From an optimization exercise on the open Yosys and OpenROAD flow, aimed at small area and a short achievable clock period; shortcuts taken in it are not production practice. Where RTL was checked, it was by simulation tests only, not by an equivalence proof against the original. Not every run is shown, and edits may drop behaviour that the tests do not exercise. Only the layout flow was run in run 2; the RTL was not checked for function there. Power is estimated from default activity; no workload was simulated.

## design.v

```verilog
module cell_aoi222 (
    input  logic a1, a2, b1, b2, c1, c2,
    output logic y
);
    assign y = ~((a1 & a2) | (b1 & b2) | (c1 & c2));
endmodule
module rf_rdbit (
    input  logic [31:1] d,
    input  logic [31:1] s,
    output logic        y
);
    logic [10:0] t;
    for (genvar g = 0; g < 10; g++) begin : g_aoi
        cell_aoi222 u (.a1(d[3*g+1]), .a2(s[3*g+1]), .b1(d[3*g+2]), .b2(s[3*g+2]),
                       .c1(d[3*g+3]), .c2(s[3*g+3]), .y(t[g]));
    end
    assign t[10] = ~(d[31] & s[31]);
    assign y = ~(&t[3:0]) | ~(&t[7:4]) | ~(&t[10:8]);
endmodule
module singlecycle (
    input  logic        i_clk,
    input  logic        i_reset,
    input  logic [31:0] i_io_sw,
    output logic [31:0] o_io_lcd,
    output logic [31:0] o_io_ledg,
    output logic [31:0] o_io_ledr,
    output logic [6:0]  o_io_hex0,
    output logic [6:0]  o_io_hex1,
    output logic [6:0]  o_io_hex2,
    output logic [6:0]  o_io_hex3,
    output logic [6:0]  o_io_hex4,
    output logic [6:0]  o_io_hex5,
    output logic [6:0]  o_io_hex6,
    output logic [6:0]  o_io_hex7,
    output logic [31:0] o_pc_debug,
    output logic [31:0] o_imem_addr,
    input  logic [31:0] i_imem_data,
    output logic [12:0] o_dmem_addr,
    output logic [31:0] o_dmem_wdata,
    output logic [3:0]  o_dmem_be,
    output logic        o_dmem_we,
    input  logic [31:0] i_dmem_rdata
);
    logic [31:0] ins;
    logic [4:0]  opc;
    logic [2:0]  f3;
    logic        b30;
    assign ins = i_imem_data;
    assign opc = ins[6:2];
    assign f3  = ins[14:12];
    assign b30 = ins[30];
    logic is_op, is_opimm, is_lui, is_auipc, is_jal, is_jalr, is_br, is_load, is_store;
    assign is_op    = (opc == 5'b01100);
    assign is_opimm = (opc == 5'b00100);
    assign is_lui   = (opc == 5'b01101);
    assign is_auipc = (opc == 5'b00101);
    assign is_jal   = (opc == 5'b11011);
    assign is_jalr  = (opc == 5'b11001);
    assign is_br    = (opc == 5'b11000);
    assign is_load  = (opc == 5'b00000);
    assign is_store = (opc == 5'b01000);
    logic [31:0] imm_i, imm_s, imm_b, imm_j, imm_u;
    assign imm_i = {{20{ins[31]}}, ins[31:20]};
    assign imm_s = {{20{ins[31]}}, ins[31:25], ins[11:7]};
    assign imm_b = {{20{ins[31]}}, ins[7], ins[30:25], ins[11:8], 1'b0};
    assign imm_j = {{12{ins[31]}}, ins[19:12], ins[20], ins[30:21], 1'b0};
    assign imm_u = {ins[31:12], 12'b0};
    logic [31:1][31:0] rf;
    logic [31:1]       rf_v;
    logic [31:1]       sel1, sel2, wsel;
    logic [31:0]       rs1, rs2, wb;
    logic              rd_we;
    assign rd_we = ~i_reset & (is_op | is_opimm | is_lui | is_auipc | is_jal | is_jalr | is_load);
    logic [31:0][31:1] rf_t;    
    always_comb begin
        for (int i = 1; i < 32; i++) begin
            sel1[i] = (ins[19:15] == i[4:0]) & rf_v[i];
            sel2[i] = (ins[24:20] == i[4:0]) & rf_v[i];
            wsel[i] = (ins[11:7]  == i[4:0]) & rd_we;
            for (int b = 0; b < 32; b++) rf_t[b][i] = rf[i][b];
        end
    end
    for (genvar b = 0; b < 32; b++) begin : g_rd
        rf_rdbit u_rs1 (.d(rf_t[b]), .s(sel1), .y(rs1[b]));
        rf_rdbit u_rs2 (.d(rf_t[b]), .s(sel2), .y(rs2[b]));
    end
    always_ff @(posedge i_clk) begin
        for (int i = 1; i < 32; i++)
            if (wsel[i]) rf[i] <= wb;
    end
    always_ff @(posedge i_clk) begin
        if (i_reset) rf_v <= '0;
        else         rf_v <= rf_v | wsel;
    end
    logic [31:0] pc, pc4, tgt, pc_next;
    assign pc4 = pc + 32'd4;
    assign tgt = pc + (is_jal ? imm_j : is_auipc ? imm_u : imm_b);
    logic [31:0] maddr;
    assign maddr = rs1 + ((~ins[6] & ins[5]) ? imm_s : imm_i);
    logic [31:0] opb, addsub, sh_in, sh_out, alu;
    logic [32:0] diff;
    logic        sub, ltu, lts, eq, brc;
    assign opb = is_opimm ? imm_i : rs2;
    assign sub = (f3 != 3'b000) | is_br | (is_op & b30);
    assign diff = {1'b0, rs1} + {1'b0, opb ^ {32{sub}}} + {32'd0, sub};
    assign addsub = diff[31:0];
    assign ltu = ~diff[32];
    assign lts = ltu ^ rs1[31] ^ opb[31];
    assign eq  = (rs1 == rs2);
    always_comb begin
        case (f3)
            3'b000:  brc = eq;
            3'b001:  brc = ~eq;
            3'b100:  brc = lts;
            3'b101:  brc = ~lts;
            3'b110:  brc = ltu;
            3'b111:  brc = ~ltu;
            default: brc = 1'b0;
        endcase
    end
    always_comb begin
        for (int i = 0; i < 32; i++)
            sh_in[i] = f3[2] ? rs1[i] : rs1[31-i];
    end
    logic [31:0] sh_wide, sh1, sh2, sh3, sh4;
    logic        fill;
    assign fill = f3[2] & b30 & rs1[31];
    assign sh1 = opb[4] ? {{16{fill}}, sh_in[31:16]} : sh_in;
    assign sh2 = opb[3] ? {{8{fill}},  sh1[31:8]}    : sh1;
    assign sh3 = opb[2] ? {{4{fill}},  sh2[31:4]}    : sh2;
    assign sh4 = opb[1] ? {{2{fill}},  sh3[31:2]}    : sh3;
    assign sh_wide = opb[0] ? {fill, sh4[31:1]}     : sh4;
    always_comb begin
        for (int i = 0; i < 32; i++)
            sh_out[i] = f3[2] ? sh_wide[i] : sh_wide[31-i];
    end
    always_comb begin
        case (f3)
            3'b000:  alu = addsub;
            3'b001:  alu = sh_out;
            3'b010:  alu = {31'd0, lts};
            3'b011:  alu = {31'd0, ltu};
            3'b100:  alu = rs1 ^ opb;
            3'b101:  alu = sh_out;
            3'b110:  alu = rs1 | opb;
            default: alu = rs1 & opb;
        endcase
    end
    logic is_ram, is_ledr, is_ledg, is_hex03, is_hex47, is_lcd, is_sw;
    assign is_ram   = (maddr[31:15] == 17'd0);
    assign is_ledr  = (maddr[31:12] == 20'h10000);
    assign is_ledg  = (maddr[31:12] == 20'h10001);
    assign is_hex03 = (maddr[31:12] == 20'h10002);
    assign is_hex47 = (maddr[31:12] == 20'h10003);
    assign is_lcd   = (maddr[31:12] == 20'h10004);
    assign is_sw    = (maddr[31:12] == 20'h10010);
    logic acc_word, acc_half, misal, st_ok;
    assign acc_word = f3[1];
    assign acc_half = ~f3[1] & f3[0];
    assign misal    = (acc_word & (maddr[1] | maddr[0])) | (acc_half & maddr[0]);
    assign st_ok    = is_store & ~i_reset & ~misal & ~f3[2] & ~(f3[1] & f3[0]);
    logic [3:0]  st_be;
    logic [31:0] st_data;
    always_comb begin
        if (f3[1])      st_be = 4'b1111;
        else if (f3[0]) st_be = maddr[1] ? 4'b1100 : 4'b0011;
        else            st_be = 4'b0001 << maddr[1:0];
        st_data[7:0]   = rs2[7:0];
        st_data[15:8]  = (f3[1:0] == 2'b00) ? rs2[7:0] : rs2[15:8];
        st_data[23:16] = f3[1] ? rs2[23:16] : rs2[7:0];
        st_data[31:24] = f3[1] ? rs2[31:24] : f3[0] ? rs2[15:8] : rs2[7:0];
    end
    assign o_dmem_addr  = maddr[14:2];
    assign o_dmem_wdata = st_data;
    assign o_dmem_be    = st_be;
    assign o_dmem_we    = st_ok & is_ram;
    logic [31:0] ledr, ledg, lcd;
    logic [6:0]  hex [0:7];
    logic [31:0] io_d;
    logic [3:0]  hex_en_lo, hex_en_hi;
    logic        ledr_en, ledg_en, lcd_en;
    assign io_d = i_reset ? 32'd0 : st_data;
    assign ledr_en = i_reset | (st_ok & is_ledr);
    assign ledg_en = i_reset | (st_ok & is_ledg);
    assign lcd_en  = i_reset | (st_ok & is_lcd);
    for (genvar k = 0; k < 4; k++) begin : g_hex_en
        assign hex_en_lo[k] = i_reset | (st_ok & is_hex03 & st_be[k]);
        assign hex_en_hi[k] = i_reset | (st_ok & is_hex47 & st_be[k]);
    end
    logic [31:0] rs2_z;
    assign rs2_z = i_reset ? 32'd0 : rs2;
    always_ff @(posedge i_clk) begin
        if (ledr_en) ledr <= rs2_z;
        if (ledg_en) ledg <= rs2_z;
        if (lcd_en)  lcd  <= rs2_z;
        for (int k = 0; k < 4; k++) begin
            if (hex_en_lo[k]) hex[k]   <= io_d[8*k +: 7];
            if (hex_en_hi[k]) hex[k+4] <= io_d[8*k +: 7];
        end
    end
    assign o_io_ledr = ledr;
    assign o_io_ledg = ledg;
    assign o_io_lcd  = lcd;
    assign o_io_hex0 = hex[0];
    assign o_io_hex1 = hex[1];
    assign o_io_hex2 = hex[2];
    assign o_io_hex3 = hex[3];
    assign o_io_hex4 = hex[4];
    assign o_io_hex5 = hex[5];
    assign o_io_hex6 = hex[6];
    assign o_io_hex7 = hex[7];
    logic [31:0] ld, ram_ld;
    logic [7:0]  lb;
    logic [15:0] lh;
    always_comb begin
        case (maddr[1:0])
            2'b00:   lb = i_dmem_rdata[7:0];
            2'b01:   lb = i_dmem_rdata[15:8];
            2'b10:   lb = i_dmem_rdata[23:16];
            default: lb = i_dmem_rdata[31:24];
        endcase
        lh = maddr[1] ? i_dmem_rdata[31:16] : i_dmem_rdata[15:0];
        if (acc_word)      ram_ld = i_dmem_rdata;
        else if (acc_half) ram_ld = {{16{~f3[2] & lh[15]}}, lh};
        else               ram_ld = {{24{~f3[2] & lb[7]}}, lb};
        ld = '0;
        if (!misal) begin
            if (is_ram)   ld = ram_ld;
            if (is_ledr)  ld = ledr;
            if (is_ledg)  ld = ledg;
            if (is_hex03) ld = {1'b0, hex[3], 1'b0, hex[2], 1'b0, hex[1], 1'b0, hex[0]};
            if (is_hex47) ld = {1'b0, hex[7], 1'b0, hex[6], 1'b0, hex[5], 1'b0, hex[4]};
            if (is_lcd)   ld = lcd;
            if (is_sw)    ld = i_io_sw;
        end
    end
    always_comb begin
        if (is_load)                wb = ld;
        else if (is_jal | is_jalr)  wb = pc4;
        else if (is_lui)            wb = imm_u;
        else if (is_auipc)          wb = tgt;
        else                        wb = alu;
    end
    always_comb begin
        if (is_jalr)                          pc_next = maddr;
        else if (is_jal | (is_br & brc))      pc_next = tgt;
        else                                  pc_next = pc4;
    end
    always_ff @(posedge i_clk) begin
        if (i_reset) pc <= '0;
        else         pc <= pc_next;
        o_pc_debug <= pc;
    end
    assign o_imem_addr = pc;
endmodule
```

## run.sh

```bash
#!/bin/bash
# synth_recipe.tcl (not shown) runs the flow's synth.tcl, then flattens the netlist and writes it again
# the make line also repeats each setting of config.mk as NAME=value (left out here)
make -C /OpenROAD-flow-scripts/flow DESIGN_CONFIG=/design/flow/config.mk WORK_HOME=/design/flow/orfs CLKGATE_MAP_FILE= SYNTH_SCRIPT=/design/flow/synth_recipe.tcl finish
```

## config.mk

```make
export PLATFORM = sky130hd
export DESIGN_NAME = singlecycle
export DESIGN_NICKNAME = singlecycle
export VERILOG_FILES = /design/flow/design.v
export SDC_FILE = /design/flow/constraint.sdc
export NUM_CORES = 4
export LEC_CHECK = 0
export CAP_MARGIN = 20
export CORE_MARGIN = 2
export CORE_UTILIZATION = 35
export SETUP_SLACK_MARGIN = 0.5
export SLEW_MARGIN = 20
export SYNTH_HIERARCHICAL = 1
```

## constraint.sdc

```tcl
create_clock -name core_clock -period 30.0 [get_ports {i_clk}]
set_input_delay 6.0000 -clock core_clock [delete_from_list [all_inputs] [get_ports {i_clk}]]
set_output_delay 6.0000 -clock core_clock [all_outputs]
set_load 0.01 [all_outputs]
```

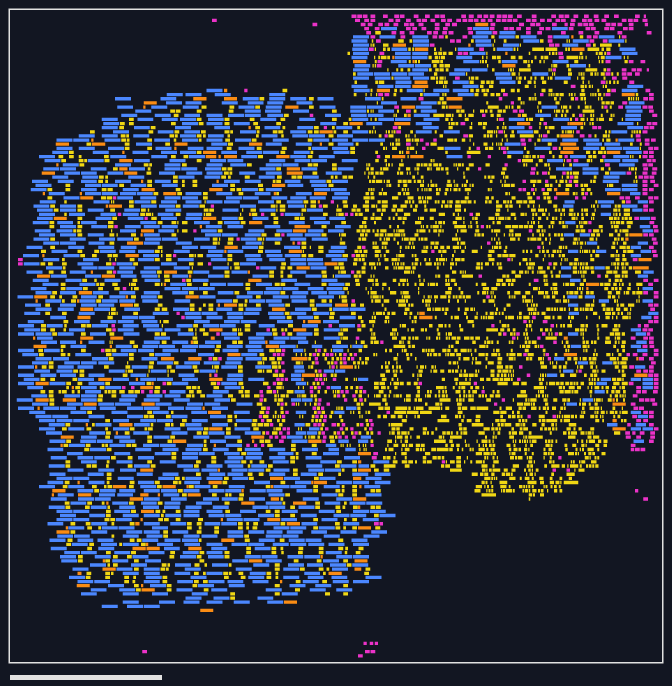
**Above:** run 1 (cells coloured by class).
Bar = 100 µm.
| colour | class | cells |
|---|---|---|
| yellow | all other logic | 3606 |
| orange | clock drivers and dummy loads | 241 |
| blue | flip-flops | 1239 |
| magenta | other buffers and delay cells | 610 |
Site Rows: 156
sequential cell area share: 0.480
final core area utilization: 0.419
Core Region: 181000 µm²
finished layout cell area: 75600 µm²

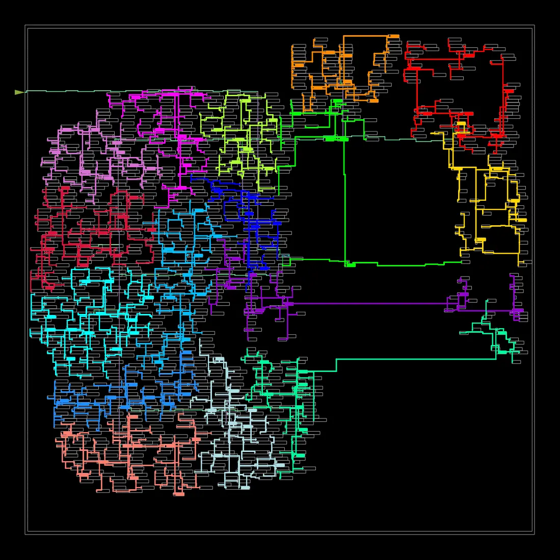
**Above:** run 1 (clock tree branches).
H-tree levels: 4
CTS Buf Count: 133

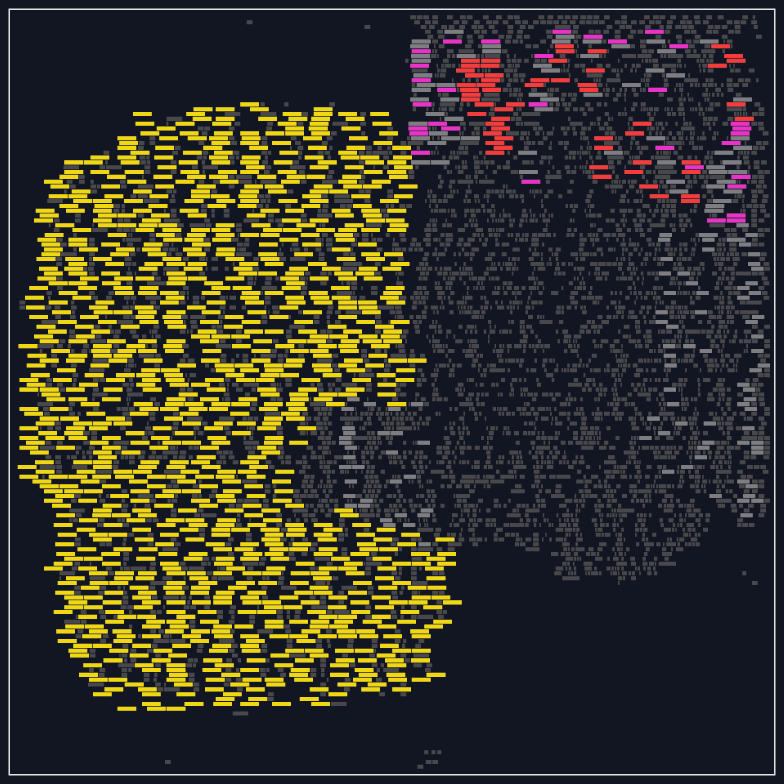
**Above:** run 1 (sequential cells coloured by netlist name).
Other sequential cells in the stronger grey, the rest of the logic in the fainter grey.
| colour | name in the netlist | flops |
|---|---|---|
| red | hex | 56 |
| magenta | ledr | 32 |
| yellow | rf | 992 |

==> flow_summary.toml, run 1 <==
[status]
status = "complete, no violations"

[synthesis]
yosysWarnings = 8
synthFlopType = "edfxtp_1"
synthTopCellsByCount = "1144 x edfxtp_1, 641 x a222oi_1, 347 x nand2_1"
synth_area_um2 = 63500
synth_area_leaders = "edfxtp_1 54%, a222oi_1 10%, ha_1 3.1%, dfxtp_1 3.0%, nand2_1 2.1%"
syn_inst = 5063
yosysTopAreaCell = "edfxtp_1"
synth_edf_count = 1144
syn_avg_cell_area_um2 = 12.5
synth-seq-area-share = 0.571
ys_ff_latch = 1239
synth_top_area_frac = 0.541

[die]
die_h_um = 430
die_area_um2 = 185000

[cells_and_area]
multiInputGateArea_um2 = 26200
stdcell_count = 8089
drive_gt1_frac = 0.113
regArea_um2 = 36300
nNetsFinal = 5848
syn2layout_area_growth_pct = 19.1
n_fill_cell = 16900

[sta]
min_period_ns = 20.34
tns_ns = 0
finalCritPeriodShare = 0.678
rsz0062_at_grt = "false"
max-slew-margin-rel = 0.204
tightest_slew_ns = 1.17
clock.fmax_ghz = 0.0492
setup_violations = 0
timing.final.hold_violations = 0
setup_slack_ns = 9.66

[worst_setup_path]
reg2reg_slack_ns = 21.17
cp.arrival_ns = 14.34
startpoint = "i_imem_data[18]"
required_ns = 24.00
critPathTopFamily = "simple AND/OR/NAND/NOR gates"
crit_fanout = 32
crit_path_end_kind = "output pin"
worstSetupStartpointType = "input port"

[detailed_routing]
wl_um = 309000
vias = 56500
via_per_inst = 6.99
postRouteAntennaNets = 0

[power]
power_density_nw_per_um2 = 51.5
ir_drop_mv = 0.0404

[hold_path]
min_to = "o_pc_debug[7]"
min_path_cells = 0
hp-start = "pc[7]"

[global_route]
grt-ovfl-total = 0
grt_pass1_vias = 53100
antenna_found_initial = 38
gr-usage-all-layers = 0.322
grt_pass1_wl_um = 422000

[clocking]
clkSlewWorstSetupHoldPaths_ns = 0.06
post_cts_buffers = 0
cts_max_path_buffers = 3
cts_sinks = 1239

[place]
dp_hpwl_um = 200000
run 1: through the flow:
step                       util  hold slack, ns
after floorplan               -           0.400
after global placement    0.395           0.426
after detailed placement  0.395           0.422
after CTS                 0.418           0.434
after global routing      0.419           0.452
final                     0.419           0.431
run 1: sequential cells by signal, indices dropped and copies added (netlist names):
| register | flops |
|---|---|
| hex | 56 |
| pc | 32 |
| rf_v | 31 |
| ledr | 32 |
| o_pc_debug | 32 |
| rf | 992 |
| ledg | 32 |
| lcd | 32 |
run 1: power by group:
part / total [W] / switching [W] / internal (W) / leakage (nW)
sequential: 0.00194 / 0.0000151 / 0.00193 / 11.6
clock: 0.00160 / 0.000733 / 0.000863 / 2.01
combinational: 0.000358 / 0.000250 / 0.000108 / 13.6
run 1: Yosys stat by module (local to each module, per instance):
module	cells	cell area, µm²
singlecycle	4167	55300
rf_rdbit	4	27.5
cell_aoi222	1	10.0
run 1: layout make-up:
cell class	count	share of cell area
Antenna cell	23	0.000761
Clock buffer	161	0.0458
Clock inverter	80	0.00947
Inverter	122	0.00609
Multi-Input combinational cell	3484	0.347
Sequential cell	1239	0.480
Tap cell	2370	0.0392
Timing Repair Buffer	610	0.0723
run 1: cell usage in the layout (no fill, tap or decap), drive strengths merged, types with 68 or more instances in the layout:
cell type and n:
nor2b 82, and3 91, clkbuf 161, ha 157, buf 253, o21ai 208, xnor2 89, nor2 304
edfxtp 1144, xor2 73, a2111o 70, nor3 69, mux2i 68, nand4 164, dfxtp 95, a21oi 247
clkdlybuf4s50 357, a222oi 641, nand3 89, nand2 348, inv 127
run 1: metal layers:
layer / up-vias / GRT usage / wire, µm
met5: - / 0 / 85
met4: 12 / 0.226 / 25200
met3: 978 / 0.0997 / 43200
met2: 4818 / 0.472 / 132000
met1: 27900 / 0.406 / 109000
li1: 22800 / - / -
run 1: logic make-up (layout without fill, tap and decap cells):
kind of cell	after synthesis	count (layout)	synth area share
AOI/OAI and AO/OA	1742	1742	0.224
xor gates and xnor gates	162	162	0.0227
adders and majority gates	160	160	0.0319
buffers and inverters	340	973	0.0229
DFF	1239	1239	0.571
muxes	122	122	0.0250
other	0	23	0
and+or+nand+nor	1298	1298	0.102
## Run 2: files that changed since run 1, shown whole
removed: run.sh
==> design.v <==
module add_inc4 (
    input  logic [31:0] a,
    output logic [31:0] y
);
    logic [32:2] c;
    assign y[1:0] = a[1:0];
    assign y[2]   = ~a[2];
    assign c[3]   = a[2];
    for (genvar i = 3; i < 32; i++) begin : g_ha
        cell_ha u (.a(a[i]), .b(c[i]), .s(y[i]), .co(c[i+1]));
    end
endmodule
module add_rip #(
    parameter int N = 8
) (
    input  logic [N-1:0] a,
    input  logic [N-1:0] b,
    input  logic         ci,
    output logic [N-1:0] s,
    output logic         co
);
    logic [N:0] c;
    assign c[0] = ci;
    for (genvar i = 0; i < N; i++) begin : g_fa
        cell_fa u (.a(a[i]), .b(b[i]), .c(c[i]), .s(s[i]), .co(c[i+1]));
    end
    assign co = c[N];
endmodule
module add_csel #(
    parameter int NB = 4,
    parameter int W  = 8
) (
    input  logic [NB*W-1:0] a,
    input  logic [NB*W-1:0] b,
    input  logic            ci,
    output logic [NB*W-1:0] s,
    output logic            co
);
    logic [NB:0] c;
    assign c[0] = ci;
    add_rip #(.N(W)) u_lo (.a(a[W-1:0]), .b(b[W-1:0]), .ci(ci), .s(s[W-1:0]), .co(c[1]));
    for (genvar k = 1; k < NB; k++) begin : g_blk
        logic [W-1:0] s0, s1;
        logic         c0, c1;
        add_rip #(.N(W)) u0 (.a(a[k*W +: W]), .b(b[k*W +: W]), .ci(1'b0), .s(s0), .co(c0));
        add_rip #(.N(W)) u1 (.a(a[k*W +: W]), .b(b[k*W +: W]), .ci(1'b1), .s(s1), .co(c1));
        assign s[k*W +: W] = c[k] ? s1 : s0;
        assign c[k+1]      = c[k] ? c1 : c0;
    end
    assign co = c[NB];
endmodule
module add_mem (
    input  logic [31:0] a,
    input  logic [11:0] b,
    output logic [31:0] y,
    output logic        ram
);
    logic [14:0] bl;
    logic [15:0] lo;
    logic        s, c15, up;
    logic [31:15] d, ab, flip;
    assign s  = b[11];
    assign bl = {{3{s}}, b};
    assign lo = {1'b0, a[14:0]} + {1'b0, bl};
    assign c15 = lo[15];
    assign y[14:0] = lo[14:0];
    assign up = c15 ^ s;
    assign d  = s ? ~a[31:15] : a[31:15];
    always_comb begin
        flip[15] = 1'b1;
        for (int i = 16; i < 32; i++) flip[i] = flip[i-1] & d[i-1];
    end
    assign y[31:15] = a[31:15] ^ (flip & {17{up}});
    always_comb begin
        for (int i = 16; i < 32; i++) ab[i] = (a[i] ^ s) ~^ (a[i-1] | s);
        ab[15] = (a[15] ^ s) ~^ c15;
    end
    assign ram = &ab;
endmodule
module shift_r (
    input  logic [31:0] a,
    input  logic        right,
    input  logic        fill,
    input  logic [4:0]  s,
    output logic [31:0] y
);
    logic [5:0][31:0] x;    
    logic [5:0]       f;
    for (genvar i = 0; i < 32; i++) begin : g_rev
        cell_mux2i u (.a0(a[31-i]), .a1(a[i]), .s(right), .y(x[0][i]));
    end
    assign f[0] = ~fill;
    for (genvar k = 0; k < 5; k++) begin : g_st
        localparam int SH = 16 >> k;
        if (k > 0) begin : g_f
            assign f[k] = ~f[k-1];
        end
        for (genvar i = 0; i < 32; i++) begin : g_b
            cell_mux2i u (.a0(x[k][i]), .a1((i + SH < 32) ? x[k][(i + SH) % 32] : f[k]),
                          .s(s[4-k]), .y(x[k+1][i]));
        end
    end
    assign y = x[5];
endmodule
module andor #(
    parameter int N = 3
) (
    input  logic [N-1:0] d,
    input  logic [N-1:0] s,
    output logic         y
);
    localparam int G = N / 3;
    localparam int R = N % 3;
    localparam int T = G + (R != 0 ? 1 : 0);
    logic [T-1:0] t;
    for (genvar g = 0; g < G; g++) begin : g_aoi
        cell_aoi222 u (.a1(d[3*g]), .a2(s[3*g]), .b1(d[3*g+1]), .b2(s[3*g+1]),
                       .c1(d[3*g+2]), .c2(s[3*g+2]), .y(t[g]));
    end
    if (R == 2) begin : g_r2
        cell_aoi22 u (.a1(d[3*G]), .a2(s[3*G]), .b1(d[3*G+1]), .b2(s[3*G+1]), .y(t[G]));
    end else if (R == 1) begin : g_r1
        assign t[G] = ~(d[3*G] & s[3*G]);
    end
    assign y = ~(&t);
endmodule
module cell_aoi222 (
    input  logic a1, a2, b1, b2, c1, c2,
    output logic y
);
    assign y = ~((a1 & a2) | (b1 & b2) | (c1 & c2));
endmodule
module cell_aoi22 (
    input  logic a1, a2, b1, b2,
    output logic y
);
    assign y = ~((a1 & a2) | (b1 & b2));
endmodule
module cell_mux2i (
    input  logic a0, a1, s,
    output logic y
);
    assign y = ~(s ? a1 : a0);
endmodule
module cell_fa (
    input  logic a, b, c,
    output logic s, co
);
    assign s  = a ^ b ^ c;
    assign co = (a & b) | (c & (a ^ b));
endmodule
module cell_ha (
    input  logic a, b,
    output logic s, co
);
    assign s  = a ^ b;
    assign co = a & b;
endmodule
module rf_rdbit #(
    parameter bit EXTRA = 1'b0
) (
    input  logic [31:1] d,
    input  logic [31:1] s,
    input  logic        d0,
    input  logic        s0,
    output logic        y
);
    logic [10:0] t;
    for (genvar g = 0; g < 10; g++) begin : g_aoi
        cell_aoi222 u (.a1(d[3*g+1]), .a2(s[3*g+1]), .b1(d[3*g+2]), .b2(s[3*g+2]),
                       .c1(d[3*g+3]), .c2(s[3*g+3]), .y(t[g]));
    end
    if (EXTRA) begin : g_x
        cell_aoi22 u (.a1(d[31]), .a2(s[31]), .b1(d0), .b2(s0), .y(t[10]));
    end else begin : g_n
        assign t[10] = ~(d[31] & s[31]);
    end
    assign y = ~(&t[3:0]) | ~(&t[7:4]) | ~(&t[10:8]);
endmodule
module singlecycle (
    input  logic        i_clk,
    input  logic        i_reset,
    input  logic [31:0] i_io_sw,
    output logic [31:0] o_io_lcd,
    output logic [31:0] o_io_ledg,
    output logic [31:0] o_io_ledr,
    output logic [6:0]  o_io_hex0,
    output logic [6:0]  o_io_hex1,
    output logic [6:0]  o_io_hex2,
    output logic [6:0]  o_io_hex3,
    output logic [6:0]  o_io_hex4,
    output logic [6:0]  o_io_hex5,
    output logic [6:0]  o_io_hex6,
    output logic [6:0]  o_io_hex7,
    output logic [31:0] o_pc_debug,
    output logic [31:0] o_imem_addr,
    input  logic [31:0] i_imem_data,
    output logic [12:0] o_dmem_addr,
    output logic [31:0] o_dmem_wdata,
    output logic [3:0]  o_dmem_be,
    output logic        o_dmem_we,
    input  logic [31:0] i_dmem_rdata
);
    logic [31:0] ins;
    logic [4:0]  opc;
    logic [2:0]  f3;
    logic        b30;
    assign ins = i_imem_data;
    assign opc = ins[6:2];
    assign f3  = ins[14:12];
    assign b30 = ins[30];
    logic is_op, is_opimm, is_lui, is_auipc, is_jal, is_jalr, is_br, is_load, is_store, is_alu;
    assign is_op    = (opc == 5'b01100);
    assign is_opimm = (opc == 5'b00100);
    assign is_lui   = (opc == 5'b01101);
    assign is_auipc = (opc == 5'b00101);
    assign is_jal   = (opc == 5'b11011);
    assign is_jalr  = (opc == 5'b11001);
    assign is_br    = (opc == 5'b11000);
    assign is_load  = (opc == 5'b00000);
    assign is_store = (opc == 5'b01000);
    assign is_alu   = is_op | is_opimm;
    logic [31:0] imm_i, imm_s, imm_b, imm_j, imm_u;
    assign imm_i = {{20{ins[31]}}, ins[31:20]};
    assign imm_s = {{20{ins[31]}}, ins[31:25], ins[11:7]};
    assign imm_b = {{20{ins[31]}}, ins[7], ins[30:25], ins[11:8], 1'b0};
    assign imm_j = {{12{ins[31]}}, ins[19:12], ins[20], ins[30:21], 1'b0};
    assign imm_u = {ins[31:12], 12'b0};
    logic [31:1][31:0] rf;
    logic [31:1]       rf_v;
    logic [31:1]       sel1, sel2, wsel;
    logic [31:0]       rs1, rs2, wb;
    logic              rd_we;
    assign rd_we = ~i_reset & (is_alu | is_lui | is_auipc | is_jal | is_jalr | is_load);
    logic [31:0][31:1] rf_t;    
    always_comb begin
        for (int i = 1; i < 32; i++) begin
            sel1[i] = (ins[19:15] == i[4:0]) & rf_v[i];
            sel2[i] = (ins[24:20] == i[4:0]) & rf_v[i] & ~is_opimm & ~i_reset;
            wsel[i] = (ins[11:7]  == i[4:0]) & rd_we;
            for (int b = 0; b < 32; b++) rf_t[b][i] = rf[i][b];
        end
    end
    for (genvar b = 0; b < 32; b++) begin : g_rd
        rf_rdbit #(.EXTRA(1'b0)) u_rs1 (.d(rf_t[b]), .s(sel1), .d0(1'b0), .s0(1'b0), .y(rs1[b]));
        rf_rdbit #(.EXTRA(1'b1)) u_rs2 (.d(rf_t[b]), .s(sel2), .d0(imm_i[b]), .s0(is_opimm & ~i_reset), .y(rs2[b]));
    end
    always_ff @(posedge i_clk) begin
        for (int i = 1; i < 32; i++)
            if (wsel[i]) rf[i] <= wb;
    end
    always_ff @(posedge i_clk) begin
        if (i_reset) rf_v <= '0;
        else         rf_v <= rf_v | wsel;
    end
    logic [31:0] pc, pc4, tgt, maddr, opb, addsub;
    logic [32:0] diff;
    logic        sub;
    add_inc4 u_pc4 (.a(pc), .y(pc4));
    logic tgt_co, sub_co;
    add_csel #(.NB(2), .W(16)) u_tgt (.a(pc), .b(is_jal ? imm_j : is_auipc ? imm_u : imm_b), .ci(1'b0),
                                      .s(tgt), .co(tgt_co));
    logic is_ram;
    add_mem  u_mem (.a(rs1), .b((~ins[6] & ins[5]) ? imm_s[11:0] : imm_i[11:0]), .y(maddr), .ram(is_ram));
    assign opb = rs2;    
    assign sub = is_br | (f3 == 3'b010) | (f3 == 3'b011) | (is_op & b30);
    add_csel #(.NB(4), .W(8)) u_sub (.a(rs1), .b(opb ^ {32{sub}}), .ci(sub), .s(diff[31:0]), .co(diff[32]));
    assign addsub = diff[31:0];
    logic [31:0] lx, la;
    assign lx = rs1 ^ opb;
    assign la = rs1 & opb;
    logic ltu, lts, eq, brc;
    assign ltu = ~diff[32];
    assign lts = ltu ^ rs1[31] ^ opb[31];
    assign eq  = ~|lx;
    always_comb begin
        case (f3)
            3'b000:  brc = eq;
            3'b001:  brc = ~eq;
            3'b100:  brc = lts;
            3'b101:  brc = ~lts;
            3'b110:  brc = ltu;
            3'b111:  brc = ~ltu;
            default: brc = 1'b0;
        endcase
    end
    logic [31:0] sh_r;
    shift_r u_sh (.a(rs1), .right(f3[2]), .fill(f3[2] & b30 & rs1[31]), .s(opb[4:0]), .y(sh_r));
    logic is_ledr, is_ledg, is_hex03, is_hex47, is_lcd, is_sw;
    assign is_ledr  = (maddr[31:12] == 20'h10000);
    assign is_ledg  = (maddr[31:12] == 20'h10001);
    assign is_hex03 = (maddr[31:12] == 20'h10002);
    assign is_hex47 = (maddr[31:12] == 20'h10003);
    assign is_lcd   = (maddr[31:12] == 20'h10004);
    assign is_sw    = (maddr[31:12] == 20'h10010);
    logic acc_word, acc_half, acc_byte, misal, st_ok;
    assign acc_word = f3[1];
    assign acc_half = ~f3[1] & f3[0];
    assign acc_byte = ~f3[1] & ~f3[0];
    assign misal    = (acc_word & (maddr[1] | maddr[0])) | (acc_half & maddr[0]);
    assign st_ok    = is_store & ~i_reset & ~misal & ~f3[2] & ~(f3[1] & f3[0]);
    logic [3:0]  st_be;
    logic [31:0] st_data;
    always_comb begin
        if (f3[1])      st_be = 4'b1111;
        else if (f3[0]) st_be = maddr[1] ? 4'b1100 : 4'b0011;
        else            st_be = 4'b0001 << maddr[1:0];
        st_data[7:0]   = rs2[7:0];
        st_data[15:8]  = (f3[1:0] == 2'b00) ? rs2[7:0] : rs2[15:8];
        st_data[23:16] = f3[1] ? rs2[23:16] : rs2[7:0];
        st_data[31:24] = f3[1] ? rs2[31:24] : f3[0] ? rs2[15:8] : rs2[7:0];
    end
    assign o_dmem_addr  = maddr[14:2];
    assign o_dmem_wdata = st_data;
    assign o_dmem_be    = st_be;
    assign o_dmem_we    = st_ok & is_ram;
    logic [31:0] ledr, ledg, lcd;
    logic [6:0]  hex [0:7];
    logic [31:0] io_d, rs2_z;    
    logic [3:0]  hex_en_lo, hex_en_hi;
    logic        ledr_en, ledg_en, lcd_en;
    assign io_d    = st_data;
    assign rs2_z   = rs2;
    assign ledr_en = i_reset | (st_ok & is_ledr);
    assign ledg_en = i_reset | (st_ok & is_ledg);
    assign lcd_en  = i_reset | (st_ok & is_lcd);
    for (genvar k = 0; k < 4; k++) begin : g_hex_en
        assign hex_en_lo[k] = i_reset | (st_ok & is_hex03 & st_be[k]);
        assign hex_en_hi[k] = i_reset | (st_ok & is_hex47 & st_be[k]);
    end
    always_ff @(posedge i_clk) begin
        if (ledr_en) ledr <= rs2_z;
        if (ledg_en) ledg <= rs2_z;
        if (lcd_en)  lcd  <= rs2_z;
        for (int k = 0; k < 4; k++) begin
            if (hex_en_lo[k]) hex[k]   <= io_d[8*k +: 7];
            if (hex_en_hi[k]) hex[k+4] <= io_d[8*k +: 7];
        end
    end
    assign o_io_ledr = ledr;
    assign o_io_ledg = ledg;
    assign o_io_lcd  = lcd;
    assign o_io_hex0 = hex[0];
    assign o_io_hex1 = hex[1];
    assign o_io_hex2 = hex[2];
    assign o_io_hex3 = hex[3];
    assign o_io_hex4 = hex[4];
    assign o_io_hex5 = hex[5];
    assign o_io_hex6 = hex[6];
    assign o_io_hex7 = hex[7];
    logic [31:0] hex_lo, hex_hi;
    assign hex_lo = {1'b0, hex[3], 1'b0, hex[2], 1'b0, hex[1], 1'b0, hex[0]};
    assign hex_hi = {1'b0, hex[7], 1'b0, hex[6], 1'b0, hex[5], 1'b0, hex[4]};
    logic ld_ok, ld_ram;
    assign ld_ok  = is_load & ~misal;
    assign ld_ram = ld_ok & is_ram;
    logic s_l0, s_l1, s_l2, s_l3, s_m0, s_m1, s_w, s_x8, s_x16;
    logic sgn;
    assign s_l0 = ld_ram & (acc_word | (acc_half & ~maddr[1]) | (acc_byte & maddr[1:0] == 2'b00));
    assign s_l1 = ld_ram & acc_byte & (maddr[1:0] == 2'b01);
    assign s_l2 = ld_ram & ((acc_half & maddr[1]) | (acc_byte & maddr[1:0] == 2'b10));
    assign s_l3 = ld_ram & acc_byte & (maddr[1:0] == 2'b11);
    assign s_m0 = ld_ram & (acc_word | (acc_half & ~maddr[1]));
    assign s_m1 = ld_ram & acc_half & maddr[1];
    assign s_w  = ld_ram & acc_word;
    always_comb begin
        if (acc_half) sgn = maddr[1] ? i_dmem_rdata[31] : i_dmem_rdata[15];
        else case (maddr[1:0])
            2'b00:   sgn = i_dmem_rdata[7];
            2'b01:   sgn = i_dmem_rdata[15];
            2'b10:   sgn = i_dmem_rdata[23];
            default: sgn = i_dmem_rdata[31];
        endcase
    end
    assign s_x8  = ld_ram & acc_byte & ~f3[2];
    assign s_x16 = ld_ram & (acc_byte | acc_half) & ~f3[2];
    logic s_ledr, s_ledg, s_lcd, s_sw, s_hlo, s_hhi;
    assign s_ledr = ld_ok & is_ledr;
    assign s_ledg = ld_ok & is_ledg;
    assign s_lcd  = ld_ok & is_lcd;
    assign s_sw   = ld_ok & is_sw;
    assign s_hlo  = ld_ok & is_hex03;
    assign s_hhi  = ld_ok & is_hex47;
    logic s_add, s_shr, s_shl, s_xo, s_ao, s_slt, s_sltu, s_pc4, s_auipc, s_lui;
    assign s_add   = is_alu & (f3 == 3'b000);
    assign s_shr   = is_alu & (f3 == 3'b101);
    assign s_shl   = is_alu & (f3 == 3'b001);
    assign s_xo    = is_alu & (f3 == 3'b100 || f3 == 3'b110);
    assign s_ao    = is_alu & (f3 == 3'b111 || f3 == 3'b110);
    assign s_slt   = is_alu & (f3 == 3'b010);
    assign s_sltu  = is_alu & (f3 == 3'b011);
    assign s_pc4   = is_jal | is_jalr;
    assign s_auipc = is_auipc;
    assign s_lui   = is_lui;
    for (genvar b = 0; b < 32; b++) begin : g_wb
        localparam int NB = (b == 0) ? 16 : (b < 8) ? 14 : (b < 12) ? 13 :
                            (b < 16) ? 14 : 13;
        logic [NB-1:0] d, s;
        if (b == 0) begin : g0
            assign d = {lts, ltu, i_dmem_rdata[24], i_dmem_rdata[16], i_dmem_rdata[8], i_dmem_rdata[0],
                        hex_hi[b], hex_lo[b], i_io_sw[b], lcd[b], ledg[b], ledr[b],
                        tgt[b], pc4[b], lx[b], la[b]};
            assign s = {s_slt, s_sltu, s_l3, s_l2, s_l1, s_l0,
                        s_hhi, s_hlo, s_sw, s_lcd, s_ledg, s_ledr,
                        s_auipc, s_pc4, s_xo, s_ao};
        end else if (b < 8) begin : g1
            assign d = {i_dmem_rdata[b+24], i_dmem_rdata[b+16], i_dmem_rdata[b+8], i_dmem_rdata[b],
                        hex_hi[b], hex_lo[b], i_io_sw[b], lcd[b], ledg[b], ledr[b],
                        tgt[b], pc4[b], lx[b], la[b]};
            assign s = {s_l3, s_l2, s_l1, s_l0,
                        s_hhi, s_hlo, s_sw, s_lcd, s_ledg, s_ledr,
                        s_auipc, s_pc4, s_xo, s_ao};
        end else if (b < 16) begin : g2
            if (b < 12) begin : g2a
                assign d = {sgn, i_dmem_rdata[b+16], i_dmem_rdata[b],
                            hex_hi[b], hex_lo[b], i_io_sw[b], lcd[b], ledg[b], ledr[b],
                            tgt[b], pc4[b], lx[b], la[b]};
                assign s = {s_x8, s_m1, s_m0,
                            s_hhi, s_hlo, s_sw, s_lcd, s_ledg, s_ledr,
                            s_auipc, s_pc4, s_xo, s_ao};
            end else begin : g2b
                assign d = {ins[b], sgn, i_dmem_rdata[b+16], i_dmem_rdata[b],
                            hex_hi[b], hex_lo[b], i_io_sw[b], lcd[b], ledg[b], ledr[b],
                            tgt[b], pc4[b], lx[b], la[b]};
                assign s = {s_lui, s_x8, s_m1, s_m0,
                            s_hhi, s_hlo, s_sw, s_lcd, s_ledg, s_ledr,
                            s_auipc, s_pc4, s_xo, s_ao};
            end
        end else begin : g3
            assign d = {ins[b], sgn, i_dmem_rdata[b],
                        hex_hi[b], hex_lo[b], i_io_sw[b], lcd[b], ledg[b], ledr[b],
                        tgt[b], pc4[b], lx[b], la[b]};
            assign s = {s_lui, s_x16, s_w,
                        s_hhi, s_hlo, s_sw, s_lcd, s_ledg, s_ledr,
                        s_auipc, s_pc4, s_xo, s_ao};
        end
        andor #(.N(NB + 3)) u_wb (.d({addsub[b], sh_r[b], sh_r[31-b], d}), .s({s_add, s_shr, s_shl, s}), .y(wb[b]));
    end
    logic s_pjalr, s_ptgt, s_pinc;
    assign s_pjalr = ~i_reset & is_jalr;
    assign s_ptgt  = ~i_reset & (is_jal | (is_br & brc));
    assign s_pinc  = ~i_reset & ~is_jalr & ~(is_jal | (is_br & brc));
    logic [31:0] pc_next_n;
    for (genvar b = 0; b < 32; b++) begin : g_pcn
        cell_aoi222 u (.a1(maddr[b]), .a2(s_pjalr), .b1(tgt[b]), .b2(s_ptgt),
                       .c1(pc4[b]), .c2(s_pinc), .y(pc_next_n[b]));
    end
    always_ff @(posedge i_clk) begin
        pc         <= ~pc_next_n;
        o_pc_debug <= pc;
    end
    assign o_imem_addr = pc;
endmodule
==> flow/run.sh <==
#!/bin/bash
# The standard ORFS layout (standard.sh), with these changes:
#  - ports are buffered with plain buffers instead of delay cells;
#  - the clock tree uses clkbuf_8 leaf clusters and no dummy loads;
#  - timing repair aims below the period (SETUP_SLACK_MARGIN).
# Every tool's output stays in orfs/logs; make's output goes to flow_make.log.
set -u
source flow/settings.sh
bash standard.sh \
  BUFFER_PORTS_ARGS="-buffer_cell $PORT_BUF" \
  CTS_ARGS="-sink_clustering_enable -repair_clock_nets -dont_use_dummy_load -sink_clustering_size $CTS_SIZE -sink_clustering_max_diameter $CTS_DIAM -buf_list $CTS_BUF" \
  SETUP_SLACK_MARGIN="$SETUP_MARGIN" \
  finish > flow_make.log 2>&1
==> flow/settings.sh <==
PORT_BUF=sky130_fd_sc_hd__buf_2
CTS_SIZE=20
CTS_DIAM=50
CTS_BUF=sky130_fd_sc_hd__clkbuf_8
SETUP_MARGIN=0.5
==> standard.sh <==
#!/bin/bash
# synth_recipe.tcl (not shown) runs the flow's synth.tcl, then flattens the netlist and writes it again
# the make line also repeats each setting of config.mk as NAME=value (left out here)
make -C /OpenROAD-flow-scripts/flow DESIGN_CONFIG=/design/flow/config.mk WORK_HOME=/design/flow/orfs CLKGATE_MAP_FILE= SYNTH_SCRIPT=/design/flow/synth_recipe.tcl "${@:-finish}"
==> config.mk <==
export PLATFORM = sky130hd
export DESIGN_NAME = singlecycle
export DESIGN_NICKNAME = singlecycle
export VERILOG_FILES = /design/flow/design.v
export SDC_FILE = /design/flow/constraint.sdc
export NUM_CORES = 4
export LEC_CHECK = 0
export CAP_MARGIN = 20
export CORE_MARGIN = 2
export CORE_UTILIZATION = 50
export SETUP_SLACK_MARGIN = 0.5
export SLEW_MARGIN = 20
export SYNTH_HIERARCHICAL = 1
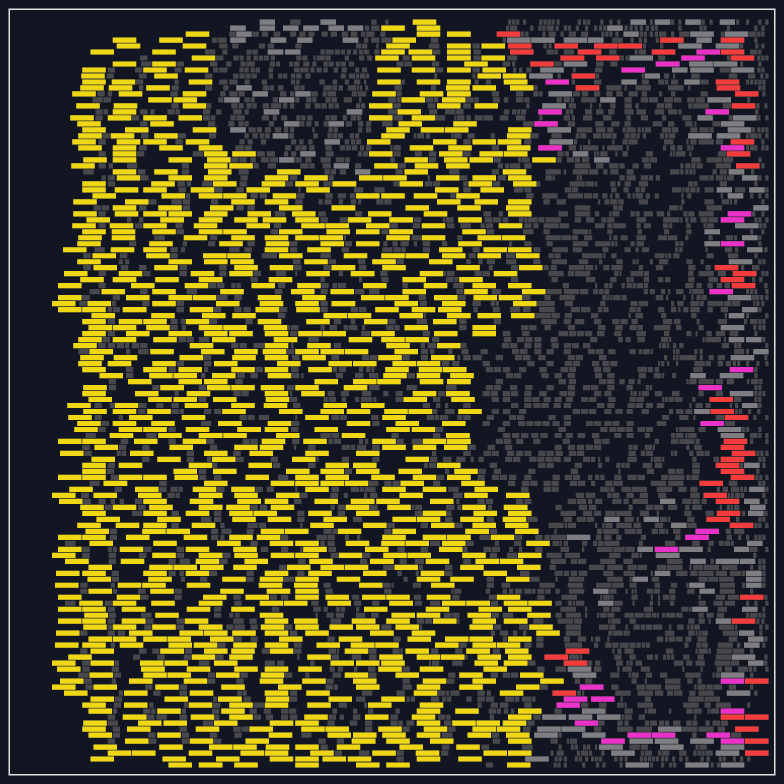
**Above:** run 2 (sequential cells coloured by netlist name).
Other sequential cells in the stronger grey, the rest of the logic in the fainter grey.
| colour | name in the netlist | flops |
|---|---|---|
| red | hex | 56 |
| yellow | rf | 992 |
| magenta | ledr | 32 |
not coloured: 159
sequential cell area share: 0.566
final core area utilization: 0.550

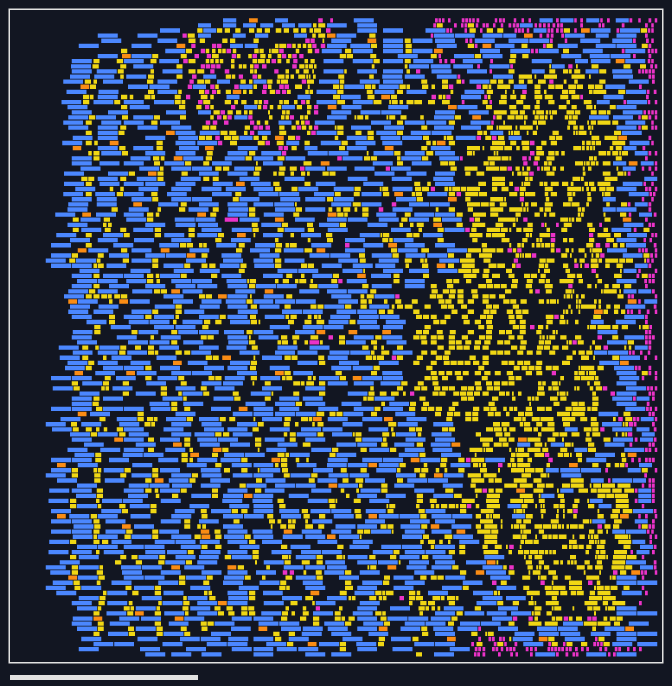
**Above:** run 2 (cells coloured by class).
Bar = 100 µm.
| colour | class | cells |
|---|---|---|
| magenta | other buffers and delay cells | 535 |
| yellow | all other logic | 2278 |
| blue | flip-flops | 1239 |
| orange | cells driving clock nets | 112 |

==> run 2 against run 1 <==
  * Global-route usage rose by 5.7 points
  * Non-clock buffer count down 75
  * Largest cell class unchanged
  * Synthesized cell count decreased by 26%
  * Synthesized area is 7.4% lower
  * Still clean
  * Fmax increased by 12%
  * Wire length decreased by 24%
  * Worst hold slack worse by 0.033 ns
==> flow_summary.toml, run 2 <==
[worst_setup_path]
reg2regPathDepth = 24
reg2reg_to = "pc[15]"
worstSetupStartpointType = "input port"
max_stage_delay_ns = 0.78
cp_cell_sequence = "buf_2, nor2b_1, nor2b_1, and3_1, buf_4, a222oi_1, nand4_1, a2111o_1, ha_1, nand3_1, a211oi_2, o31ai_2, a22oi_4, xor2_1, nor3_1, inv_1, nor2_1, buf_2"
cp_slowest_cell = "nor3_1"
crit_fanout = 32
crit_path_end_kind = "output pin"
cp.arrival_ns = 12.11
reg2reg_slack_ns = 20.43
rr_startpoint = "rf_v[1]"
criticalPathCategory = "in2out"
required_ns = 24.00

[sta]
holdWs_ns = 0.397
min_period_ns = 18.11
rsz0062_at_grt = "false"
finalMaxSlewViolations = 0
setup_violations = 0
max-slew-margin-rel = 0.116
timing.final.hold_violations = 0
tns_ns = 0
clock.fmax_ghz = 0.0552
finalCritPeriodShare = 0.604
tightest_slew_ns = 1.33
fin_worst_skew_ns = 0.113

[clocking]
clkSlewWorstSetupHoldPaths_ns = 0.06
clk_latency_ns = 0.86
cts_max_path_buffers = 3
post_cts_buffers = 0
ctsResizeCount = 0
cts_tree = "built"
cts.hold.buffers_added = 0

[detailed_routing]
wl_um = 236000
wl_per_cell_um = 41.3
via_per_inst = 7.77
drt_iter0_markers = 10200
drc = 0
vias = 44300
postRouteAntennaNets = 0
drt_first_pass_iters = 15

[cells_and_area]
final_cell_mix = "1144 x edfxtp_1, 833 x a222oi_1, 361 x buf_2"
n_fill_cell = 9498
mostFrequentLayoutCell = "edfxtp_1"
drive_gt1_frac = 0.203
largest_reg_flops = 992
nNetsFinal = 4461
top_register = "rf"
reg_top3 = "rf x992, hex x56"

[synthesis]
syn_avg_cell_area_um2 = 15.7
yosysWarnings = 9
synth_area_um2 = 58800
syn_inst = 3746

[global_route]
grt_pass1_vias = 42200
grt_start_max_net_pins = 44
grt-ovfl-total = 0
gr-usage-all-layers = 0.379
grt_pass1_wl_um = 323000
antenna_found_initial = 11

[power]
p_clk_frac = 0.299
swShare = 0.226
seqPwrFrac = 0.648
p_leak_nw = 23.4
power_density_nw_per_um2 = 45.6
p_int_w = 0.00226
ir_drop_mv = 0.0352
pwr-share-comb = 0.053
power.switching_w = 0.000659
total_power_w = 0.00292

[place]
dp_hpwl_um = 155000
place_congestion = 1.00
io_buffers = 361
dp_slack_ns = 12.33

[hold_path]
min_to = "o_pc_debug[15]"
min_path_cells = 0
hp-start = "pc[15]"
hold_path_class = "reg2reg"

[die]
rows = 125
ios = 364
coreArea_um2 = 116000
start_util = 0.505
fp.dieW_um = 347
die_h_um = 347
die_area_um2 = 120000

[status]
status = "complete, no violations"

[flow_run]
drv_cap = 0
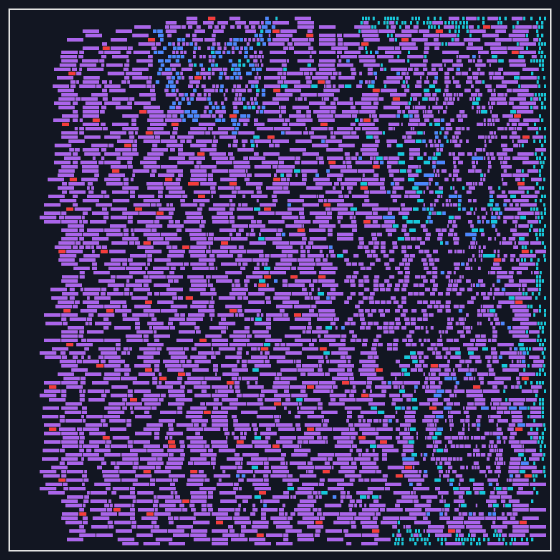
**Above:** run 2 (cells by drive strength).
| colour | size | cells | most used |
|---|---|---|---|
| red | drive 6 and up | 114 | clkbuf_8 |
| purple | drive 1 or less | 3317 | edfxtp_1 |
| blue | drive 3 to 4 | 224 | buf_4 |
| cyan | drive 2 | 509 | buf_2 |
synth-to-layout area growth: 8.97%
Non-clock buffers: 535
post-route setup slack: 11.89 ns
finished layout cell area: 64000 µm²

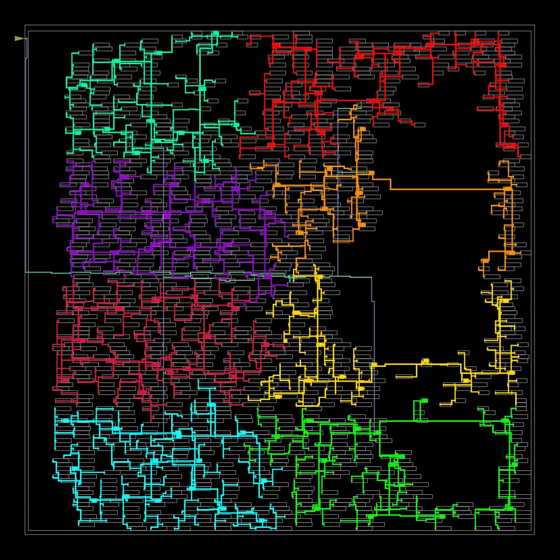
**Above:** run 2 (clock tree branches).
TritonCTS sink count: 1239
root buffer cell: clkbuf_8
H-tree levels: 3
Seq cells: 1239
CTS Buf Count: 112

-- run 2: how the worst max path moves through the flow --
stage | cells past startpoint | startpoint | slack (ns) | end
floorplan | 8 | i_imem_data[3] | 11.60 | o_dmem_wdata[24]
global placement | 17 | i_imem_data[16] | 12.30 | o_dmem_we
detailed placement | 17 | i_imem_data[16] | 12.33 | o_dmem_we
CTS | 17 | i_imem_data[16] | 12.34 | o_dmem_we
global route | 17 | i_imem_data[16] | 11.81 | o_dmem_we
finish | 18 | i_imem_data[19] | 11.89 | o_dmem_we
-- run 2: layout make-up --
type	count	area [µm²]	area share
timing repair buffer	535	3130	0.0489
antenna	9	22.5	0.000352
sequential	1239	36300	0.566
tap	1524	1910	0.0298
inverter	67	251	0.00393
clock buffer	112	1540	0.0241
multi-input combinational	2211	20900	0.327
-- run 2: metrics by stage --
stage,cells,area (µm²),utilization
finish,5697,64000,0.550
global route,5694,64000,0.550
floorplan,3759,58800,-
CTS,5687,64000,0.550
detailed placement,5575,62400,0.537
global placement,5574,62400,0.536
-- run 2: worst max-delay path, delay by kind of cell --
| family | cells | cell delay (ns) |
|---|---|---|
| adder cells (fa/ha/maj) | 1 | 0.52 |
| XOR/XNOR | 1 | 0.12 |
| buffers and inverters | 4 | 0.89 |
| AND/OR/NAND/NOR | 7 | 2.29 |
| AO/OA/AOI/OAI | 5 | 2.24 |
-- run 2: metal layers --
metal | vias up | GRT usage | wire length, µm
met1 | 22300 | 0.480 | 81400
met2 | 3733 | 0.589 | 106000
met4 | 4 | 0.198 | 14100
met3 | 654 | 0.113 | 34100
li1 | 17600 | - | -
met5 | - | 0 | 117
-- run 2: power groups by stage --
stage                     Sequential [W]  Combinational [W]  Clock, W
after global routing             0.00189           0.000162  0.000933
after detailed placement         0.00193           0.000149         0
after global placement           0.00193           0.000147         0
after CTS                        0.00189           0.000150  0.000875
final                            0.00189           0.000155  0.000872
after floorplan                  0.00193          0.0000892         0
==> inputs of run 3 (changes only) <==
--- a/design.v
+++ b/design.v
@@ -260,8 +260,9 @@
     logic tgt_co, sub_co;
     add_csel #(.NB(2), .W(16)) u_tgt (.a(pc), .b(is_jal ? imm_j : is_auipc ? imm_u : imm_b), .ci(1'b0),
                                       .s(tgt), .co(tgt_co));
-    logic is_ram;
-    add_mem  u_mem (.a(rs1), .b((~ins[6] & ins[5]) ? imm_s[11:0] : imm_i[11:0]), .y(maddr), .ram(is_ram));
+    logic is_ram, ram_we;
+    add_mem  u_mem (.a(rs1), .b((~ins[6] & ins[5]) ? imm_s[11:0] : imm_i[11:0]), .y(maddr), .ram(ram_we));
+    assign is_ram = (maddr[31:15] == 17'd0);
     assign opb = rs2;    
     assign sub = is_br | (f3 == 3'b010) | (f3 == 3'b011) | (is_op & b30);
     add_csel #(.NB(4), .W(8)) u_sub (.a(rs1), .b(opb ^ {32{sub}}), .ci(sub), .s(diff[31:0]), .co(diff[32]));
@@ -313,7 +314,7 @@
     assign o_dmem_addr  = maddr[14:2];
     assign o_dmem_wdata = st_data;
     assign o_dmem_be    = st_be;
-    assign o_dmem_we    = st_ok & is_ram;
+    assign o_dmem_we    = st_ok & ram_we;
     logic [31:0] ledr, ledg, lcd;
     logic [6:0]  hex [0:7];
     logic [31:0] io_d, rs2_z;    
--- a/flow/run.sh
+++ b/flow/run.sh
@@ -2,7 +2,7 @@
 # The standard ORFS layout (standard.sh), with these changes:
 #  - ports are buffered with plain buffers instead of delay cells;
 #  - the clock tree uses clkbuf_8 leaf clusters and no dummy loads;
-#  - timing repair aims below the period (SETUP_SLACK_MARGIN).
+#  - timing repair aims below the period (SETUP_SLACK_MARGIN in settings.sh).
 # Every tool's output stays in orfs/logs; make's output goes to flow_make.log.
 set -u
 source flow/settings.sh
==> flow/settings.sh (replaced) <==
PORT_BUF=sky130_fd_sc_hd__buf_2
CTS_SIZE=20
CTS_DIAM=50
CTS_BUF=sky130_fd_sc_hd__clkbuf_8
SETUP_MARGIN=12.5
--- a/config.mk
+++ b/config.mk
@@ -7,7 +7,7 @@
 export LEC_CHECK = 0
 export CAP_MARGIN = 20
 export CORE_MARGIN = 2
-export CORE_UTILIZATION = 50
+export CORE_UTILIZATION = 60
 export SETUP_SLACK_MARGIN = 0.5
 export SLEW_MARGIN = 20
 export SYNTH_HIERARCHICAL = 1
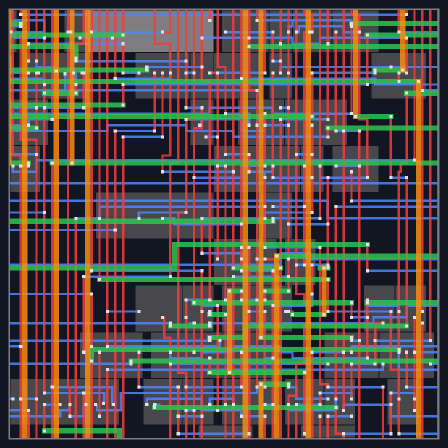
**Above:** run 3 (zoomed window).
Region (225, 225) to (250, 250) µm. Cells in grey, sequential cells in the stronger grey; small squares are vias.
| colour | layer |
|---|---|
| blue | met1 |
| orange | met4 |
| green | met3 |
| red | met2 |
cells with their middle in the window: 41
sequential cells in the window: 1
most frequent: buf_4 (6), and4_1 (4)
netlist names of flops here include: pc (1)

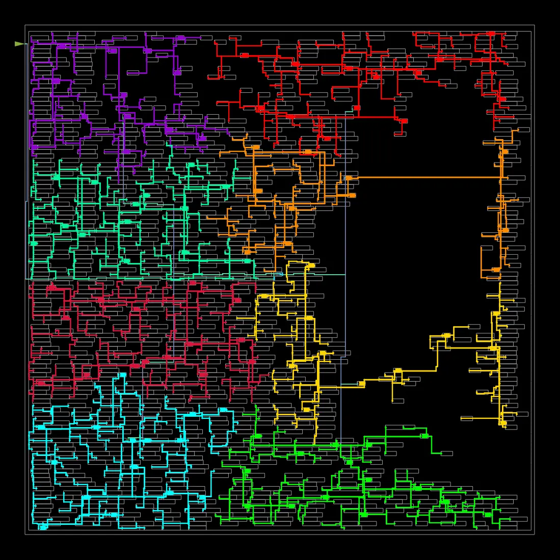
**Above:** run 3 (clock tree branches).
CTS Buf Count: 109

==> run 3 against run 2 <==
  * Final cell count is 4.0% lower
  * Final area decreased by 0.60%
  * Critical path type unchanged
  * Clock power decreased by 2%
  * Wire length decreased by 1.2%
  * Still clean
  * Utilization rose by 11 points
  * Critical endpoint is now o_dmem_addr[12]
==> flow_summary.toml, run 3 <==
[global_route]
grt_pass1_vias = 43700
antenna_found_initial = 8
grt_start_max_net_pins = 52
grt-ovfl-total = 0
gr-usage-all-layers = 0.452
grt_pass1_wl_um = 319000

[clocking]
cts_sinks = 1239
cts.htree.levels = 3
post_cts_buffers = 0
clkSlewWorstSetupHoldPaths_ns = 0.10
cts.hold.buffers_added = 0
cts_max_path_buffers = 3
clk_latency_ns = 0.86
cts_tree = "built"
cts_root_buf = "clkbuf_8"

[sta]
fin_worst_skew_ns = 0.109
setup_slack_ns = 12.56
min_period_ns = 17.44
finalCritPeriodShare = 0.581
tns_ns = 0
max-slew-margin-rel = 0.201
finalMaxSlewViolations = 0
clock.fmax_ghz = 0.0573
tightest_slew_ns = 1.20
timing.final.hold_violations = 0
setup_violations = 0
rsz0062_at_grt = "false"
holdWs_ns = 0.378

[power]
power_density_nw_per_um2 = 45.8
total_power_w = 0.00292
ir_drop_mv = 0.0567
p_leak_nw = 22.5

[place]
place_congestion = 1.01
io_buffers = 361
dpl-instance-area_um2 = 62000
dp_slack_ns = 12.42
dp_hpwl_um = 154000

[hold_path]
min_to = "o_pc_debug[14]"
hp-start = "pc[14]"
min_path_cells = 0
hold_path_class = "reg2reg"

[cells_and_area]
largest_reg_flops = 992
reg_top3 = "rf x992, hex x56"
top_register = "rf"
nNetsFinal = 4481
syn2layout_area_growth_pct = 8.47
final_cell_mix = "1144 x edfxtp_1, 833 x a222oi_1, 361 x buf_2"
drive_gt1_frac = 0.199
final_area_um2 = 63600
mostFrequentLayoutCell = "edfxtp_1"
n_fill_cell = 6837

[worst_setup_path]
rr_startpoint = "rf_v[13]"
reg2regPathDepth = 22
reg2reg_to = "rf[480]"
critPathMostFrequentCell = "buf_2"
max_stage_delay_ns = 0.70
critPathTopFamily = "compound AO/OA/AOI/OAI gates"
worstSetupStartpointType = "input port"
crit_fanout = 32
cp_cell_sequence = "buf_2, nor3b_1, and3_1, buf_4, a222oi_1, nand4_1, a2111o_1, ha_1, inv_1, fa_1, nor2b_1, o21a_1, o21ai_1, a21boi_0, o21ai_0, a21oi_1, xor2_2, buf_2"
required_ns = 24.00
crit_buf_inv = 4
crit_path_end_kind = "output pin"
criticalPathCategory = "in2out"
reg2reg_slack_ns = 20.25
cp_slowest_cell = "nor3b_1"
cp.arrival_ns = 11.44

[detailed_routing]
vias = 46000
drc = 0
wl_per_cell_um = 42.5
wl_met2_um = 103000
via_per_inst = 8.40
wl_um = 233000
drt_first_pass_iters = 22
wl_met1_um = 75700
wl_met3_um = 38900
drt_iter0_markers = 12600
postRouteAntennaNets = 0
top_layer = "met5"

[synthesis]
syn_avg_cell_area_um2 = 15.5
synth_area_um2 = 58700
yosysWarnings = 9
syn_inst = 3776

[die]
coreArea_um2 = 96900
fp.dieW_um = 317
die_area_um2 = 100000
rows = 114
ios = 364
start_util = 0.606
die_h_um = 317

[flow_run]
drv_cap = 0

[status]
status = "complete, no violations"
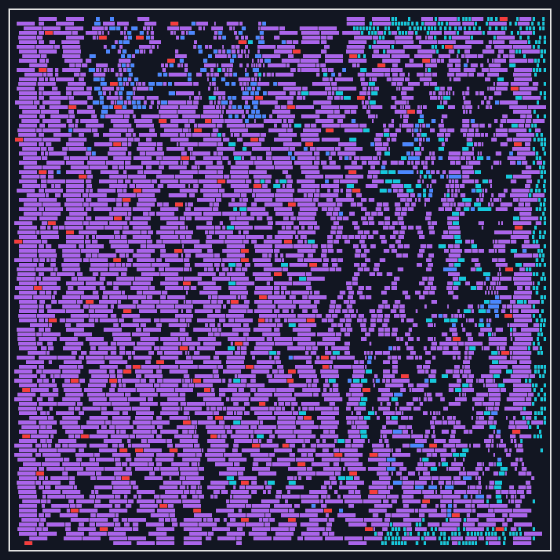
**Above:** run 3 (cells by drive strength).
| colour | size | cells | most used |
|---|---|---|---|
| cyan | drive 2 | 511 | buf_2 |
| blue | drive 3 to 4 | 203 | buf_4 |
| purple | drive 1 or less | 3353 | edfxtp_1 |
| red | drive 6 and up | 117 | clkbuf_8 |

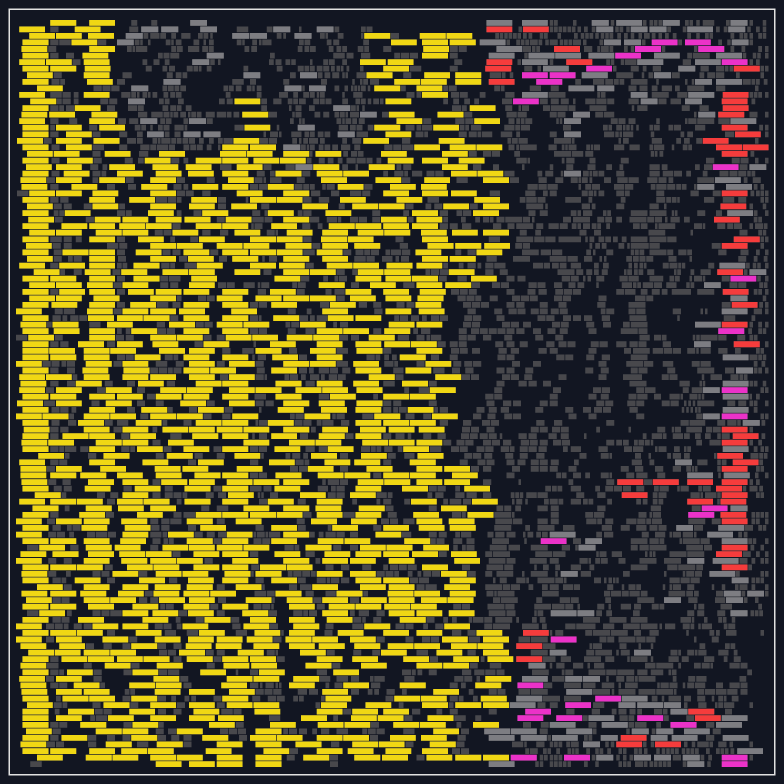
**Above:** run 3 (sequential cells coloured by netlist name).
Other sequential cells in the stronger grey, the rest of the logic in the fainter grey.
| colour | name in the netlist | flops |
|---|---|---|
| yellow | rf | 992 |
| red | hex | 56 |
| magenta | ledr | 32 |
not coloured: 159
sequential logic power: 0.00190 W
sequential cell area share: 0.570
register area: 36300 µm²

## run 3: worst max-delay path by stage
stage / cells past startpoint / endpoint / startpoint
2_1_floorplan: 25 / pc[0] / i_imem_data[6]
3_3_place_gp: 18 / o_dmem_addr[12] / i_imem_data[16]
3_5_place_dp: 18 / o_dmem_addr[12] / i_imem_data[19]
4_1_cts: 14 / o_dmem_wdata[26] / i_reset
5_1_grt: 16 / o_dmem_addr[11] / i_imem_data[16]
6_report: 18 / o_dmem_addr[12] / i_imem_data[15]
## run 3: final cells by class
type	instances	area [µm²]	share of cell area
Inverter	96	360	0.00566
Timing Repair Buffer	522	3050	0.0478
Antenna cell	11	27.5	0.000432
Sequential cell	1239	36300	0.570
Multi-Input combinational cell	2218	20900	0.328
Clock buffer	109	1500	0.0236
Tap cell	1276	1600	0.0251
## run 3: worst reg2reg max path: cells and delay by family (launching register included)
family                   cells  cell delay [ns]
buffers and inverters        2             0.65
flip-flops                   1             0.32
AND/OR/NAND/NOR              5             1.72
XOR/XNOR                     2             0.46
multiplexers                 3             1.50
adder cells (fa/ha/maj)      8             3.35
AO/OA/AOI/OAI                2             1.49
## run 3: what timing repair did
| item | in CTS | in global routing |
|---|---|---|
| resized for setup | 2 | 3 |
| pin swaps | 0 | 2 |
| setup endpoints to repair | 1 | 3 |
## run 3: through the flow
stage / utilization / instances
finish: 0.657 / 5471
global route: 0.657 / 5466
CTS: 0.656 / 5454
detailed placement: 0.640 / 5345
global placement: 0.640 / 5343
floorplan: - / 3789
## run 3: layer usage
layer / track usage / up-vias
met4: 0.223 / 8
met3: 0.166 / 941
met5: 0 / -
met2: 0.699 / 4791
met1: 0.567 / 22500
li1: - / 17700
## run 3: where the power goes
part	switching, W	internal, W	total (W)
clock	0.000532	0.000321	0.000853
sequential	0.0000104	0.00189	0.00190
combinational	0.000116	0.0000508	0.000166
total	0.000658	0.00226	0.00292
==> inputs of run 4 (changes only) <==
--- a/design.v
+++ b/design.v
@@ -111,18 +111,17 @@
 );
     localparam int G = N / 3;
     localparam int R = N % 3;
-    localparam int T = G + (R != 0 ? 1 : 0);
-    logic [T-1:0] t;
+    logic [G-1:0] t;
     for (genvar g = 0; g < G; g++) begin : g_aoi
         cell_aoi222 u (.a1(d[3*g]), .a2(s[3*g]), .b1(d[3*g+1]), .b2(s[3*g+1]),
                        .c1(d[3*g+2]), .c2(s[3*g+2]), .y(t[g]));
     end
-    if (R == 2) begin : g_r2
-        cell_aoi22 u (.a1(d[3*G]), .a2(s[3*G]), .b1(d[3*G+1]), .b2(s[3*G+1]), .y(t[G]));
-    end else if (R == 1) begin : g_r1
-        assign t[G] = ~(d[3*G] & s[3*G]);
+    logic [R:0] r;
+    assign r[0] = 1'b1;
+    for (genvar k = 0; k < R; k++) begin : g_r
+        assign r[k+1] = ~(d[3*G+k] & s[3*G+k]);
     end
-    assign y = ~(&t);
+    assign y = ~((&t) & (&r));
 endmodule
 module cell_aoi222 (
     input  logic a1, a2, b1, b2, c1, c2,
@@ -170,12 +169,10 @@
         cell_aoi222 u (.a1(d[3*g+1]), .a2(s[3*g+1]), .b1(d[3*g+2]), .b2(s[3*g+2]),
                        .c1(d[3*g+3]), .c2(s[3*g+3]), .y(t[g]));
     end
-    if (EXTRA) begin : g_x
-        cell_aoi22 u (.a1(d[31]), .a2(s[31]), .b1(d0), .b2(s0), .y(t[10]));
-    end else begin : g_n
-        assign t[10] = ~(d[31] & s[31]);
-    end
-    assign y = ~(&t[3:0]) | ~(&t[7:4]) | ~(&t[10:8]);
+    logic x;
+    assign t[10] = ~(d[31] & s[31]);
+    assign x     = EXTRA ? ~(d0 & s0) : 1'b1;
+    assign y = ~(&t[3:0]) | ~(&t[7:4]) | ~(&t[10:8] & x);
 endmodule
 module singlecycle (
     input  logic        i_clk,
@@ -394,48 +391,54 @@
     assign s_auipc = is_auipc;
     assign s_lui   = is_lui;
     for (genvar b = 0; b < 32; b++) begin : g_wb
-        localparam int NB = (b == 0) ? 16 : (b < 8) ? 14 : (b < 12) ? 13 :
-                            (b < 16) ? 14 : 13;
+        localparam int NB = (b == 0) ? 14 : (b < 8) ? 12 : (b < 12) ? 11 :
+                            (b < 16) ? 12 : 11;
         logic [NB-1:0] d, s;
         if (b == 0) begin : g0
             assign d = {lts, ltu, i_dmem_rdata[24], i_dmem_rdata[16], i_dmem_rdata[8], i_dmem_rdata[0],
-                        hex_hi[b], hex_lo[b], i_io_sw[b], lcd[b], ledg[b], ledr[b],
+                        i_io_sw[b], lcd[b], ledg[b], ledr[b],
                         tgt[b], pc4[b], lx[b], la[b]};
             assign s = {s_slt, s_sltu, s_l3, s_l2, s_l1, s_l0,
-                        s_hhi, s_hlo, s_sw, s_lcd, s_ledg, s_ledr,
+                        s_sw, s_lcd, s_ledg, s_ledr,
                         s_auipc, s_pc4, s_xo, s_ao};
         end else if (b < 8) begin : g1
             assign d = {i_dmem_rdata[b+24], i_dmem_rdata[b+16], i_dmem_rdata[b+8], i_dmem_rdata[b],
-                        hex_hi[b], hex_lo[b], i_io_sw[b], lcd[b], ledg[b], ledr[b],
+                        i_io_sw[b], lcd[b], ledg[b], ledr[b],
                         tgt[b], pc4[b], lx[b], la[b]};
             assign s = {s_l3, s_l2, s_l1, s_l0,
-                        s_hhi, s_hlo, s_sw, s_lcd, s_ledg, s_ledr,
+                        s_sw, s_lcd, s_ledg, s_ledr,
                         s_auipc, s_pc4, s_xo, s_ao};
         end else if (b < 16) begin : g2
             if (b < 12) begin : g2a
                 assign d = {sgn, i_dmem_rdata[b+16], i_dmem_rdata[b],
-                            hex_hi[b], hex_lo[b], i_io_sw[b], lcd[b], ledg[b], ledr[b],
+                            i_io_sw[b], lcd[b], ledg[b], ledr[b],
                             tgt[b], pc4[b], lx[b], la[b]};
                 assign s = {s_x8, s_m1, s_m0,
-                            s_hhi, s_hlo, s_sw, s_lcd, s_ledg, s_ledr,
+                            s_sw, s_lcd, s_ledg, s_ledr,
                             s_auipc, s_pc4, s_xo, s_ao};
             end else begin : g2b
                 assign d = {ins[b], sgn, i_dmem_rdata[b+16], i_dmem_rdata[b],
-                            hex_hi[b], hex_lo[b], i_io_sw[b], lcd[b], ledg[b], ledr[b],
+                            i_io_sw[b], lcd[b], ledg[b], ledr[b],
                             tgt[b], pc4[b], lx[b], la[b]};
                 assign s = {s_lui, s_x8, s_m1, s_m0,
-                            s_hhi, s_hlo, s_sw, s_lcd, s_ledg, s_ledr,
+                            s_sw, s_lcd, s_ledg, s_ledr,
                             s_auipc, s_pc4, s_xo, s_ao};
             end
         end else begin : g3
             assign d = {ins[b], sgn, i_dmem_rdata[b],
-                        hex_hi[b], hex_lo[b], i_io_sw[b], lcd[b], ledg[b], ledr[b],
+                        i_io_sw[b], lcd[b], ledg[b], ledr[b],
                         tgt[b], pc4[b], lx[b], la[b]};
             assign s = {s_lui, s_x16, s_w,
-                        s_hhi, s_hlo, s_sw, s_lcd, s_ledg, s_ledr,
+                        s_sw, s_lcd, s_ledg, s_ledr,
                         s_auipc, s_pc4, s_xo, s_ao};
         end
-        andor #(.N(NB + 3)) u_wb (.d({addsub[b], sh_r[b], sh_r[31-b], d}), .s({s_add, s_shr, s_shl, s}), .y(wb[b]));
+        if (b % 8 != 7) begin : g_hx
+            andor #(.N(NB + 5)) u_wb (.d({addsub[b], sh_r[b], sh_r[31-b], hex_hi[b], hex_lo[b], d}),
+                                      .s({s_add, s_shr, s_shl, s_hhi, s_hlo, s}), .y(wb[b]));
+        end else begin : g_nhx
+            andor #(.N(NB + 3)) u_wb (.d({addsub[b], sh_r[b], sh_r[31-b], d}),
+                                      .s({s_add, s_shr, s_shl, s}), .y(wb[b]));
+        end
     end
     logic s_pjalr, s_ptgt, s_pinc;
     assign s_pjalr = ~i_reset & is_jalr;
==> flow/settings.sh (replaced) <==
PORT_BUF=sky130_fd_sc_hd__buf_2
CTS_SIZE=16
CTS_DIAM=40
CTS_BUF=sky130_fd_sc_hd__clkbuf_8
SETUP_MARGIN=0.5
--- a/config.mk
+++ b/config.mk
@@ -7,7 +7,7 @@
 export LEC_CHECK = 0
 export CAP_MARGIN = 20
 export CORE_MARGIN = 2
-export CORE_UTILIZATION = 60
+export CORE_UTILIZATION = 55
 export SETUP_SLACK_MARGIN = 0.5
 export SLEW_MARGIN = 20
 export SYNTH_HIERARCHICAL = 1
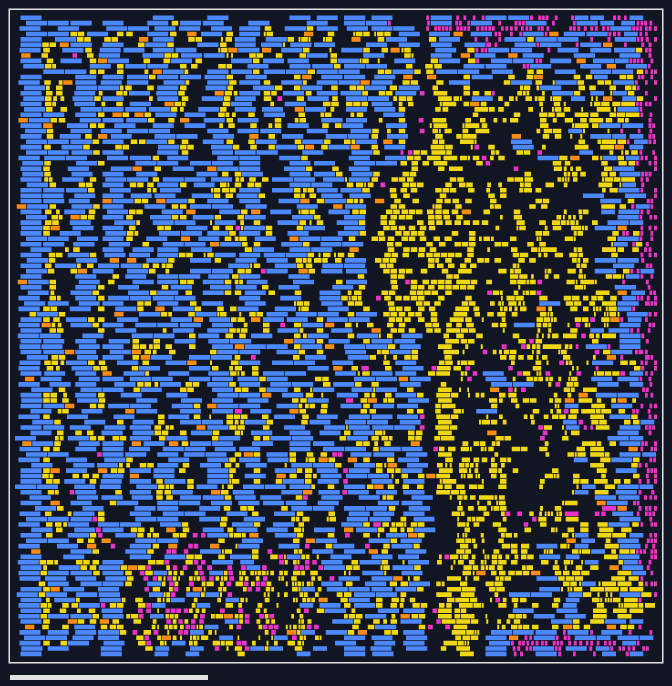
**Above:** run 4 (cells coloured by class).
Bar = 100 µm.
| colour | class | cells |
|---|---|---|
| blue | flip-flops | 1239 |
| yellow | all other logic | 2299 |
| orange | cells driving clock nets | 150 |
| magenta | other buffers and delay cells | 541 |

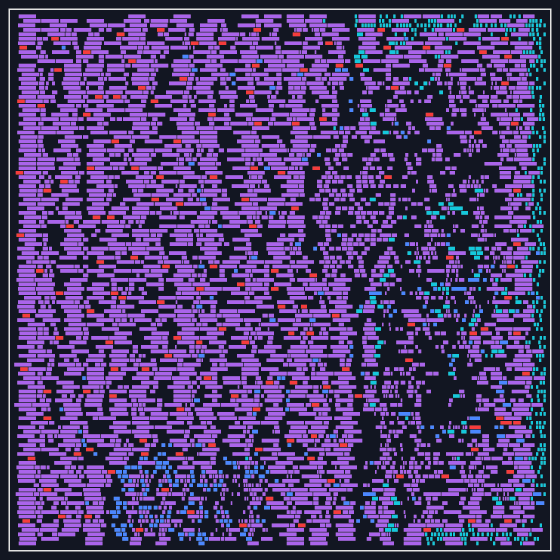
**Above:** run 4 (cells by drive strength).
| colour | size | cells | most used |
|---|---|---|---|
| purple | drive 1 or less | 3365 | edfxtp_1 |
| cyan | drive 2 | 455 | buf_2 |
| red | drive 6 and up | 156 | clkbuf_8 |
| blue | drive 3 to 4 | 253 | buf_4 |

==> run 4 against run 3 <==
  * Final area increased by 0.93%
  * Sequential power about the same
  * Final cell count increased by 2.8%
  * Setup slack got worse by 0.46 ns
  * Utilization shrank 4.5 points
  * Sequential share of layout area is 0.52 points lower
  * Global-route usage decreased by 0.086 points
  * Synthesized cell count down 1.7%
  * Count of clock-buffer cells in the layout increased by 41
  * Sequential cell count unchanged
  * Wire length grew 7.7%
  * Largest cell class unchanged
==> flow_summary.toml, run 4 <==
[synthesis]
syn_avg_cell_area_um2 = 15.7
synth_area_um2 = 58100
yosysWarnings = 9
syn_inst = 3711

[clocking]
ctsResizeCount = 0
cts_sinks = 1239
clk_latency_ns = 0.89
cts_buffers = 150
cts.hold.buffers_added = 0
cts_root_buf = "clkbuf_8"
post_cts_buffers = 0
clkSlewWorstSetupHoldPaths_ns = 0.07
cts.htree.levels = 4
cts_tree = "built"

[detailed_routing]
wl_um = 251000
via_per_inst = 8.25
vias = 46400
drt_first_pass_iters = 22
drc = 0
postRouteAntennaNets = 0
drt_iter0_markers = 12900
wl_per_cell_um = 44.6

[sta]
max-slew-margin-rel = 0.116
finalMaxSlewViolations = 0
fin_worst_skew_ns = 0.0967
finalCritPeriodShare = 0.597
timing.final.hold_violations = 0
setup_slack_ns = 12.09
tightest_slew_ns = 1.33
rsz0062_at_grt = "false"
tns_ns = 0
setup_violations = 0
min_period_ns = 17.91

[power]
ir_drop_mv = 0.0506
power_density_nw_per_um2 = 47.8

[place]
dp_hpwl_um = 166000
place_congestion = 1.06
dp_slack_ns = 12.50
dp.cells = 5464
io_buffers = 361

[global_route]
gr-usage-all-layers = 0.452
grt_pass1_wl_um = 338000
grt_pass1_vias = 44300
grt_start_max_net_pins = 52
grt-ovfl-total = 0

[worst_setup_path]
cp_cell_sequence = "buf_2, and3_1, and3_1, buf_4, a222oi_1, nand2_1, a2111o_1, ha_1, a2111oi_2, o21ai_1, a211oi_2, o21ai_0, a31oi_1, xnor2_1, nor3_1, and2_1, buf_2"
required_ns = 24.00
crit_path_end_kind = "output pin"
crit_buf_inv = 3
crit_fanout = 32
cp_slowest_cell = "a222oi_1"
rr_startpoint = "rf_v[19]"
cp.arrival_ns = 11.91
worstSetupStartpointType = "input port"
criticalPathCategory = "in2out"
startpoint = "i_imem_data[15]"
critPathTopFamily = "compound AO/OA/AOI/OAI gates"
max_stage_delay_ns = 0.93

[cells_and_area]
syn2layout_area_growth_pct = 10.6
mostFrequentLayoutCell = "edfxtp_1"
reg_top3 = "rf x992, hex x56"
stdcell_count = 5625
largest_reg_flops = 992
final_cell_mix = "1144 x edfxtp_1, 831 x a222oi_1, 363 x buf_2"
drive_gt1_frac = 0.204
top_register = "rf"
nNetsFinal = 4526

[die]
ios = 364
fp.dieW_um = 329
die_area_um2 = 108000
rows = 119
coreArea_um2 = 105000
start_util = 0.553

[hold_path]
hold_path_class = "reg2reg"
hp-start = "pc[7]"

[status]
status = "complete, no violations"

[flow_run]
drv_cap = 0
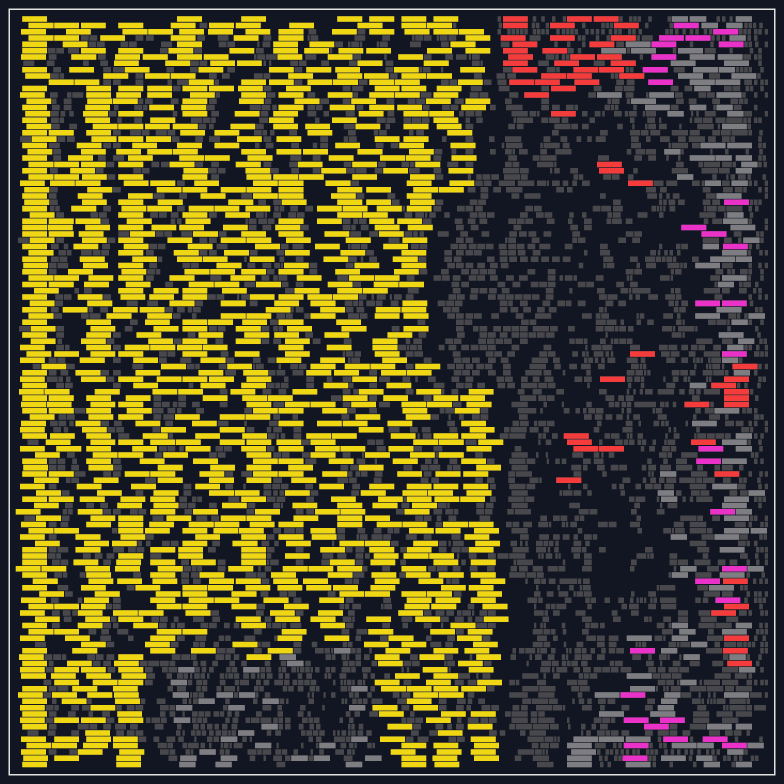
**Above:** run 4 (sequential cells coloured by netlist name).
Other sequential cells in the stronger grey, the rest of the logic in the fainter grey.
| colour | name in the netlist | flops |
|---|---|---|
| yellow | rf | 992 |
| magenta | ledr | 32 |
| red | hex | 56 |
final core area utilization: 0.612
sequential cell area share: 0.564

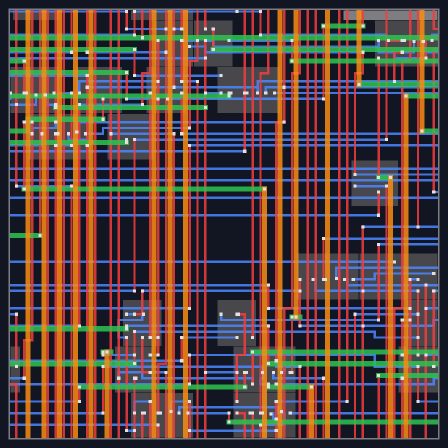
**Above:** run 4 (zoomed window).
Region (234, 234) to (259, 259) µm. Cells in grey, sequential cells in the stronger grey; small squares are vias.
| colour | layer |
|---|---|
| green | met3 |
| red | met2 |
| blue | met1 |
| orange | met4 |
most frequent: a222oi_1 (8), nand4_1 (4)
cells with their middle in the window: 20
sequential cells in the window: 0

## run 4: final cells by class
cell class              count  area (µm²)
well taps                1391        1740
fillers                  8008       40700
multi-input cells        2204       20600
repair buffers            541        3190
flip-flops and latches   1239       36300
clock buffers             150        2060
inverters                  95         357
diodes                      5        12.5
## run 4: routing by layer
metal	track usage	up-vias	part of all wire
li1	-	17800	-
met2	0.694	4682	0.45
met4	0.281	16	0.075
met1	0.548	23000	0.32
met3	0.157	965	0.16
met5	0.00304	-	0.00040
## run 4: final timing paths
kind | endpoint | slack, ns | cells past startpoint
worst max-delay path | o_dmem_we | 12.09 | 17
worst min-delay path | o_pc_debug[7] | 0.41 | 0
worst max register to register | pc[0] | 20.02 | 24
worst min register to register | o_pc_debug[7] | 0.41 | 0
## run 4: through the flow
step | power (W) | cell area, µm² | hold WS, ns
floorplan | 0.00202 | 58100 | 0.428
global placement | 0.00209 | 62000 | 0.401
CTS | 0.00307 | 64100 | 0.397
detailed placement | 0.00210 | 62100 | 0.400
global route | 0.00314 | 64200 | 0.394
finish | 0.00307 | 64200 | 0.408
## run 4: worst register-to-register path: cells and delay by family, from the launching register on
kind | cells | cell delay (ns)
adders and majority gates | 8 | 3.56
muxes | 3 | 1.60
DFF | 1 | 0.32
xor gates and xnor gates | 3 | 0.65
AOI/OAI and AO/OA | 4 | 2.02
and+or+nand+nor | 3 | 1.02
buffers and inverters | 3 | 0.74
## run 4: report_power, final
group / switching, W / total (W) / internal [W]
Combinational: 0.000121 / 0.000172 / 0.0000512
Sequential: 0.0000120 / 0.00190 / 0.00189
Clock: 0.000561 / 0.00100 / 0.000441
==> inputs of run 5 (changes only) <==
==> flow/settings.sh (replaced) <==
PORT_BUF=sky130_fd_sc_hd__buf_2
CTS_SIZE=16
CTS_DIAM=60
CTS_BUF=sky130_fd_sc_hd__clkbuf_8
SETUP_MARGIN=14
--- a/config.mk
+++ b/config.mk
@@ -7,7 +7,7 @@
 export LEC_CHECK = 0
 export CAP_MARGIN = 20
 export CORE_MARGIN = 2
-export CORE_UTILIZATION = 55
+export CORE_UTILIZATION = 60
 export SETUP_SLACK_MARGIN = 0.5
 export SLEW_MARGIN = 20
 export SYNTH_HIERARCHICAL = 1
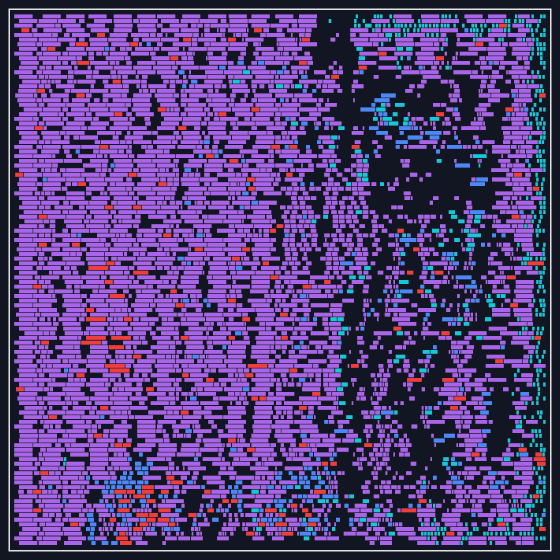
**Above:** run 5 (cells by drive strength).
| colour | size | cells | most used |
|---|---|---|---|
| red | drive 6 and up | 181 | clkbuf_8 |
| purple | drive 1 or less | 3295 | edfxtp_1 |
| cyan | drive 2 | 481 | buf_2 |
| blue | drive 3 to 4 | 322 | buf_4 |

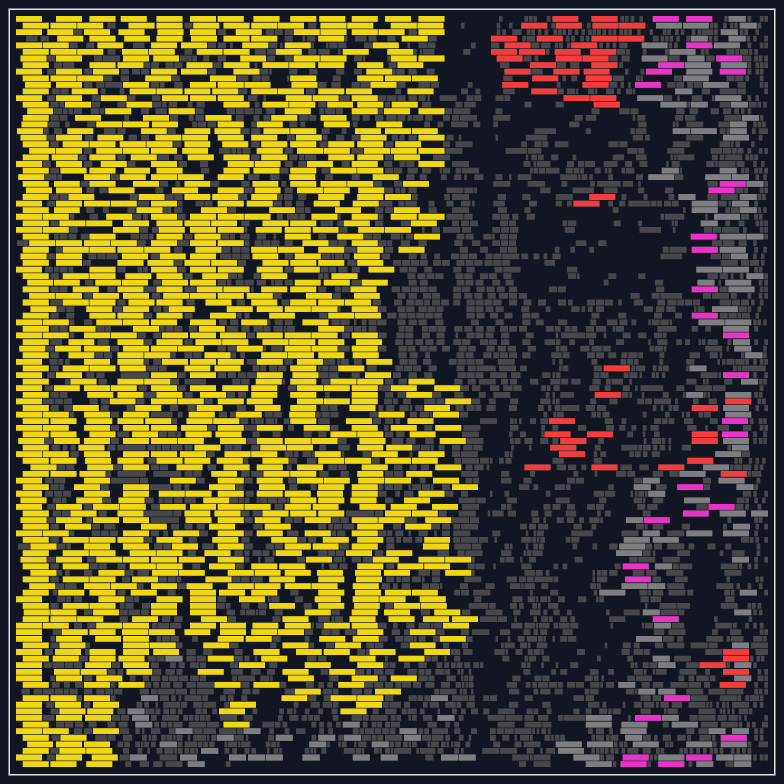
**Above:** run 5 (sequential cells coloured by netlist name).
Other sequential cells in the stronger grey, the rest of the logic in the fainter grey.
| colour | name in the netlist | flops |
|---|---|---|
| yellow | rf | 992 |
| red | hex | 56 |
| magenta | ledr | 32 |
not coloured: 159

==> run 5 against run 4 <==
  * Critical endpoint unchanged
  * Critical path depth did not move
  * Clock skew rose by 0.013 ns
  * Setup slack improved by 1.5 ns
  * Still clean
  * Wire length rose by 4.2%
  * Final cell count fell by 1.1%
==> flow_summary.toml, run 5 <==
[status]
status = "complete, no violations"

[cells_and_area]
final_cell_mix = "1144 x edfxtp_1, 831 x a222oi_1, 352 x buf_2"
drive_gt1_frac = 0.230
regArea_um2 = 36300
largest_reg_flops = 992
mostFrequentLayoutCell = "edfxtp_1"
reg_top3 = "rf x992, hex x56"
nNetsFinal = 4576
syn2layout_area_growth_pct = 12.7
top_register = "rf"
multiInputGateArea_um2 = 21200
n_fill_cell = 6494

[detailed_routing]
vias = 48400
drt_iter0_markers = 14600
wl_um = 261000
drc = 0
via_per_inst = 8.71
drt_first_pass_iters = 19
wl_per_cell_um = 46.9
postRouteAntennaNets = 0

[sta]
rsz0062_at_grt = "true"
finalCritPeriodShare = 0.548
fin_worst_skew_ns = 0.110
finalMaxSlewViolations = 0
setup_violations = 0
clock.fmax_ghz = 0.0609
max-slew-margin-rel = 0.0893
tns_ns = 0
min_period_ns = 16.43
setup_slack_ns = 13.57
tightest_slew_ns = 1.37
timing.final.hold_violations = 0

[worst_setup_path]
cp.arrival_ns = 10.43
crit_path_end_kind = "output pin"
cp_slowest_cell = "a2111o_2"
criticalPathCategory = "in2out"
worstSetupStartpointType = "input port"
max_stage_delay_ns = 0.64
required_ns = 24.00
cp_cell_sequence = "buf_4, and2_4, and3_4, buf_12, a222oi_1, nand4_1, a2111o_2, ha_4, a2111oi_4, o21ai_2, a211oi_4, o21ai_2, a31oi_4, xnor2_2, nor3_2, and2_4, buf_6"
crit_buf_inv = 3
crit_fanout = 16
critPathTopFamily = "compound AO/OA/AOI/OAI gates"

[place]
place_congestion = 1.02
dp_slack_ns = 12.65
io_buffers = 361
dp_hpwl_um = 166000

[flow_run]
drv_cap = 0

[die]
die_h_um = 315
start_util = 0.603
die_area_um2 = 99300
fp.dieW_um = 315
ios = 364

[power]
power_density_nw_per_um2 = 44.6
p_leak_nw = 23.5
ir_drop_mv = 0.0543

[synthesis]
syn_avg_cell_area_um2 = 15.7
syn_inst = 3711
yosysWarnings = 9
synth_area_um2 = 58100

[global_route]
grt_pass1_wl_um = 348000
antenna_found_initial = 22
grt_pass1_vias = 45600
gr-usage-all-layers = 0.505
grt_start_max_net_pins = 52
grt-ovfl-total = 0

[clocking]
cts_max_path_buffers = 3
cts_sinks = 1239
cts_root_buf = "clkbuf_8"
clkSlewWorstSetupHoldPaths_ns = 0.10
cts.htree.levels = 3
cts.hold.buffers_added = 0
cts_tree = "built"
clk_latency_ns = 0.87

[hold_path]
hold_path_class = "reg2reg"
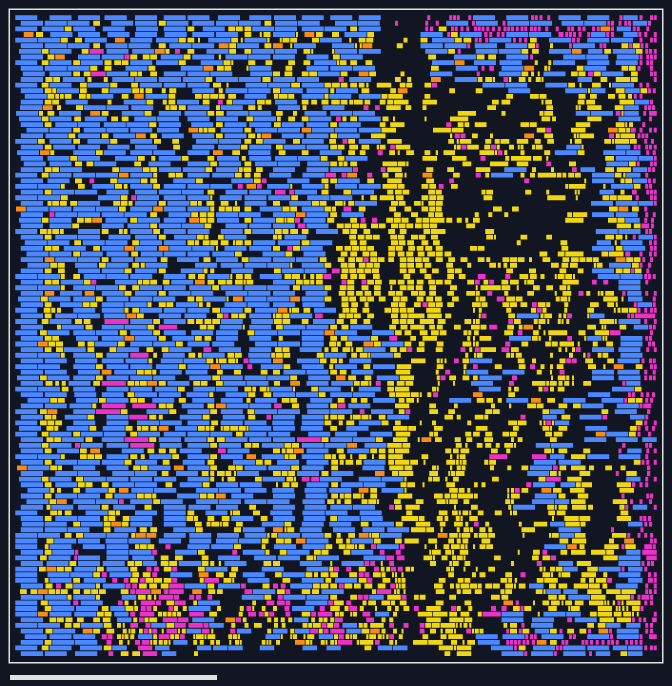
**Above:** run 5 (cells coloured by class).
Bar = 100 µm.
| colour | class | cells |
|---|---|---|
| yellow | all other logic | 2306 |
| magenta | other buffers and delay cells | 633 |
| orange | cells driving clock nets | 101 |
| blue | flip-flops | 1239 |
Site Rows: 114
finished layout cell area: 65500 µm²
sequential cell area share: 0.554
Core Region: 96300 µm²

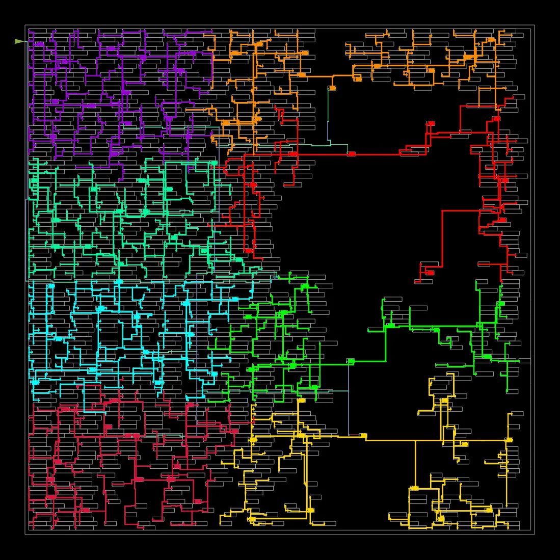
**Above:** run 5 (clock tree branches).
CTS Buf Count: 101

run 5: metrics by stage:
stage	hold slack (ns)	utilization	instances	power (W)	instance area, µm²
floorplan	0.428	-	3716	0.00202	58100
global placement	0.399	0.643	5340	0.00209	61900
detailed placement	0.405	0.643	5343	0.00210	61900
CTS	0.419	0.670	5493	0.00289	64500
global route	0.436	0.680	5557	0.00297	65400
finish	0.416	0.680	5563	0.00292	65500
run 5: final timing paths:
| path | slack, ns | cells after the start | start | end |
|---|---|---|---|---|
| setup / recovery | 13.57 | 17 | i_imem_data[18] | o_dmem_we |
| hold reg to reg | 0.42 | 0 | pc[6] | o_pc_debug[6] |
| hold / removal | 0.42 | 0 | pc[6] | o_pc_debug[6] |
| setup reg to reg | 20.08 | 24 | rf_v[7] | rf[910] |
run 5: report_power, final:
part | switching [W] | total, W | internal (W)
Clock | 0.000538 | 0.000837 | 0.000299
Combinational | 0.000126 | 0.000185 | 0.0000586
Sequential | 0.0000127 | 0.00190 | 0.00189
Total | 0.000677 | 0.00292 | 0.00224
run 5: repair_timing:
item                                    CTS  global route
gates cloned                             13             7
pin swaps                                66            42
resized for setup                       157            55
endpoints found under the setup margin   49            42
buffers inserted                         36            43
run 5: cell type report:
type	count	area share
sequential	1239	0.554
multi-input combinational	2211	0.324
timing repair buffer	633	0.0710
tap	1276	0.0244
clock buffer	101	0.0212
inverter	95	0.00545
antenna	8	0.000306
run 5: metal layers:
layer | global-route usage | up-vias | routed length, µm
met3 | 0.211 | 1481 | 46400
li1 | - | 17900 | -
met2 | 0.749 | 5749 | 110000
met5 | 0.0116 | - | 502
met1 | 0.606 | 23300 | 79200
met4 | 0.327 | 28 | 25100
==> inputs of run 6 (changes only) <==
==> flow/settings.sh (replaced) <==
PORT_BUF=sky130_fd_sc_hd__buf_2
CTS_SIZE=16
CTS_DIAM=60
CTS_BUF=sky130_fd_sc_hd__clkbuf_8
SETUP_MARGIN=13.5
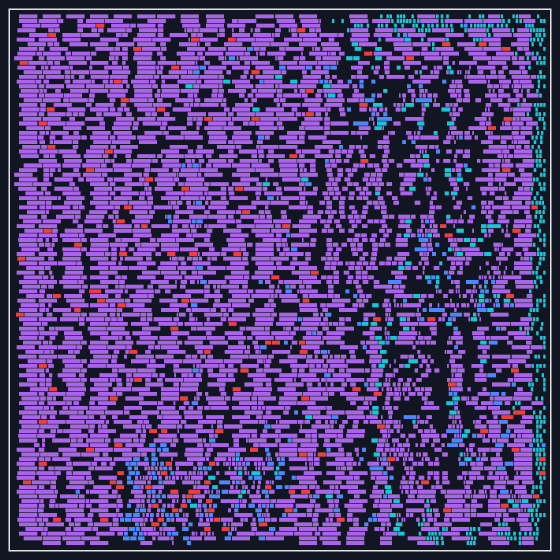
**Above:** run 6 (cells by drive strength).
| colour | size | cells | most used |
|---|---|---|---|
| red | drive 6 and up | 136 | clkbuf_8 |
| blue | drive 3 to 4 | 251 | buf_4 |
| cyan | drive 2 | 481 | buf_2 |
| purple | drive 1 or less | 3321 | edfxtp_1 |

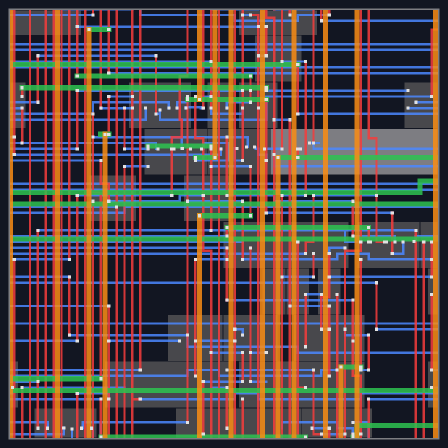
**Above:** run 6 (zoomed window).
Region (224, 224) to (249, 249) µm. Cells in grey, sequential cells in the stronger grey; small squares are vias.
| colour | layer |
|---|---|
| blue | met1 |
| green | met3 |
| orange | met4 |
| red | met2 |
most frequent: a222oi_1 (5), fa_1 (4), buf_4 (3)
netlist names of flops here include: hex (1)
sequential cells in the window: 1
cells with their middle in the window: 25

==> run 6 against run 5 <==
  * Synthesized cell count unchanged
  * Largest cell class unchanged
  * Largest power group unchanged
  * Count of clock-buffer cells in the layout shrank 2
  * Still clean on timing, DRC and antenna
  * Worst hold slack worse by 0.0017 ns
  * Via count shrank 4.5%
  * Sequential power about the same
  * Global-route usage fell by 3.4 points
==> flow_summary.toml, run 6 <==
[worst_setup_path]
cp.arrival_ns = 10.67
critPathMostFrequentCell = "buf_12"
crit_fanout = 19
rr_startpoint = "rf_v[4]"
reg2regPathDepth = 24
max_stage_delay_ns = 1.02
cp_slowest_cell = "a222oi_1"
worstSetupStartpointType = "input port"
reg2reg_to = "pc[6]"
crit_path_end_kind = "output pin"
required_ns = 24.00
reg2reg_slack_ns = 20.17
criticalPathCategory = "in2out"
cp_cell_sequence = "buf_6, and3_4, and3_1, buf_12, buf_12, a222oi_1, nand2_1, a2111o_2, ha_4, nand4_1, a21oi_2, a211oi_2, buf_4, o21ai_4, a31oi_4, xnor2_2, nor3_2, and2_4, buf_2"

[clocking]
cts_tree = "built"
cts_max_path_buffers = 3
clk_latency_ns = 0.83
cts.htree.levels = 3
cts_root_buf = "clkbuf_8"
cts_sinks = 1239
clkSlewWorstSetupHoldPaths_ns = 0.08

[die]
start_util = 0.603
coreArea_um2 = 96300
rows = 114
die_area_um2 = 99300
fp.dieW_um = 315
ios = 364
die_h_um = 315

[cells_and_area]
final_cell_mix = "1144 x edfxtp_1, 831 x a222oi_1, 358 x buf_2"
reg_top3 = "rf x992, hex x56"
syn2layout_area_growth_pct = 10.0
mostFrequentLayoutCell = "edfxtp_1"
top_register = "rf"
final_area_um2 = 63900
nNetsFinal = 4486
largest_reg_flops = 992
drive_gt1_frac = 0.207
fin_util = 0.664

[detailed_routing]
postRouteAntennaNets = 0
drc = 0
drt_iter0_markers = 13200
wl_per_cell_um = 44.1
wl_um = 241000
vias = 46300
drt_first_pass_iters = 22
via_per_inst = 8.45

[sta]
finalCritPeriodShare = 0.556
timing.final.hold_violations = 0
max-slew-margin-rel = 0.128
fin_worst_skew_ns = 0.0941
min_period_ns = 16.67
clock.fmax_ghz = 0.0600
finalMaxSlewViolations = 0
setup_violations = 0
tightest_slew_ns = 1.31
rsz0062_at_grt = "true"
tns_ns = 0

[place]
place_congestion = 1.03
io_buffers = 361
dp_hpwl_um = 162000
dpl-instance-area_um2 = 61900

[global_route]
grt_start_max_net_pins = 52
antenna_found_initial = 12
grt-ovfl-total = 0
grt_pass1_wl_um = 326000
grt_pass1_vias = 43300
gr-usage-all-layers = 0.470

[synthesis]
syn_inst = 3711
yosysWarnings = 9
syn_avg_cell_area_um2 = 15.7
synth_area_um2 = 58100

[hold_path]
min_path_cells = 0
hp-start = "pc[8]"
hold_path_class = "reg2reg"
min_to = "o_pc_debug[8]"

[power]
power_density_nw_per_um2 = 45.3
ir_drop_mv = 0.0494
total_power_w = 0.00289
p_leak_nw = 22.8

[status]
status = "complete, no violations"

[flow_run]
drv_cap = 0
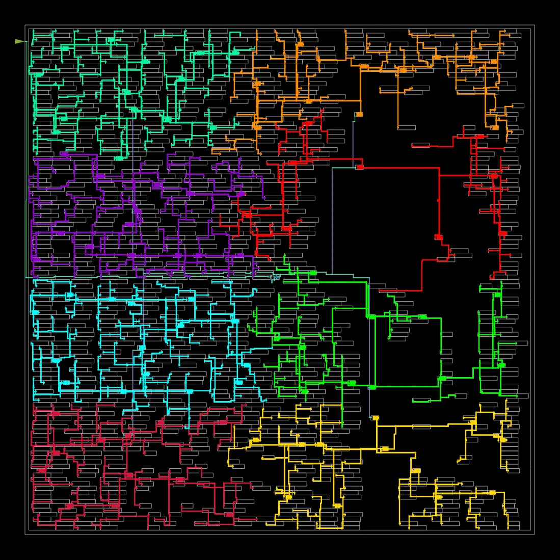
**Above:** run 6 (clock tree branches).
CTS Buf Count: 99

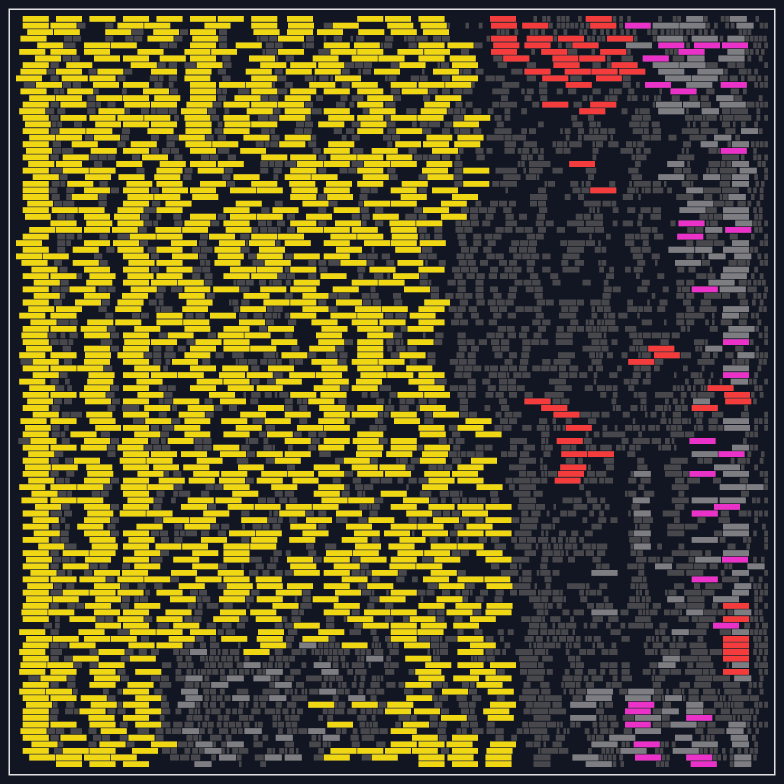
**Above:** run 6 (sequential cells coloured by netlist name).
Other sequential cells in the stronger grey, the rest of the logic in the fainter grey.
| colour | name in the netlist | flops |
|---|---|---|
| red | hex | 56 |
| yellow | rf | 992 |
| magenta | ledr | 32 |
not coloured: 159

run 6: changes by cell type in the layout (fill, tap and decap cells not counted), sizes merged:
cell and delta:
buf -71, diode +1, clkbuf -5, or4 -5, nand4 -1, bufbuf -8
run 6: area by class of cell:
cell class                      count  area (µm²)
Sequential cell                  1239       36300
Fill cell                        6848       32400
Multi-Input combinational cell   2205       20900
Timing Repair Buffer              551        3420
Tap cell                         1276        1600
Clock buffer                       99        1360
Inverter                           95         357
Antenna cell                        9        22.5
run 6: worst max-delay path by stage:
stage / slack, ns / endpoint / cells after the start / from
finish: 13.33 / o_dmem_we / 19 / i_imem_data[15]
global route: 13.35 / o_dmem_we / 19 / i_imem_data[15]
CTS: 13.33 / o_dmem_we / 16 / i_imem_data[15]
detailed placement: 12.62 / o_dmem_we / 18 / i_imem_data[15]
global placement: 12.59 / o_dmem_we / 17 / i_imem_data[17]
floorplan: 13.89 / pc[0] / 24 / i_imem_data[6]
run 6: routing by layer:
metal / wire [µm] / share of wire / GRT usage / vias up
li1: - / - / - / 17700
met1: 76200 / 0.32 / 0.575 / 22600
met2: 105000 / 0.44 / 0.721 / 4894
met3: 40400 / 0.17 / 0.168 / 1018
met4: 19100 / 0.079 / 0.280 / 12
met5: 80 / 0.00033 / 0 / -
run 6: metrics by stage:
| step | hold WS (ns) | cells | setup slack (ns) |
|---|---|---|---|
| CTS | 0.406 | 5443 | 13.33 |
| global placement | 0.397 | 5338 | 12.59 |
| finish | 0.414 | 5474 | 13.33 |
| floorplan | 0.428 | 3716 | 13.89 |
| global route | 0.414 | 5466 | 13.35 |
| detailed placement | 0.409 | 5341 | 12.62 |
run 6: power by group:
part | switching, W | total [W] | leakage (nW) | internal (W)
Sequential | 0.0000124 | 0.00190 | 11.3 | 0.00189
Combinational | 0.000120 | 0.000173 | 10.8 | 0.0000526
Clock | 0.000528 | 0.000822 | 0.712 | 0.000293
Total | 0.000661 | 0.00289 | 22.8 | 0.00223
run 6: repair_timing:
item,in CTS,in global routing
buffers inserted,3,16
hold buffers,0,0
resized for setup,51,54
setup endpoints to repair,10,12
cloned,0,1
pin swaps,11,35
run 6: critical path: cells and delay by family:
kind	cells	cell delay [ns]
buffers and inverters	5	0.80
and+or+nand+nor	6	1.18
AOI/OAI and AO/OA	6	2.16
adders and majority gates	1	0.33
xor gates and xnor gates	1	0.16
==> inputs of run 7 (changes only) <==
--- a/design.v
+++ b/design.v
@@ -50,13 +50,15 @@
     assign co = c[NB];
 endmodule
 module add_mem (
-    input  logic [31:0] a,
+    input  logic [31:0] a_n,    
     input  logic [11:0] b,
     output logic [31:0] y,
     output logic        ram
 );
+    logic [31:0] a;
     logic [14:0] bl;
     logic [15:0] lo;
+    assign a = ~a_n;
     logic        s, c15, up;
     logic [31:15] d, ab, flip;
     assign s  = b[11];
@@ -174,6 +176,21 @@
     assign x     = EXTRA ? ~(d0 & s0) : 1'b1;
     assign y = ~(&t[3:0]) | ~(&t[7:4]) | ~(&t[10:8] & x);
 endmodule
+module rf_rdbit2 (
+    input  logic [31:1] d,
+    input  logic [31:1] s,
+    output logic        y,
+    output logic        yn
+);
+    logic [10:0] t;
+    for (genvar g = 0; g < 10; g++) begin : g_aoi
+        cell_aoi222 u (.a1(d[3*g+1]), .a2(s[3*g+1]), .b1(d[3*g+2]), .b2(s[3*g+2]),
+                       .c1(d[3*g+3]), .c2(s[3*g+3]), .y(t[g]));
+    end
+    assign t[10] = ~(d[31] & s[31]);
+    assign yn = &t;
+    assign y  = ~yn;
+endmodule
 module singlecycle (
     input  logic        i_clk,
     input  logic        i_reset,
@@ -226,7 +243,7 @@
     logic [31:1][31:0] rf;
     logic [31:1]       rf_v;
     logic [31:1]       sel1, sel2, wsel;
-    logic [31:0]       rs1, rs2, wb;
+    logic [31:0]       rs1, rs1_n, rs2, wb;
     logic              rd_we;
     assign rd_we = ~i_reset & (is_alu | is_lui | is_auipc | is_jal | is_jalr | is_load);
     logic [31:0][31:1] rf_t;    
@@ -239,7 +256,7 @@
         end
     end
     for (genvar b = 0; b < 32; b++) begin : g_rd
-        rf_rdbit #(.EXTRA(1'b0)) u_rs1 (.d(rf_t[b]), .s(sel1), .d0(1'b0), .s0(1'b0), .y(rs1[b]));
+        rf_rdbit2 u_rs1 (.d(rf_t[b]), .s(sel1), .y(rs1[b]), .yn(rs1_n[b]));
         rf_rdbit #(.EXTRA(1'b1)) u_rs2 (.d(rf_t[b]), .s(sel2), .d0(imm_i[b]), .s0(is_opimm & ~i_reset), .y(rs2[b]));
     end
     always_ff @(posedge i_clk) begin
@@ -258,7 +275,7 @@
     add_csel #(.NB(2), .W(16)) u_tgt (.a(pc), .b(is_jal ? imm_j : is_auipc ? imm_u : imm_b), .ci(1'b0),
                                       .s(tgt), .co(tgt_co));
     logic is_ram, ram_we;
-    add_mem  u_mem (.a(rs1), .b((~ins[6] & ins[5]) ? imm_s[11:0] : imm_i[11:0]), .y(maddr), .ram(ram_we));
+    add_mem  u_mem (.a_n(rs1_n), .b((~ins[6] & ins[5]) ? imm_s[11:0] : imm_i[11:0]), .y(maddr), .ram(ram_we));
     assign is_ram = (maddr[31:15] == 17'd0);
     assign opb = rs2;    
     assign sub = is_br | (f3 == 3'b010) | (f3 == 3'b011) | (is_op & b30);
==> flow/settings.sh (replaced) <==
PORT_BUF=sky130_fd_sc_hd__buf_2
CTS_SIZE=16
CTS_DIAM=60
CTS_BUF=sky130_fd_sc_hd__clkbuf_8
SETUP_MARGIN=14
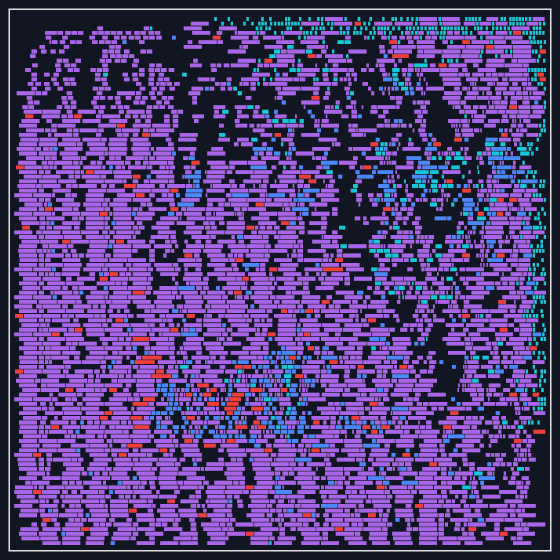
**Above:** run 7 (cells by drive strength).
| colour | size | cells | most used |
|---|---|---|---|
| purple | drive 1 or less | 3281 | edfxtp_1 |
| red | drive 6 and up | 156 | clkbuf_8 |
| cyan | drive 2 | 490 | buf_2 |
| blue | drive 3 to 4 | 412 | buf_4 |
post-route setup slack: 13.32 ns
Non-clock buffers: 659

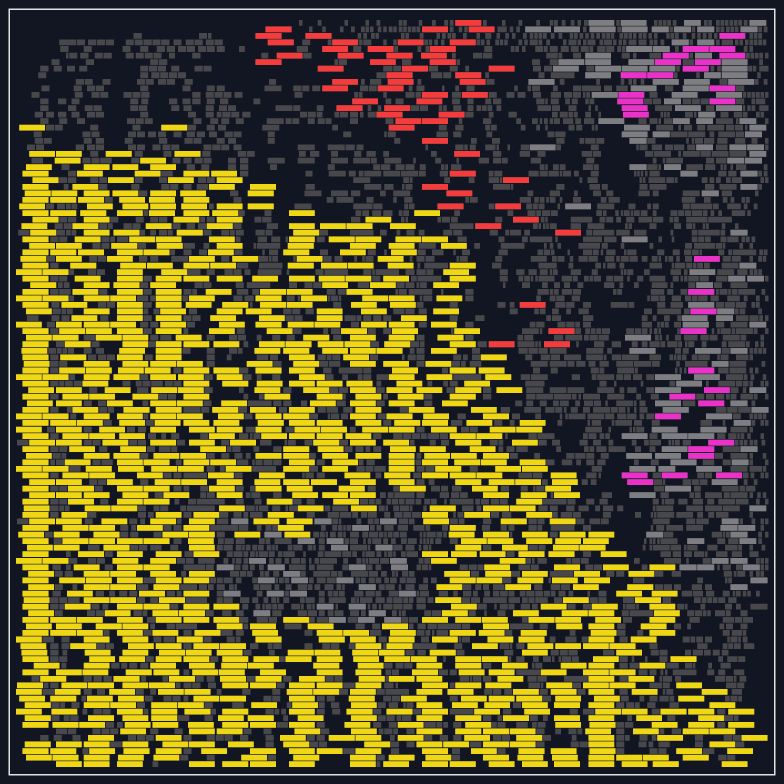
**Above:** run 7 (sequential cells coloured by netlist name).
Other sequential cells in the stronger grey, the rest of the logic in the fainter grey.
| colour | name in the netlist | flops |
|---|---|---|
| magenta | ledr | 32 |
| red | hex | 56 |
| yellow | rf | 992 |
not coloured: 159

==> run 7 against run 6 <==
  * Via count up 7.1%
  * Register-to-register slack better by 0.03 ns
  * Non-clock buffer count up 108
  * Sequential power about the same
  * Count of clock-buffer cells in the layout grew 3
  * Final area is 3.8% higher
  * Fmax barely moved
  * Critical path depth unchanged
  * Clock power grew 3.0%
  * Wire length up 11%
  * Sequential share of layout area shrank 2.1 points
  * Highest routed layer unchanged
==> flow_summary.toml, run 7 <==
[clocking]
cts_max_path_buffers = 3
cts_sinks = 1239
cts_root_buf = "clkbuf_8"
clk_latency_ns = 0.87
clkSlewWorstSetupHoldPaths_ns = 0.09
cts.htree.levels = 3
cts_tree = "built"

[sta]
timing.final.hold_violations = 0
finalMaxSlewViolations = 0
finalCritPeriodShare = 0.556
min_period_ns = 16.68
fin_worst_skew_ns = 0.146
tns_ns = 0
rsz0062_at_grt = "true"
holdWs_ns = 0.405
clock.fmax_ghz = 0.0600
setup_violations = 0
max-slew-margin-rel = 0.0142
tightest_slew_ns = 1.48

[global_route]
grt_pass1_wl_um = 358000
antenna_found_initial = 32
grt_pass1_vias = 45700
grt-ovfl-total = 0
grt_start_max_net_pins = 53
gr-usage-all-layers = 0.521

[cells_and_area]
top_register = "rf"
reg_top3 = "rf x992, hex x56"
multiInputGateArea_um2 = 22100
drive_gt1_frac = 0.244
regArea_um2 = 36300
mostFrequentLayoutCell = "edfxtp_1"
nNetsFinal = 4636
n_fill_cell = 6481
stdcell_count = 5635
syn2layout_area_growth_pct = 13.1
largest_reg_flops = 992
final_cell_mix = "1144 x edfxtp_1, 831 x a222oi_1, 352 x buf_2"

[flow_run]
drv_cap = 0

[worst_setup_path]
reg2regPathDepth = 25
required_ns = 24.00
worstSetupStartpointType = "input port"
cp.arrival_ns = 10.68
crit_path_end_kind = "output pin"
criticalPathCategory = "in2out"
crit_fanout = 5

[detailed_routing]
wl_per_cell_um = 47.6
postRouteAntennaNets = 0
drt_iter0_markers = 14800
wl_um = 268000
via_per_inst = 8.79
drc = 0
drt_first_pass_iters = 15
vias = 49500

[die]
rows = 114
die_area_um2 = 100000
ios = 364
start_util = 0.606
fp.dieW_um = 317
die_h_um = 317

[power]
seqPwrFrac = 0.648
ir_drop_mv = 0.0534
pwr-share-comb = 0.063
p_clk_frac = 0.289
p_leak_nw = 23.9
p_int_w = 0.00225
power_density_nw_per_um2 = 44.2
power.switching_w = 0.000685
swShare = 0.234

[place]
io_buffers = 361
dp_hpwl_um = 180000
dp.cells = 5395
place_congestion = 1.07

[hold_path]
min_path_cells = 0
hold_path_class = "reg2reg"

[status]
status = "complete, no violations"

[synthesis]
synth_area_um2 = 58700
syn_inst = 3752
syn_avg_cell_area_um2 = 15.6
yosysWarnings = 9
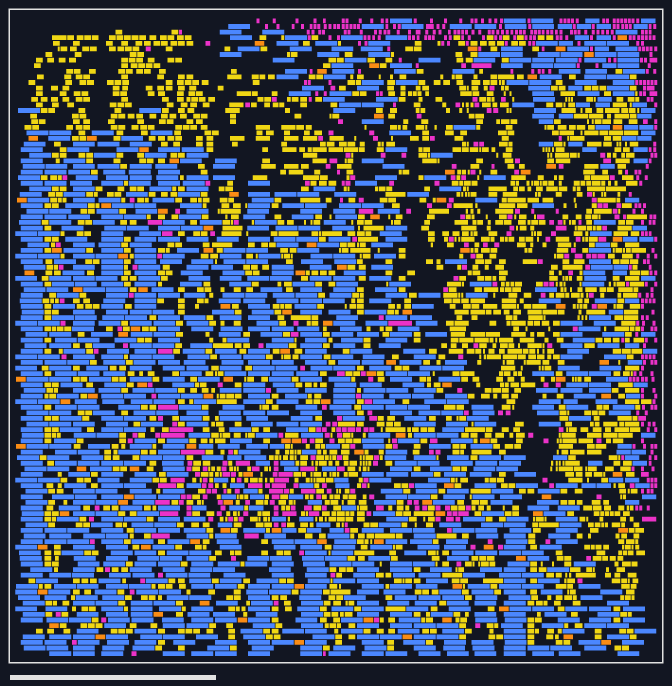
**Above:** run 7 (cells coloured by class).
Bar = 100 µm.
| colour | class | cells |
|---|---|---|
| orange | cells driving clock nets | 102 |
| magenta | other buffers and delay cells | 659 |
| yellow | all other logic | 2339 |
| blue | flip-flops | 1239 |
sequential cell area share: 0.546
Core Region: 96900 µm²

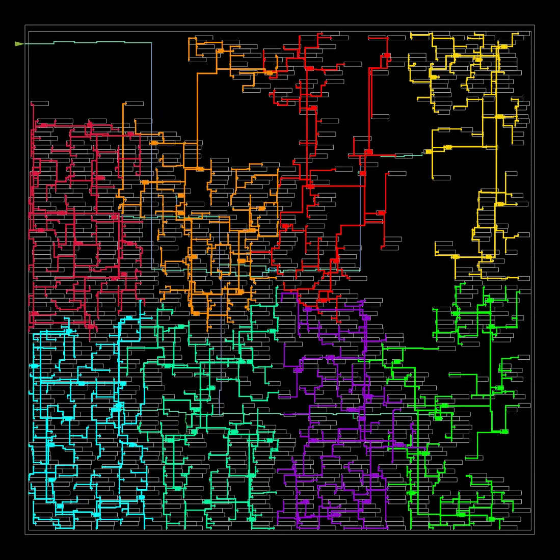
**Above:** run 7 (clock tree branches).
CTS Buf Count: 102

-- run 7: worst max-delay path, stage by stage --
cell and delay [ns]:
buf_16 0.14, and3_4 0.19, and3_4 0.20, buf_12 0.15
buf_8 0.13, a222oi_1 1.03, nand2_1 0.14, buf_4 0.21
a2111oi_4 0.51, inv_1 0.17, ha_4 0.20, a21o_1 0.18
nand4b_1 0.24, o22ai_4 0.28, o311ai_4 0.14, xor2_1 0.19
nor3_2 0.23, and2_1 0.19, buf_2 0.13
-- run 7: power groups by stage --
stage	sequential, W	combinational [W]	clock [W]
finish	0.00190	0.000185	0.000847
global route	0.00190	0.000188	0.000887
CTS	0.00190	0.000170	0.000830
detailed placement	0.00194	0.000163	0
global placement	0.00194	0.000158	0
floorplan	0.00193	0.0000872	0
-- run 7: what timing repair did --
item	in CTS	in global routing
resized for setup	180	63
hold buffers	0	0
setup endpoints to repair	46	72
pin swaps	121	31
hold endpoints to repair	0	0
cloned	7	3
setup buffers	64	31
-- run 7: layout make-up --
type	count	share of cell area
diodes	20	0.000754
clock buffers	102	0.0212
inverters	90	0.00515
multi-input cells	2249	0.333
flip-flops and latches	1239	0.546
well taps	1276	0.0241
repair buffers	659	0.0691
-- run 7: final timing paths --
check                   from              to  slack (ns)
max          i_imem_data[15]       o_dmem_we       13.32
min                   pc[12]  o_pc_debug[12]        0.40
max reg2reg         rf_v[19]           pc[5]       20.20
min reg2reg           pc[12]  o_pc_debug[12]        0.40
-- run 7: stage by stage --
stage / utilization / instance area [µm²] / total power [W] / worst slack [ns]
4_1_cts: 0.677 / 65600 / 0.00290 / 13.71
2_1_floorplan: - / 58700 / 0.00202 / 14.35
6_report: 0.685 / 66300 / 0.00293 / 13.32
3_3_place_gp: 0.646 / 62500 / 0.00209 / 12.49
5_1_grt: 0.685 / 66300 / 0.00297 / 13.46
3_5_place_dp: 0.646 / 62600 / 0.00210 / 12.42
-- run 7: layer usage --
metal | up-vias | wire length [µm] | GRT usage | part of all wire
met5 | - | 542 | 0.0246 | 0.0020
met4 | 36 | 21900 | 0.294 | 0.081
met3 | 1418 | 57700 | 0.314 | 0.22
met2 | 6113 | 105000 | 0.700 | 0.39
met1 | 23800 | 82900 | 0.644 | 0.31
li1 | 18200 | - | - | -

-- what the ideal ports hide --
The results above use ideal ports. As a check the final layouts listed here were re-extracted and re-timed, cells and wires unchanged.
Step 1 (the two cells are an assumption about what drives the block):
set clk [get_ports {i_clk}]
set_driving_cell -lib_cell sky130_fd_sc_hd__clkbuf_16 $clk
set_driving_cell -lib_cell sky130_fd_sc_hd__buf_2 [delete_from_list [all_inputs] $clk]
Step 2, shift: input delay + t, output delay - t, t = (earliest + latest rising clock arrival at the registers) / 2. This alone moves slack from input paths to output paths.
Slacks: ideal ports / drivers / drivers and shift; pairs: ideal ports / drivers.
run | t, ns | setup WS [ns] | clock arrival spread, ns | worst data-port slew with drivers (ns)
run 1 | 0.877 | 9.660 / 9.626 / 9.626 | 0.050 / 0.050 | 0.21
run 2 | 0.876 | 11.893 / 11.870 / 11.870 | 0.114 / 0.114 | 0.10
run 3 | 0.869 | 12.557 / 12.536 / 12.536 | 0.110 / 0.109 | 0.06
run 4 | 0.929 | 12.094 / 12.063 / 12.063 | 0.097 / 0.097 | 0.12
run 5 | 0.881 | 13.571 / 13.361 / 13.299 | 0.110 / 0.110 | 0.24
run 6 | 0.841 | 13.330 / 13.280 / 13.204 | 0.094 / 0.094 | 0.08
run 7 | 0.871 | 13.325 / 13.124 / 13.124 | 0.146 / 0.146 | 0.32
After both steps setup and hold are still met in every run listed. The setup slack of run 5, which loses most, moves by -0.210 ns with the drivers and by -0.272 ns with both steps.
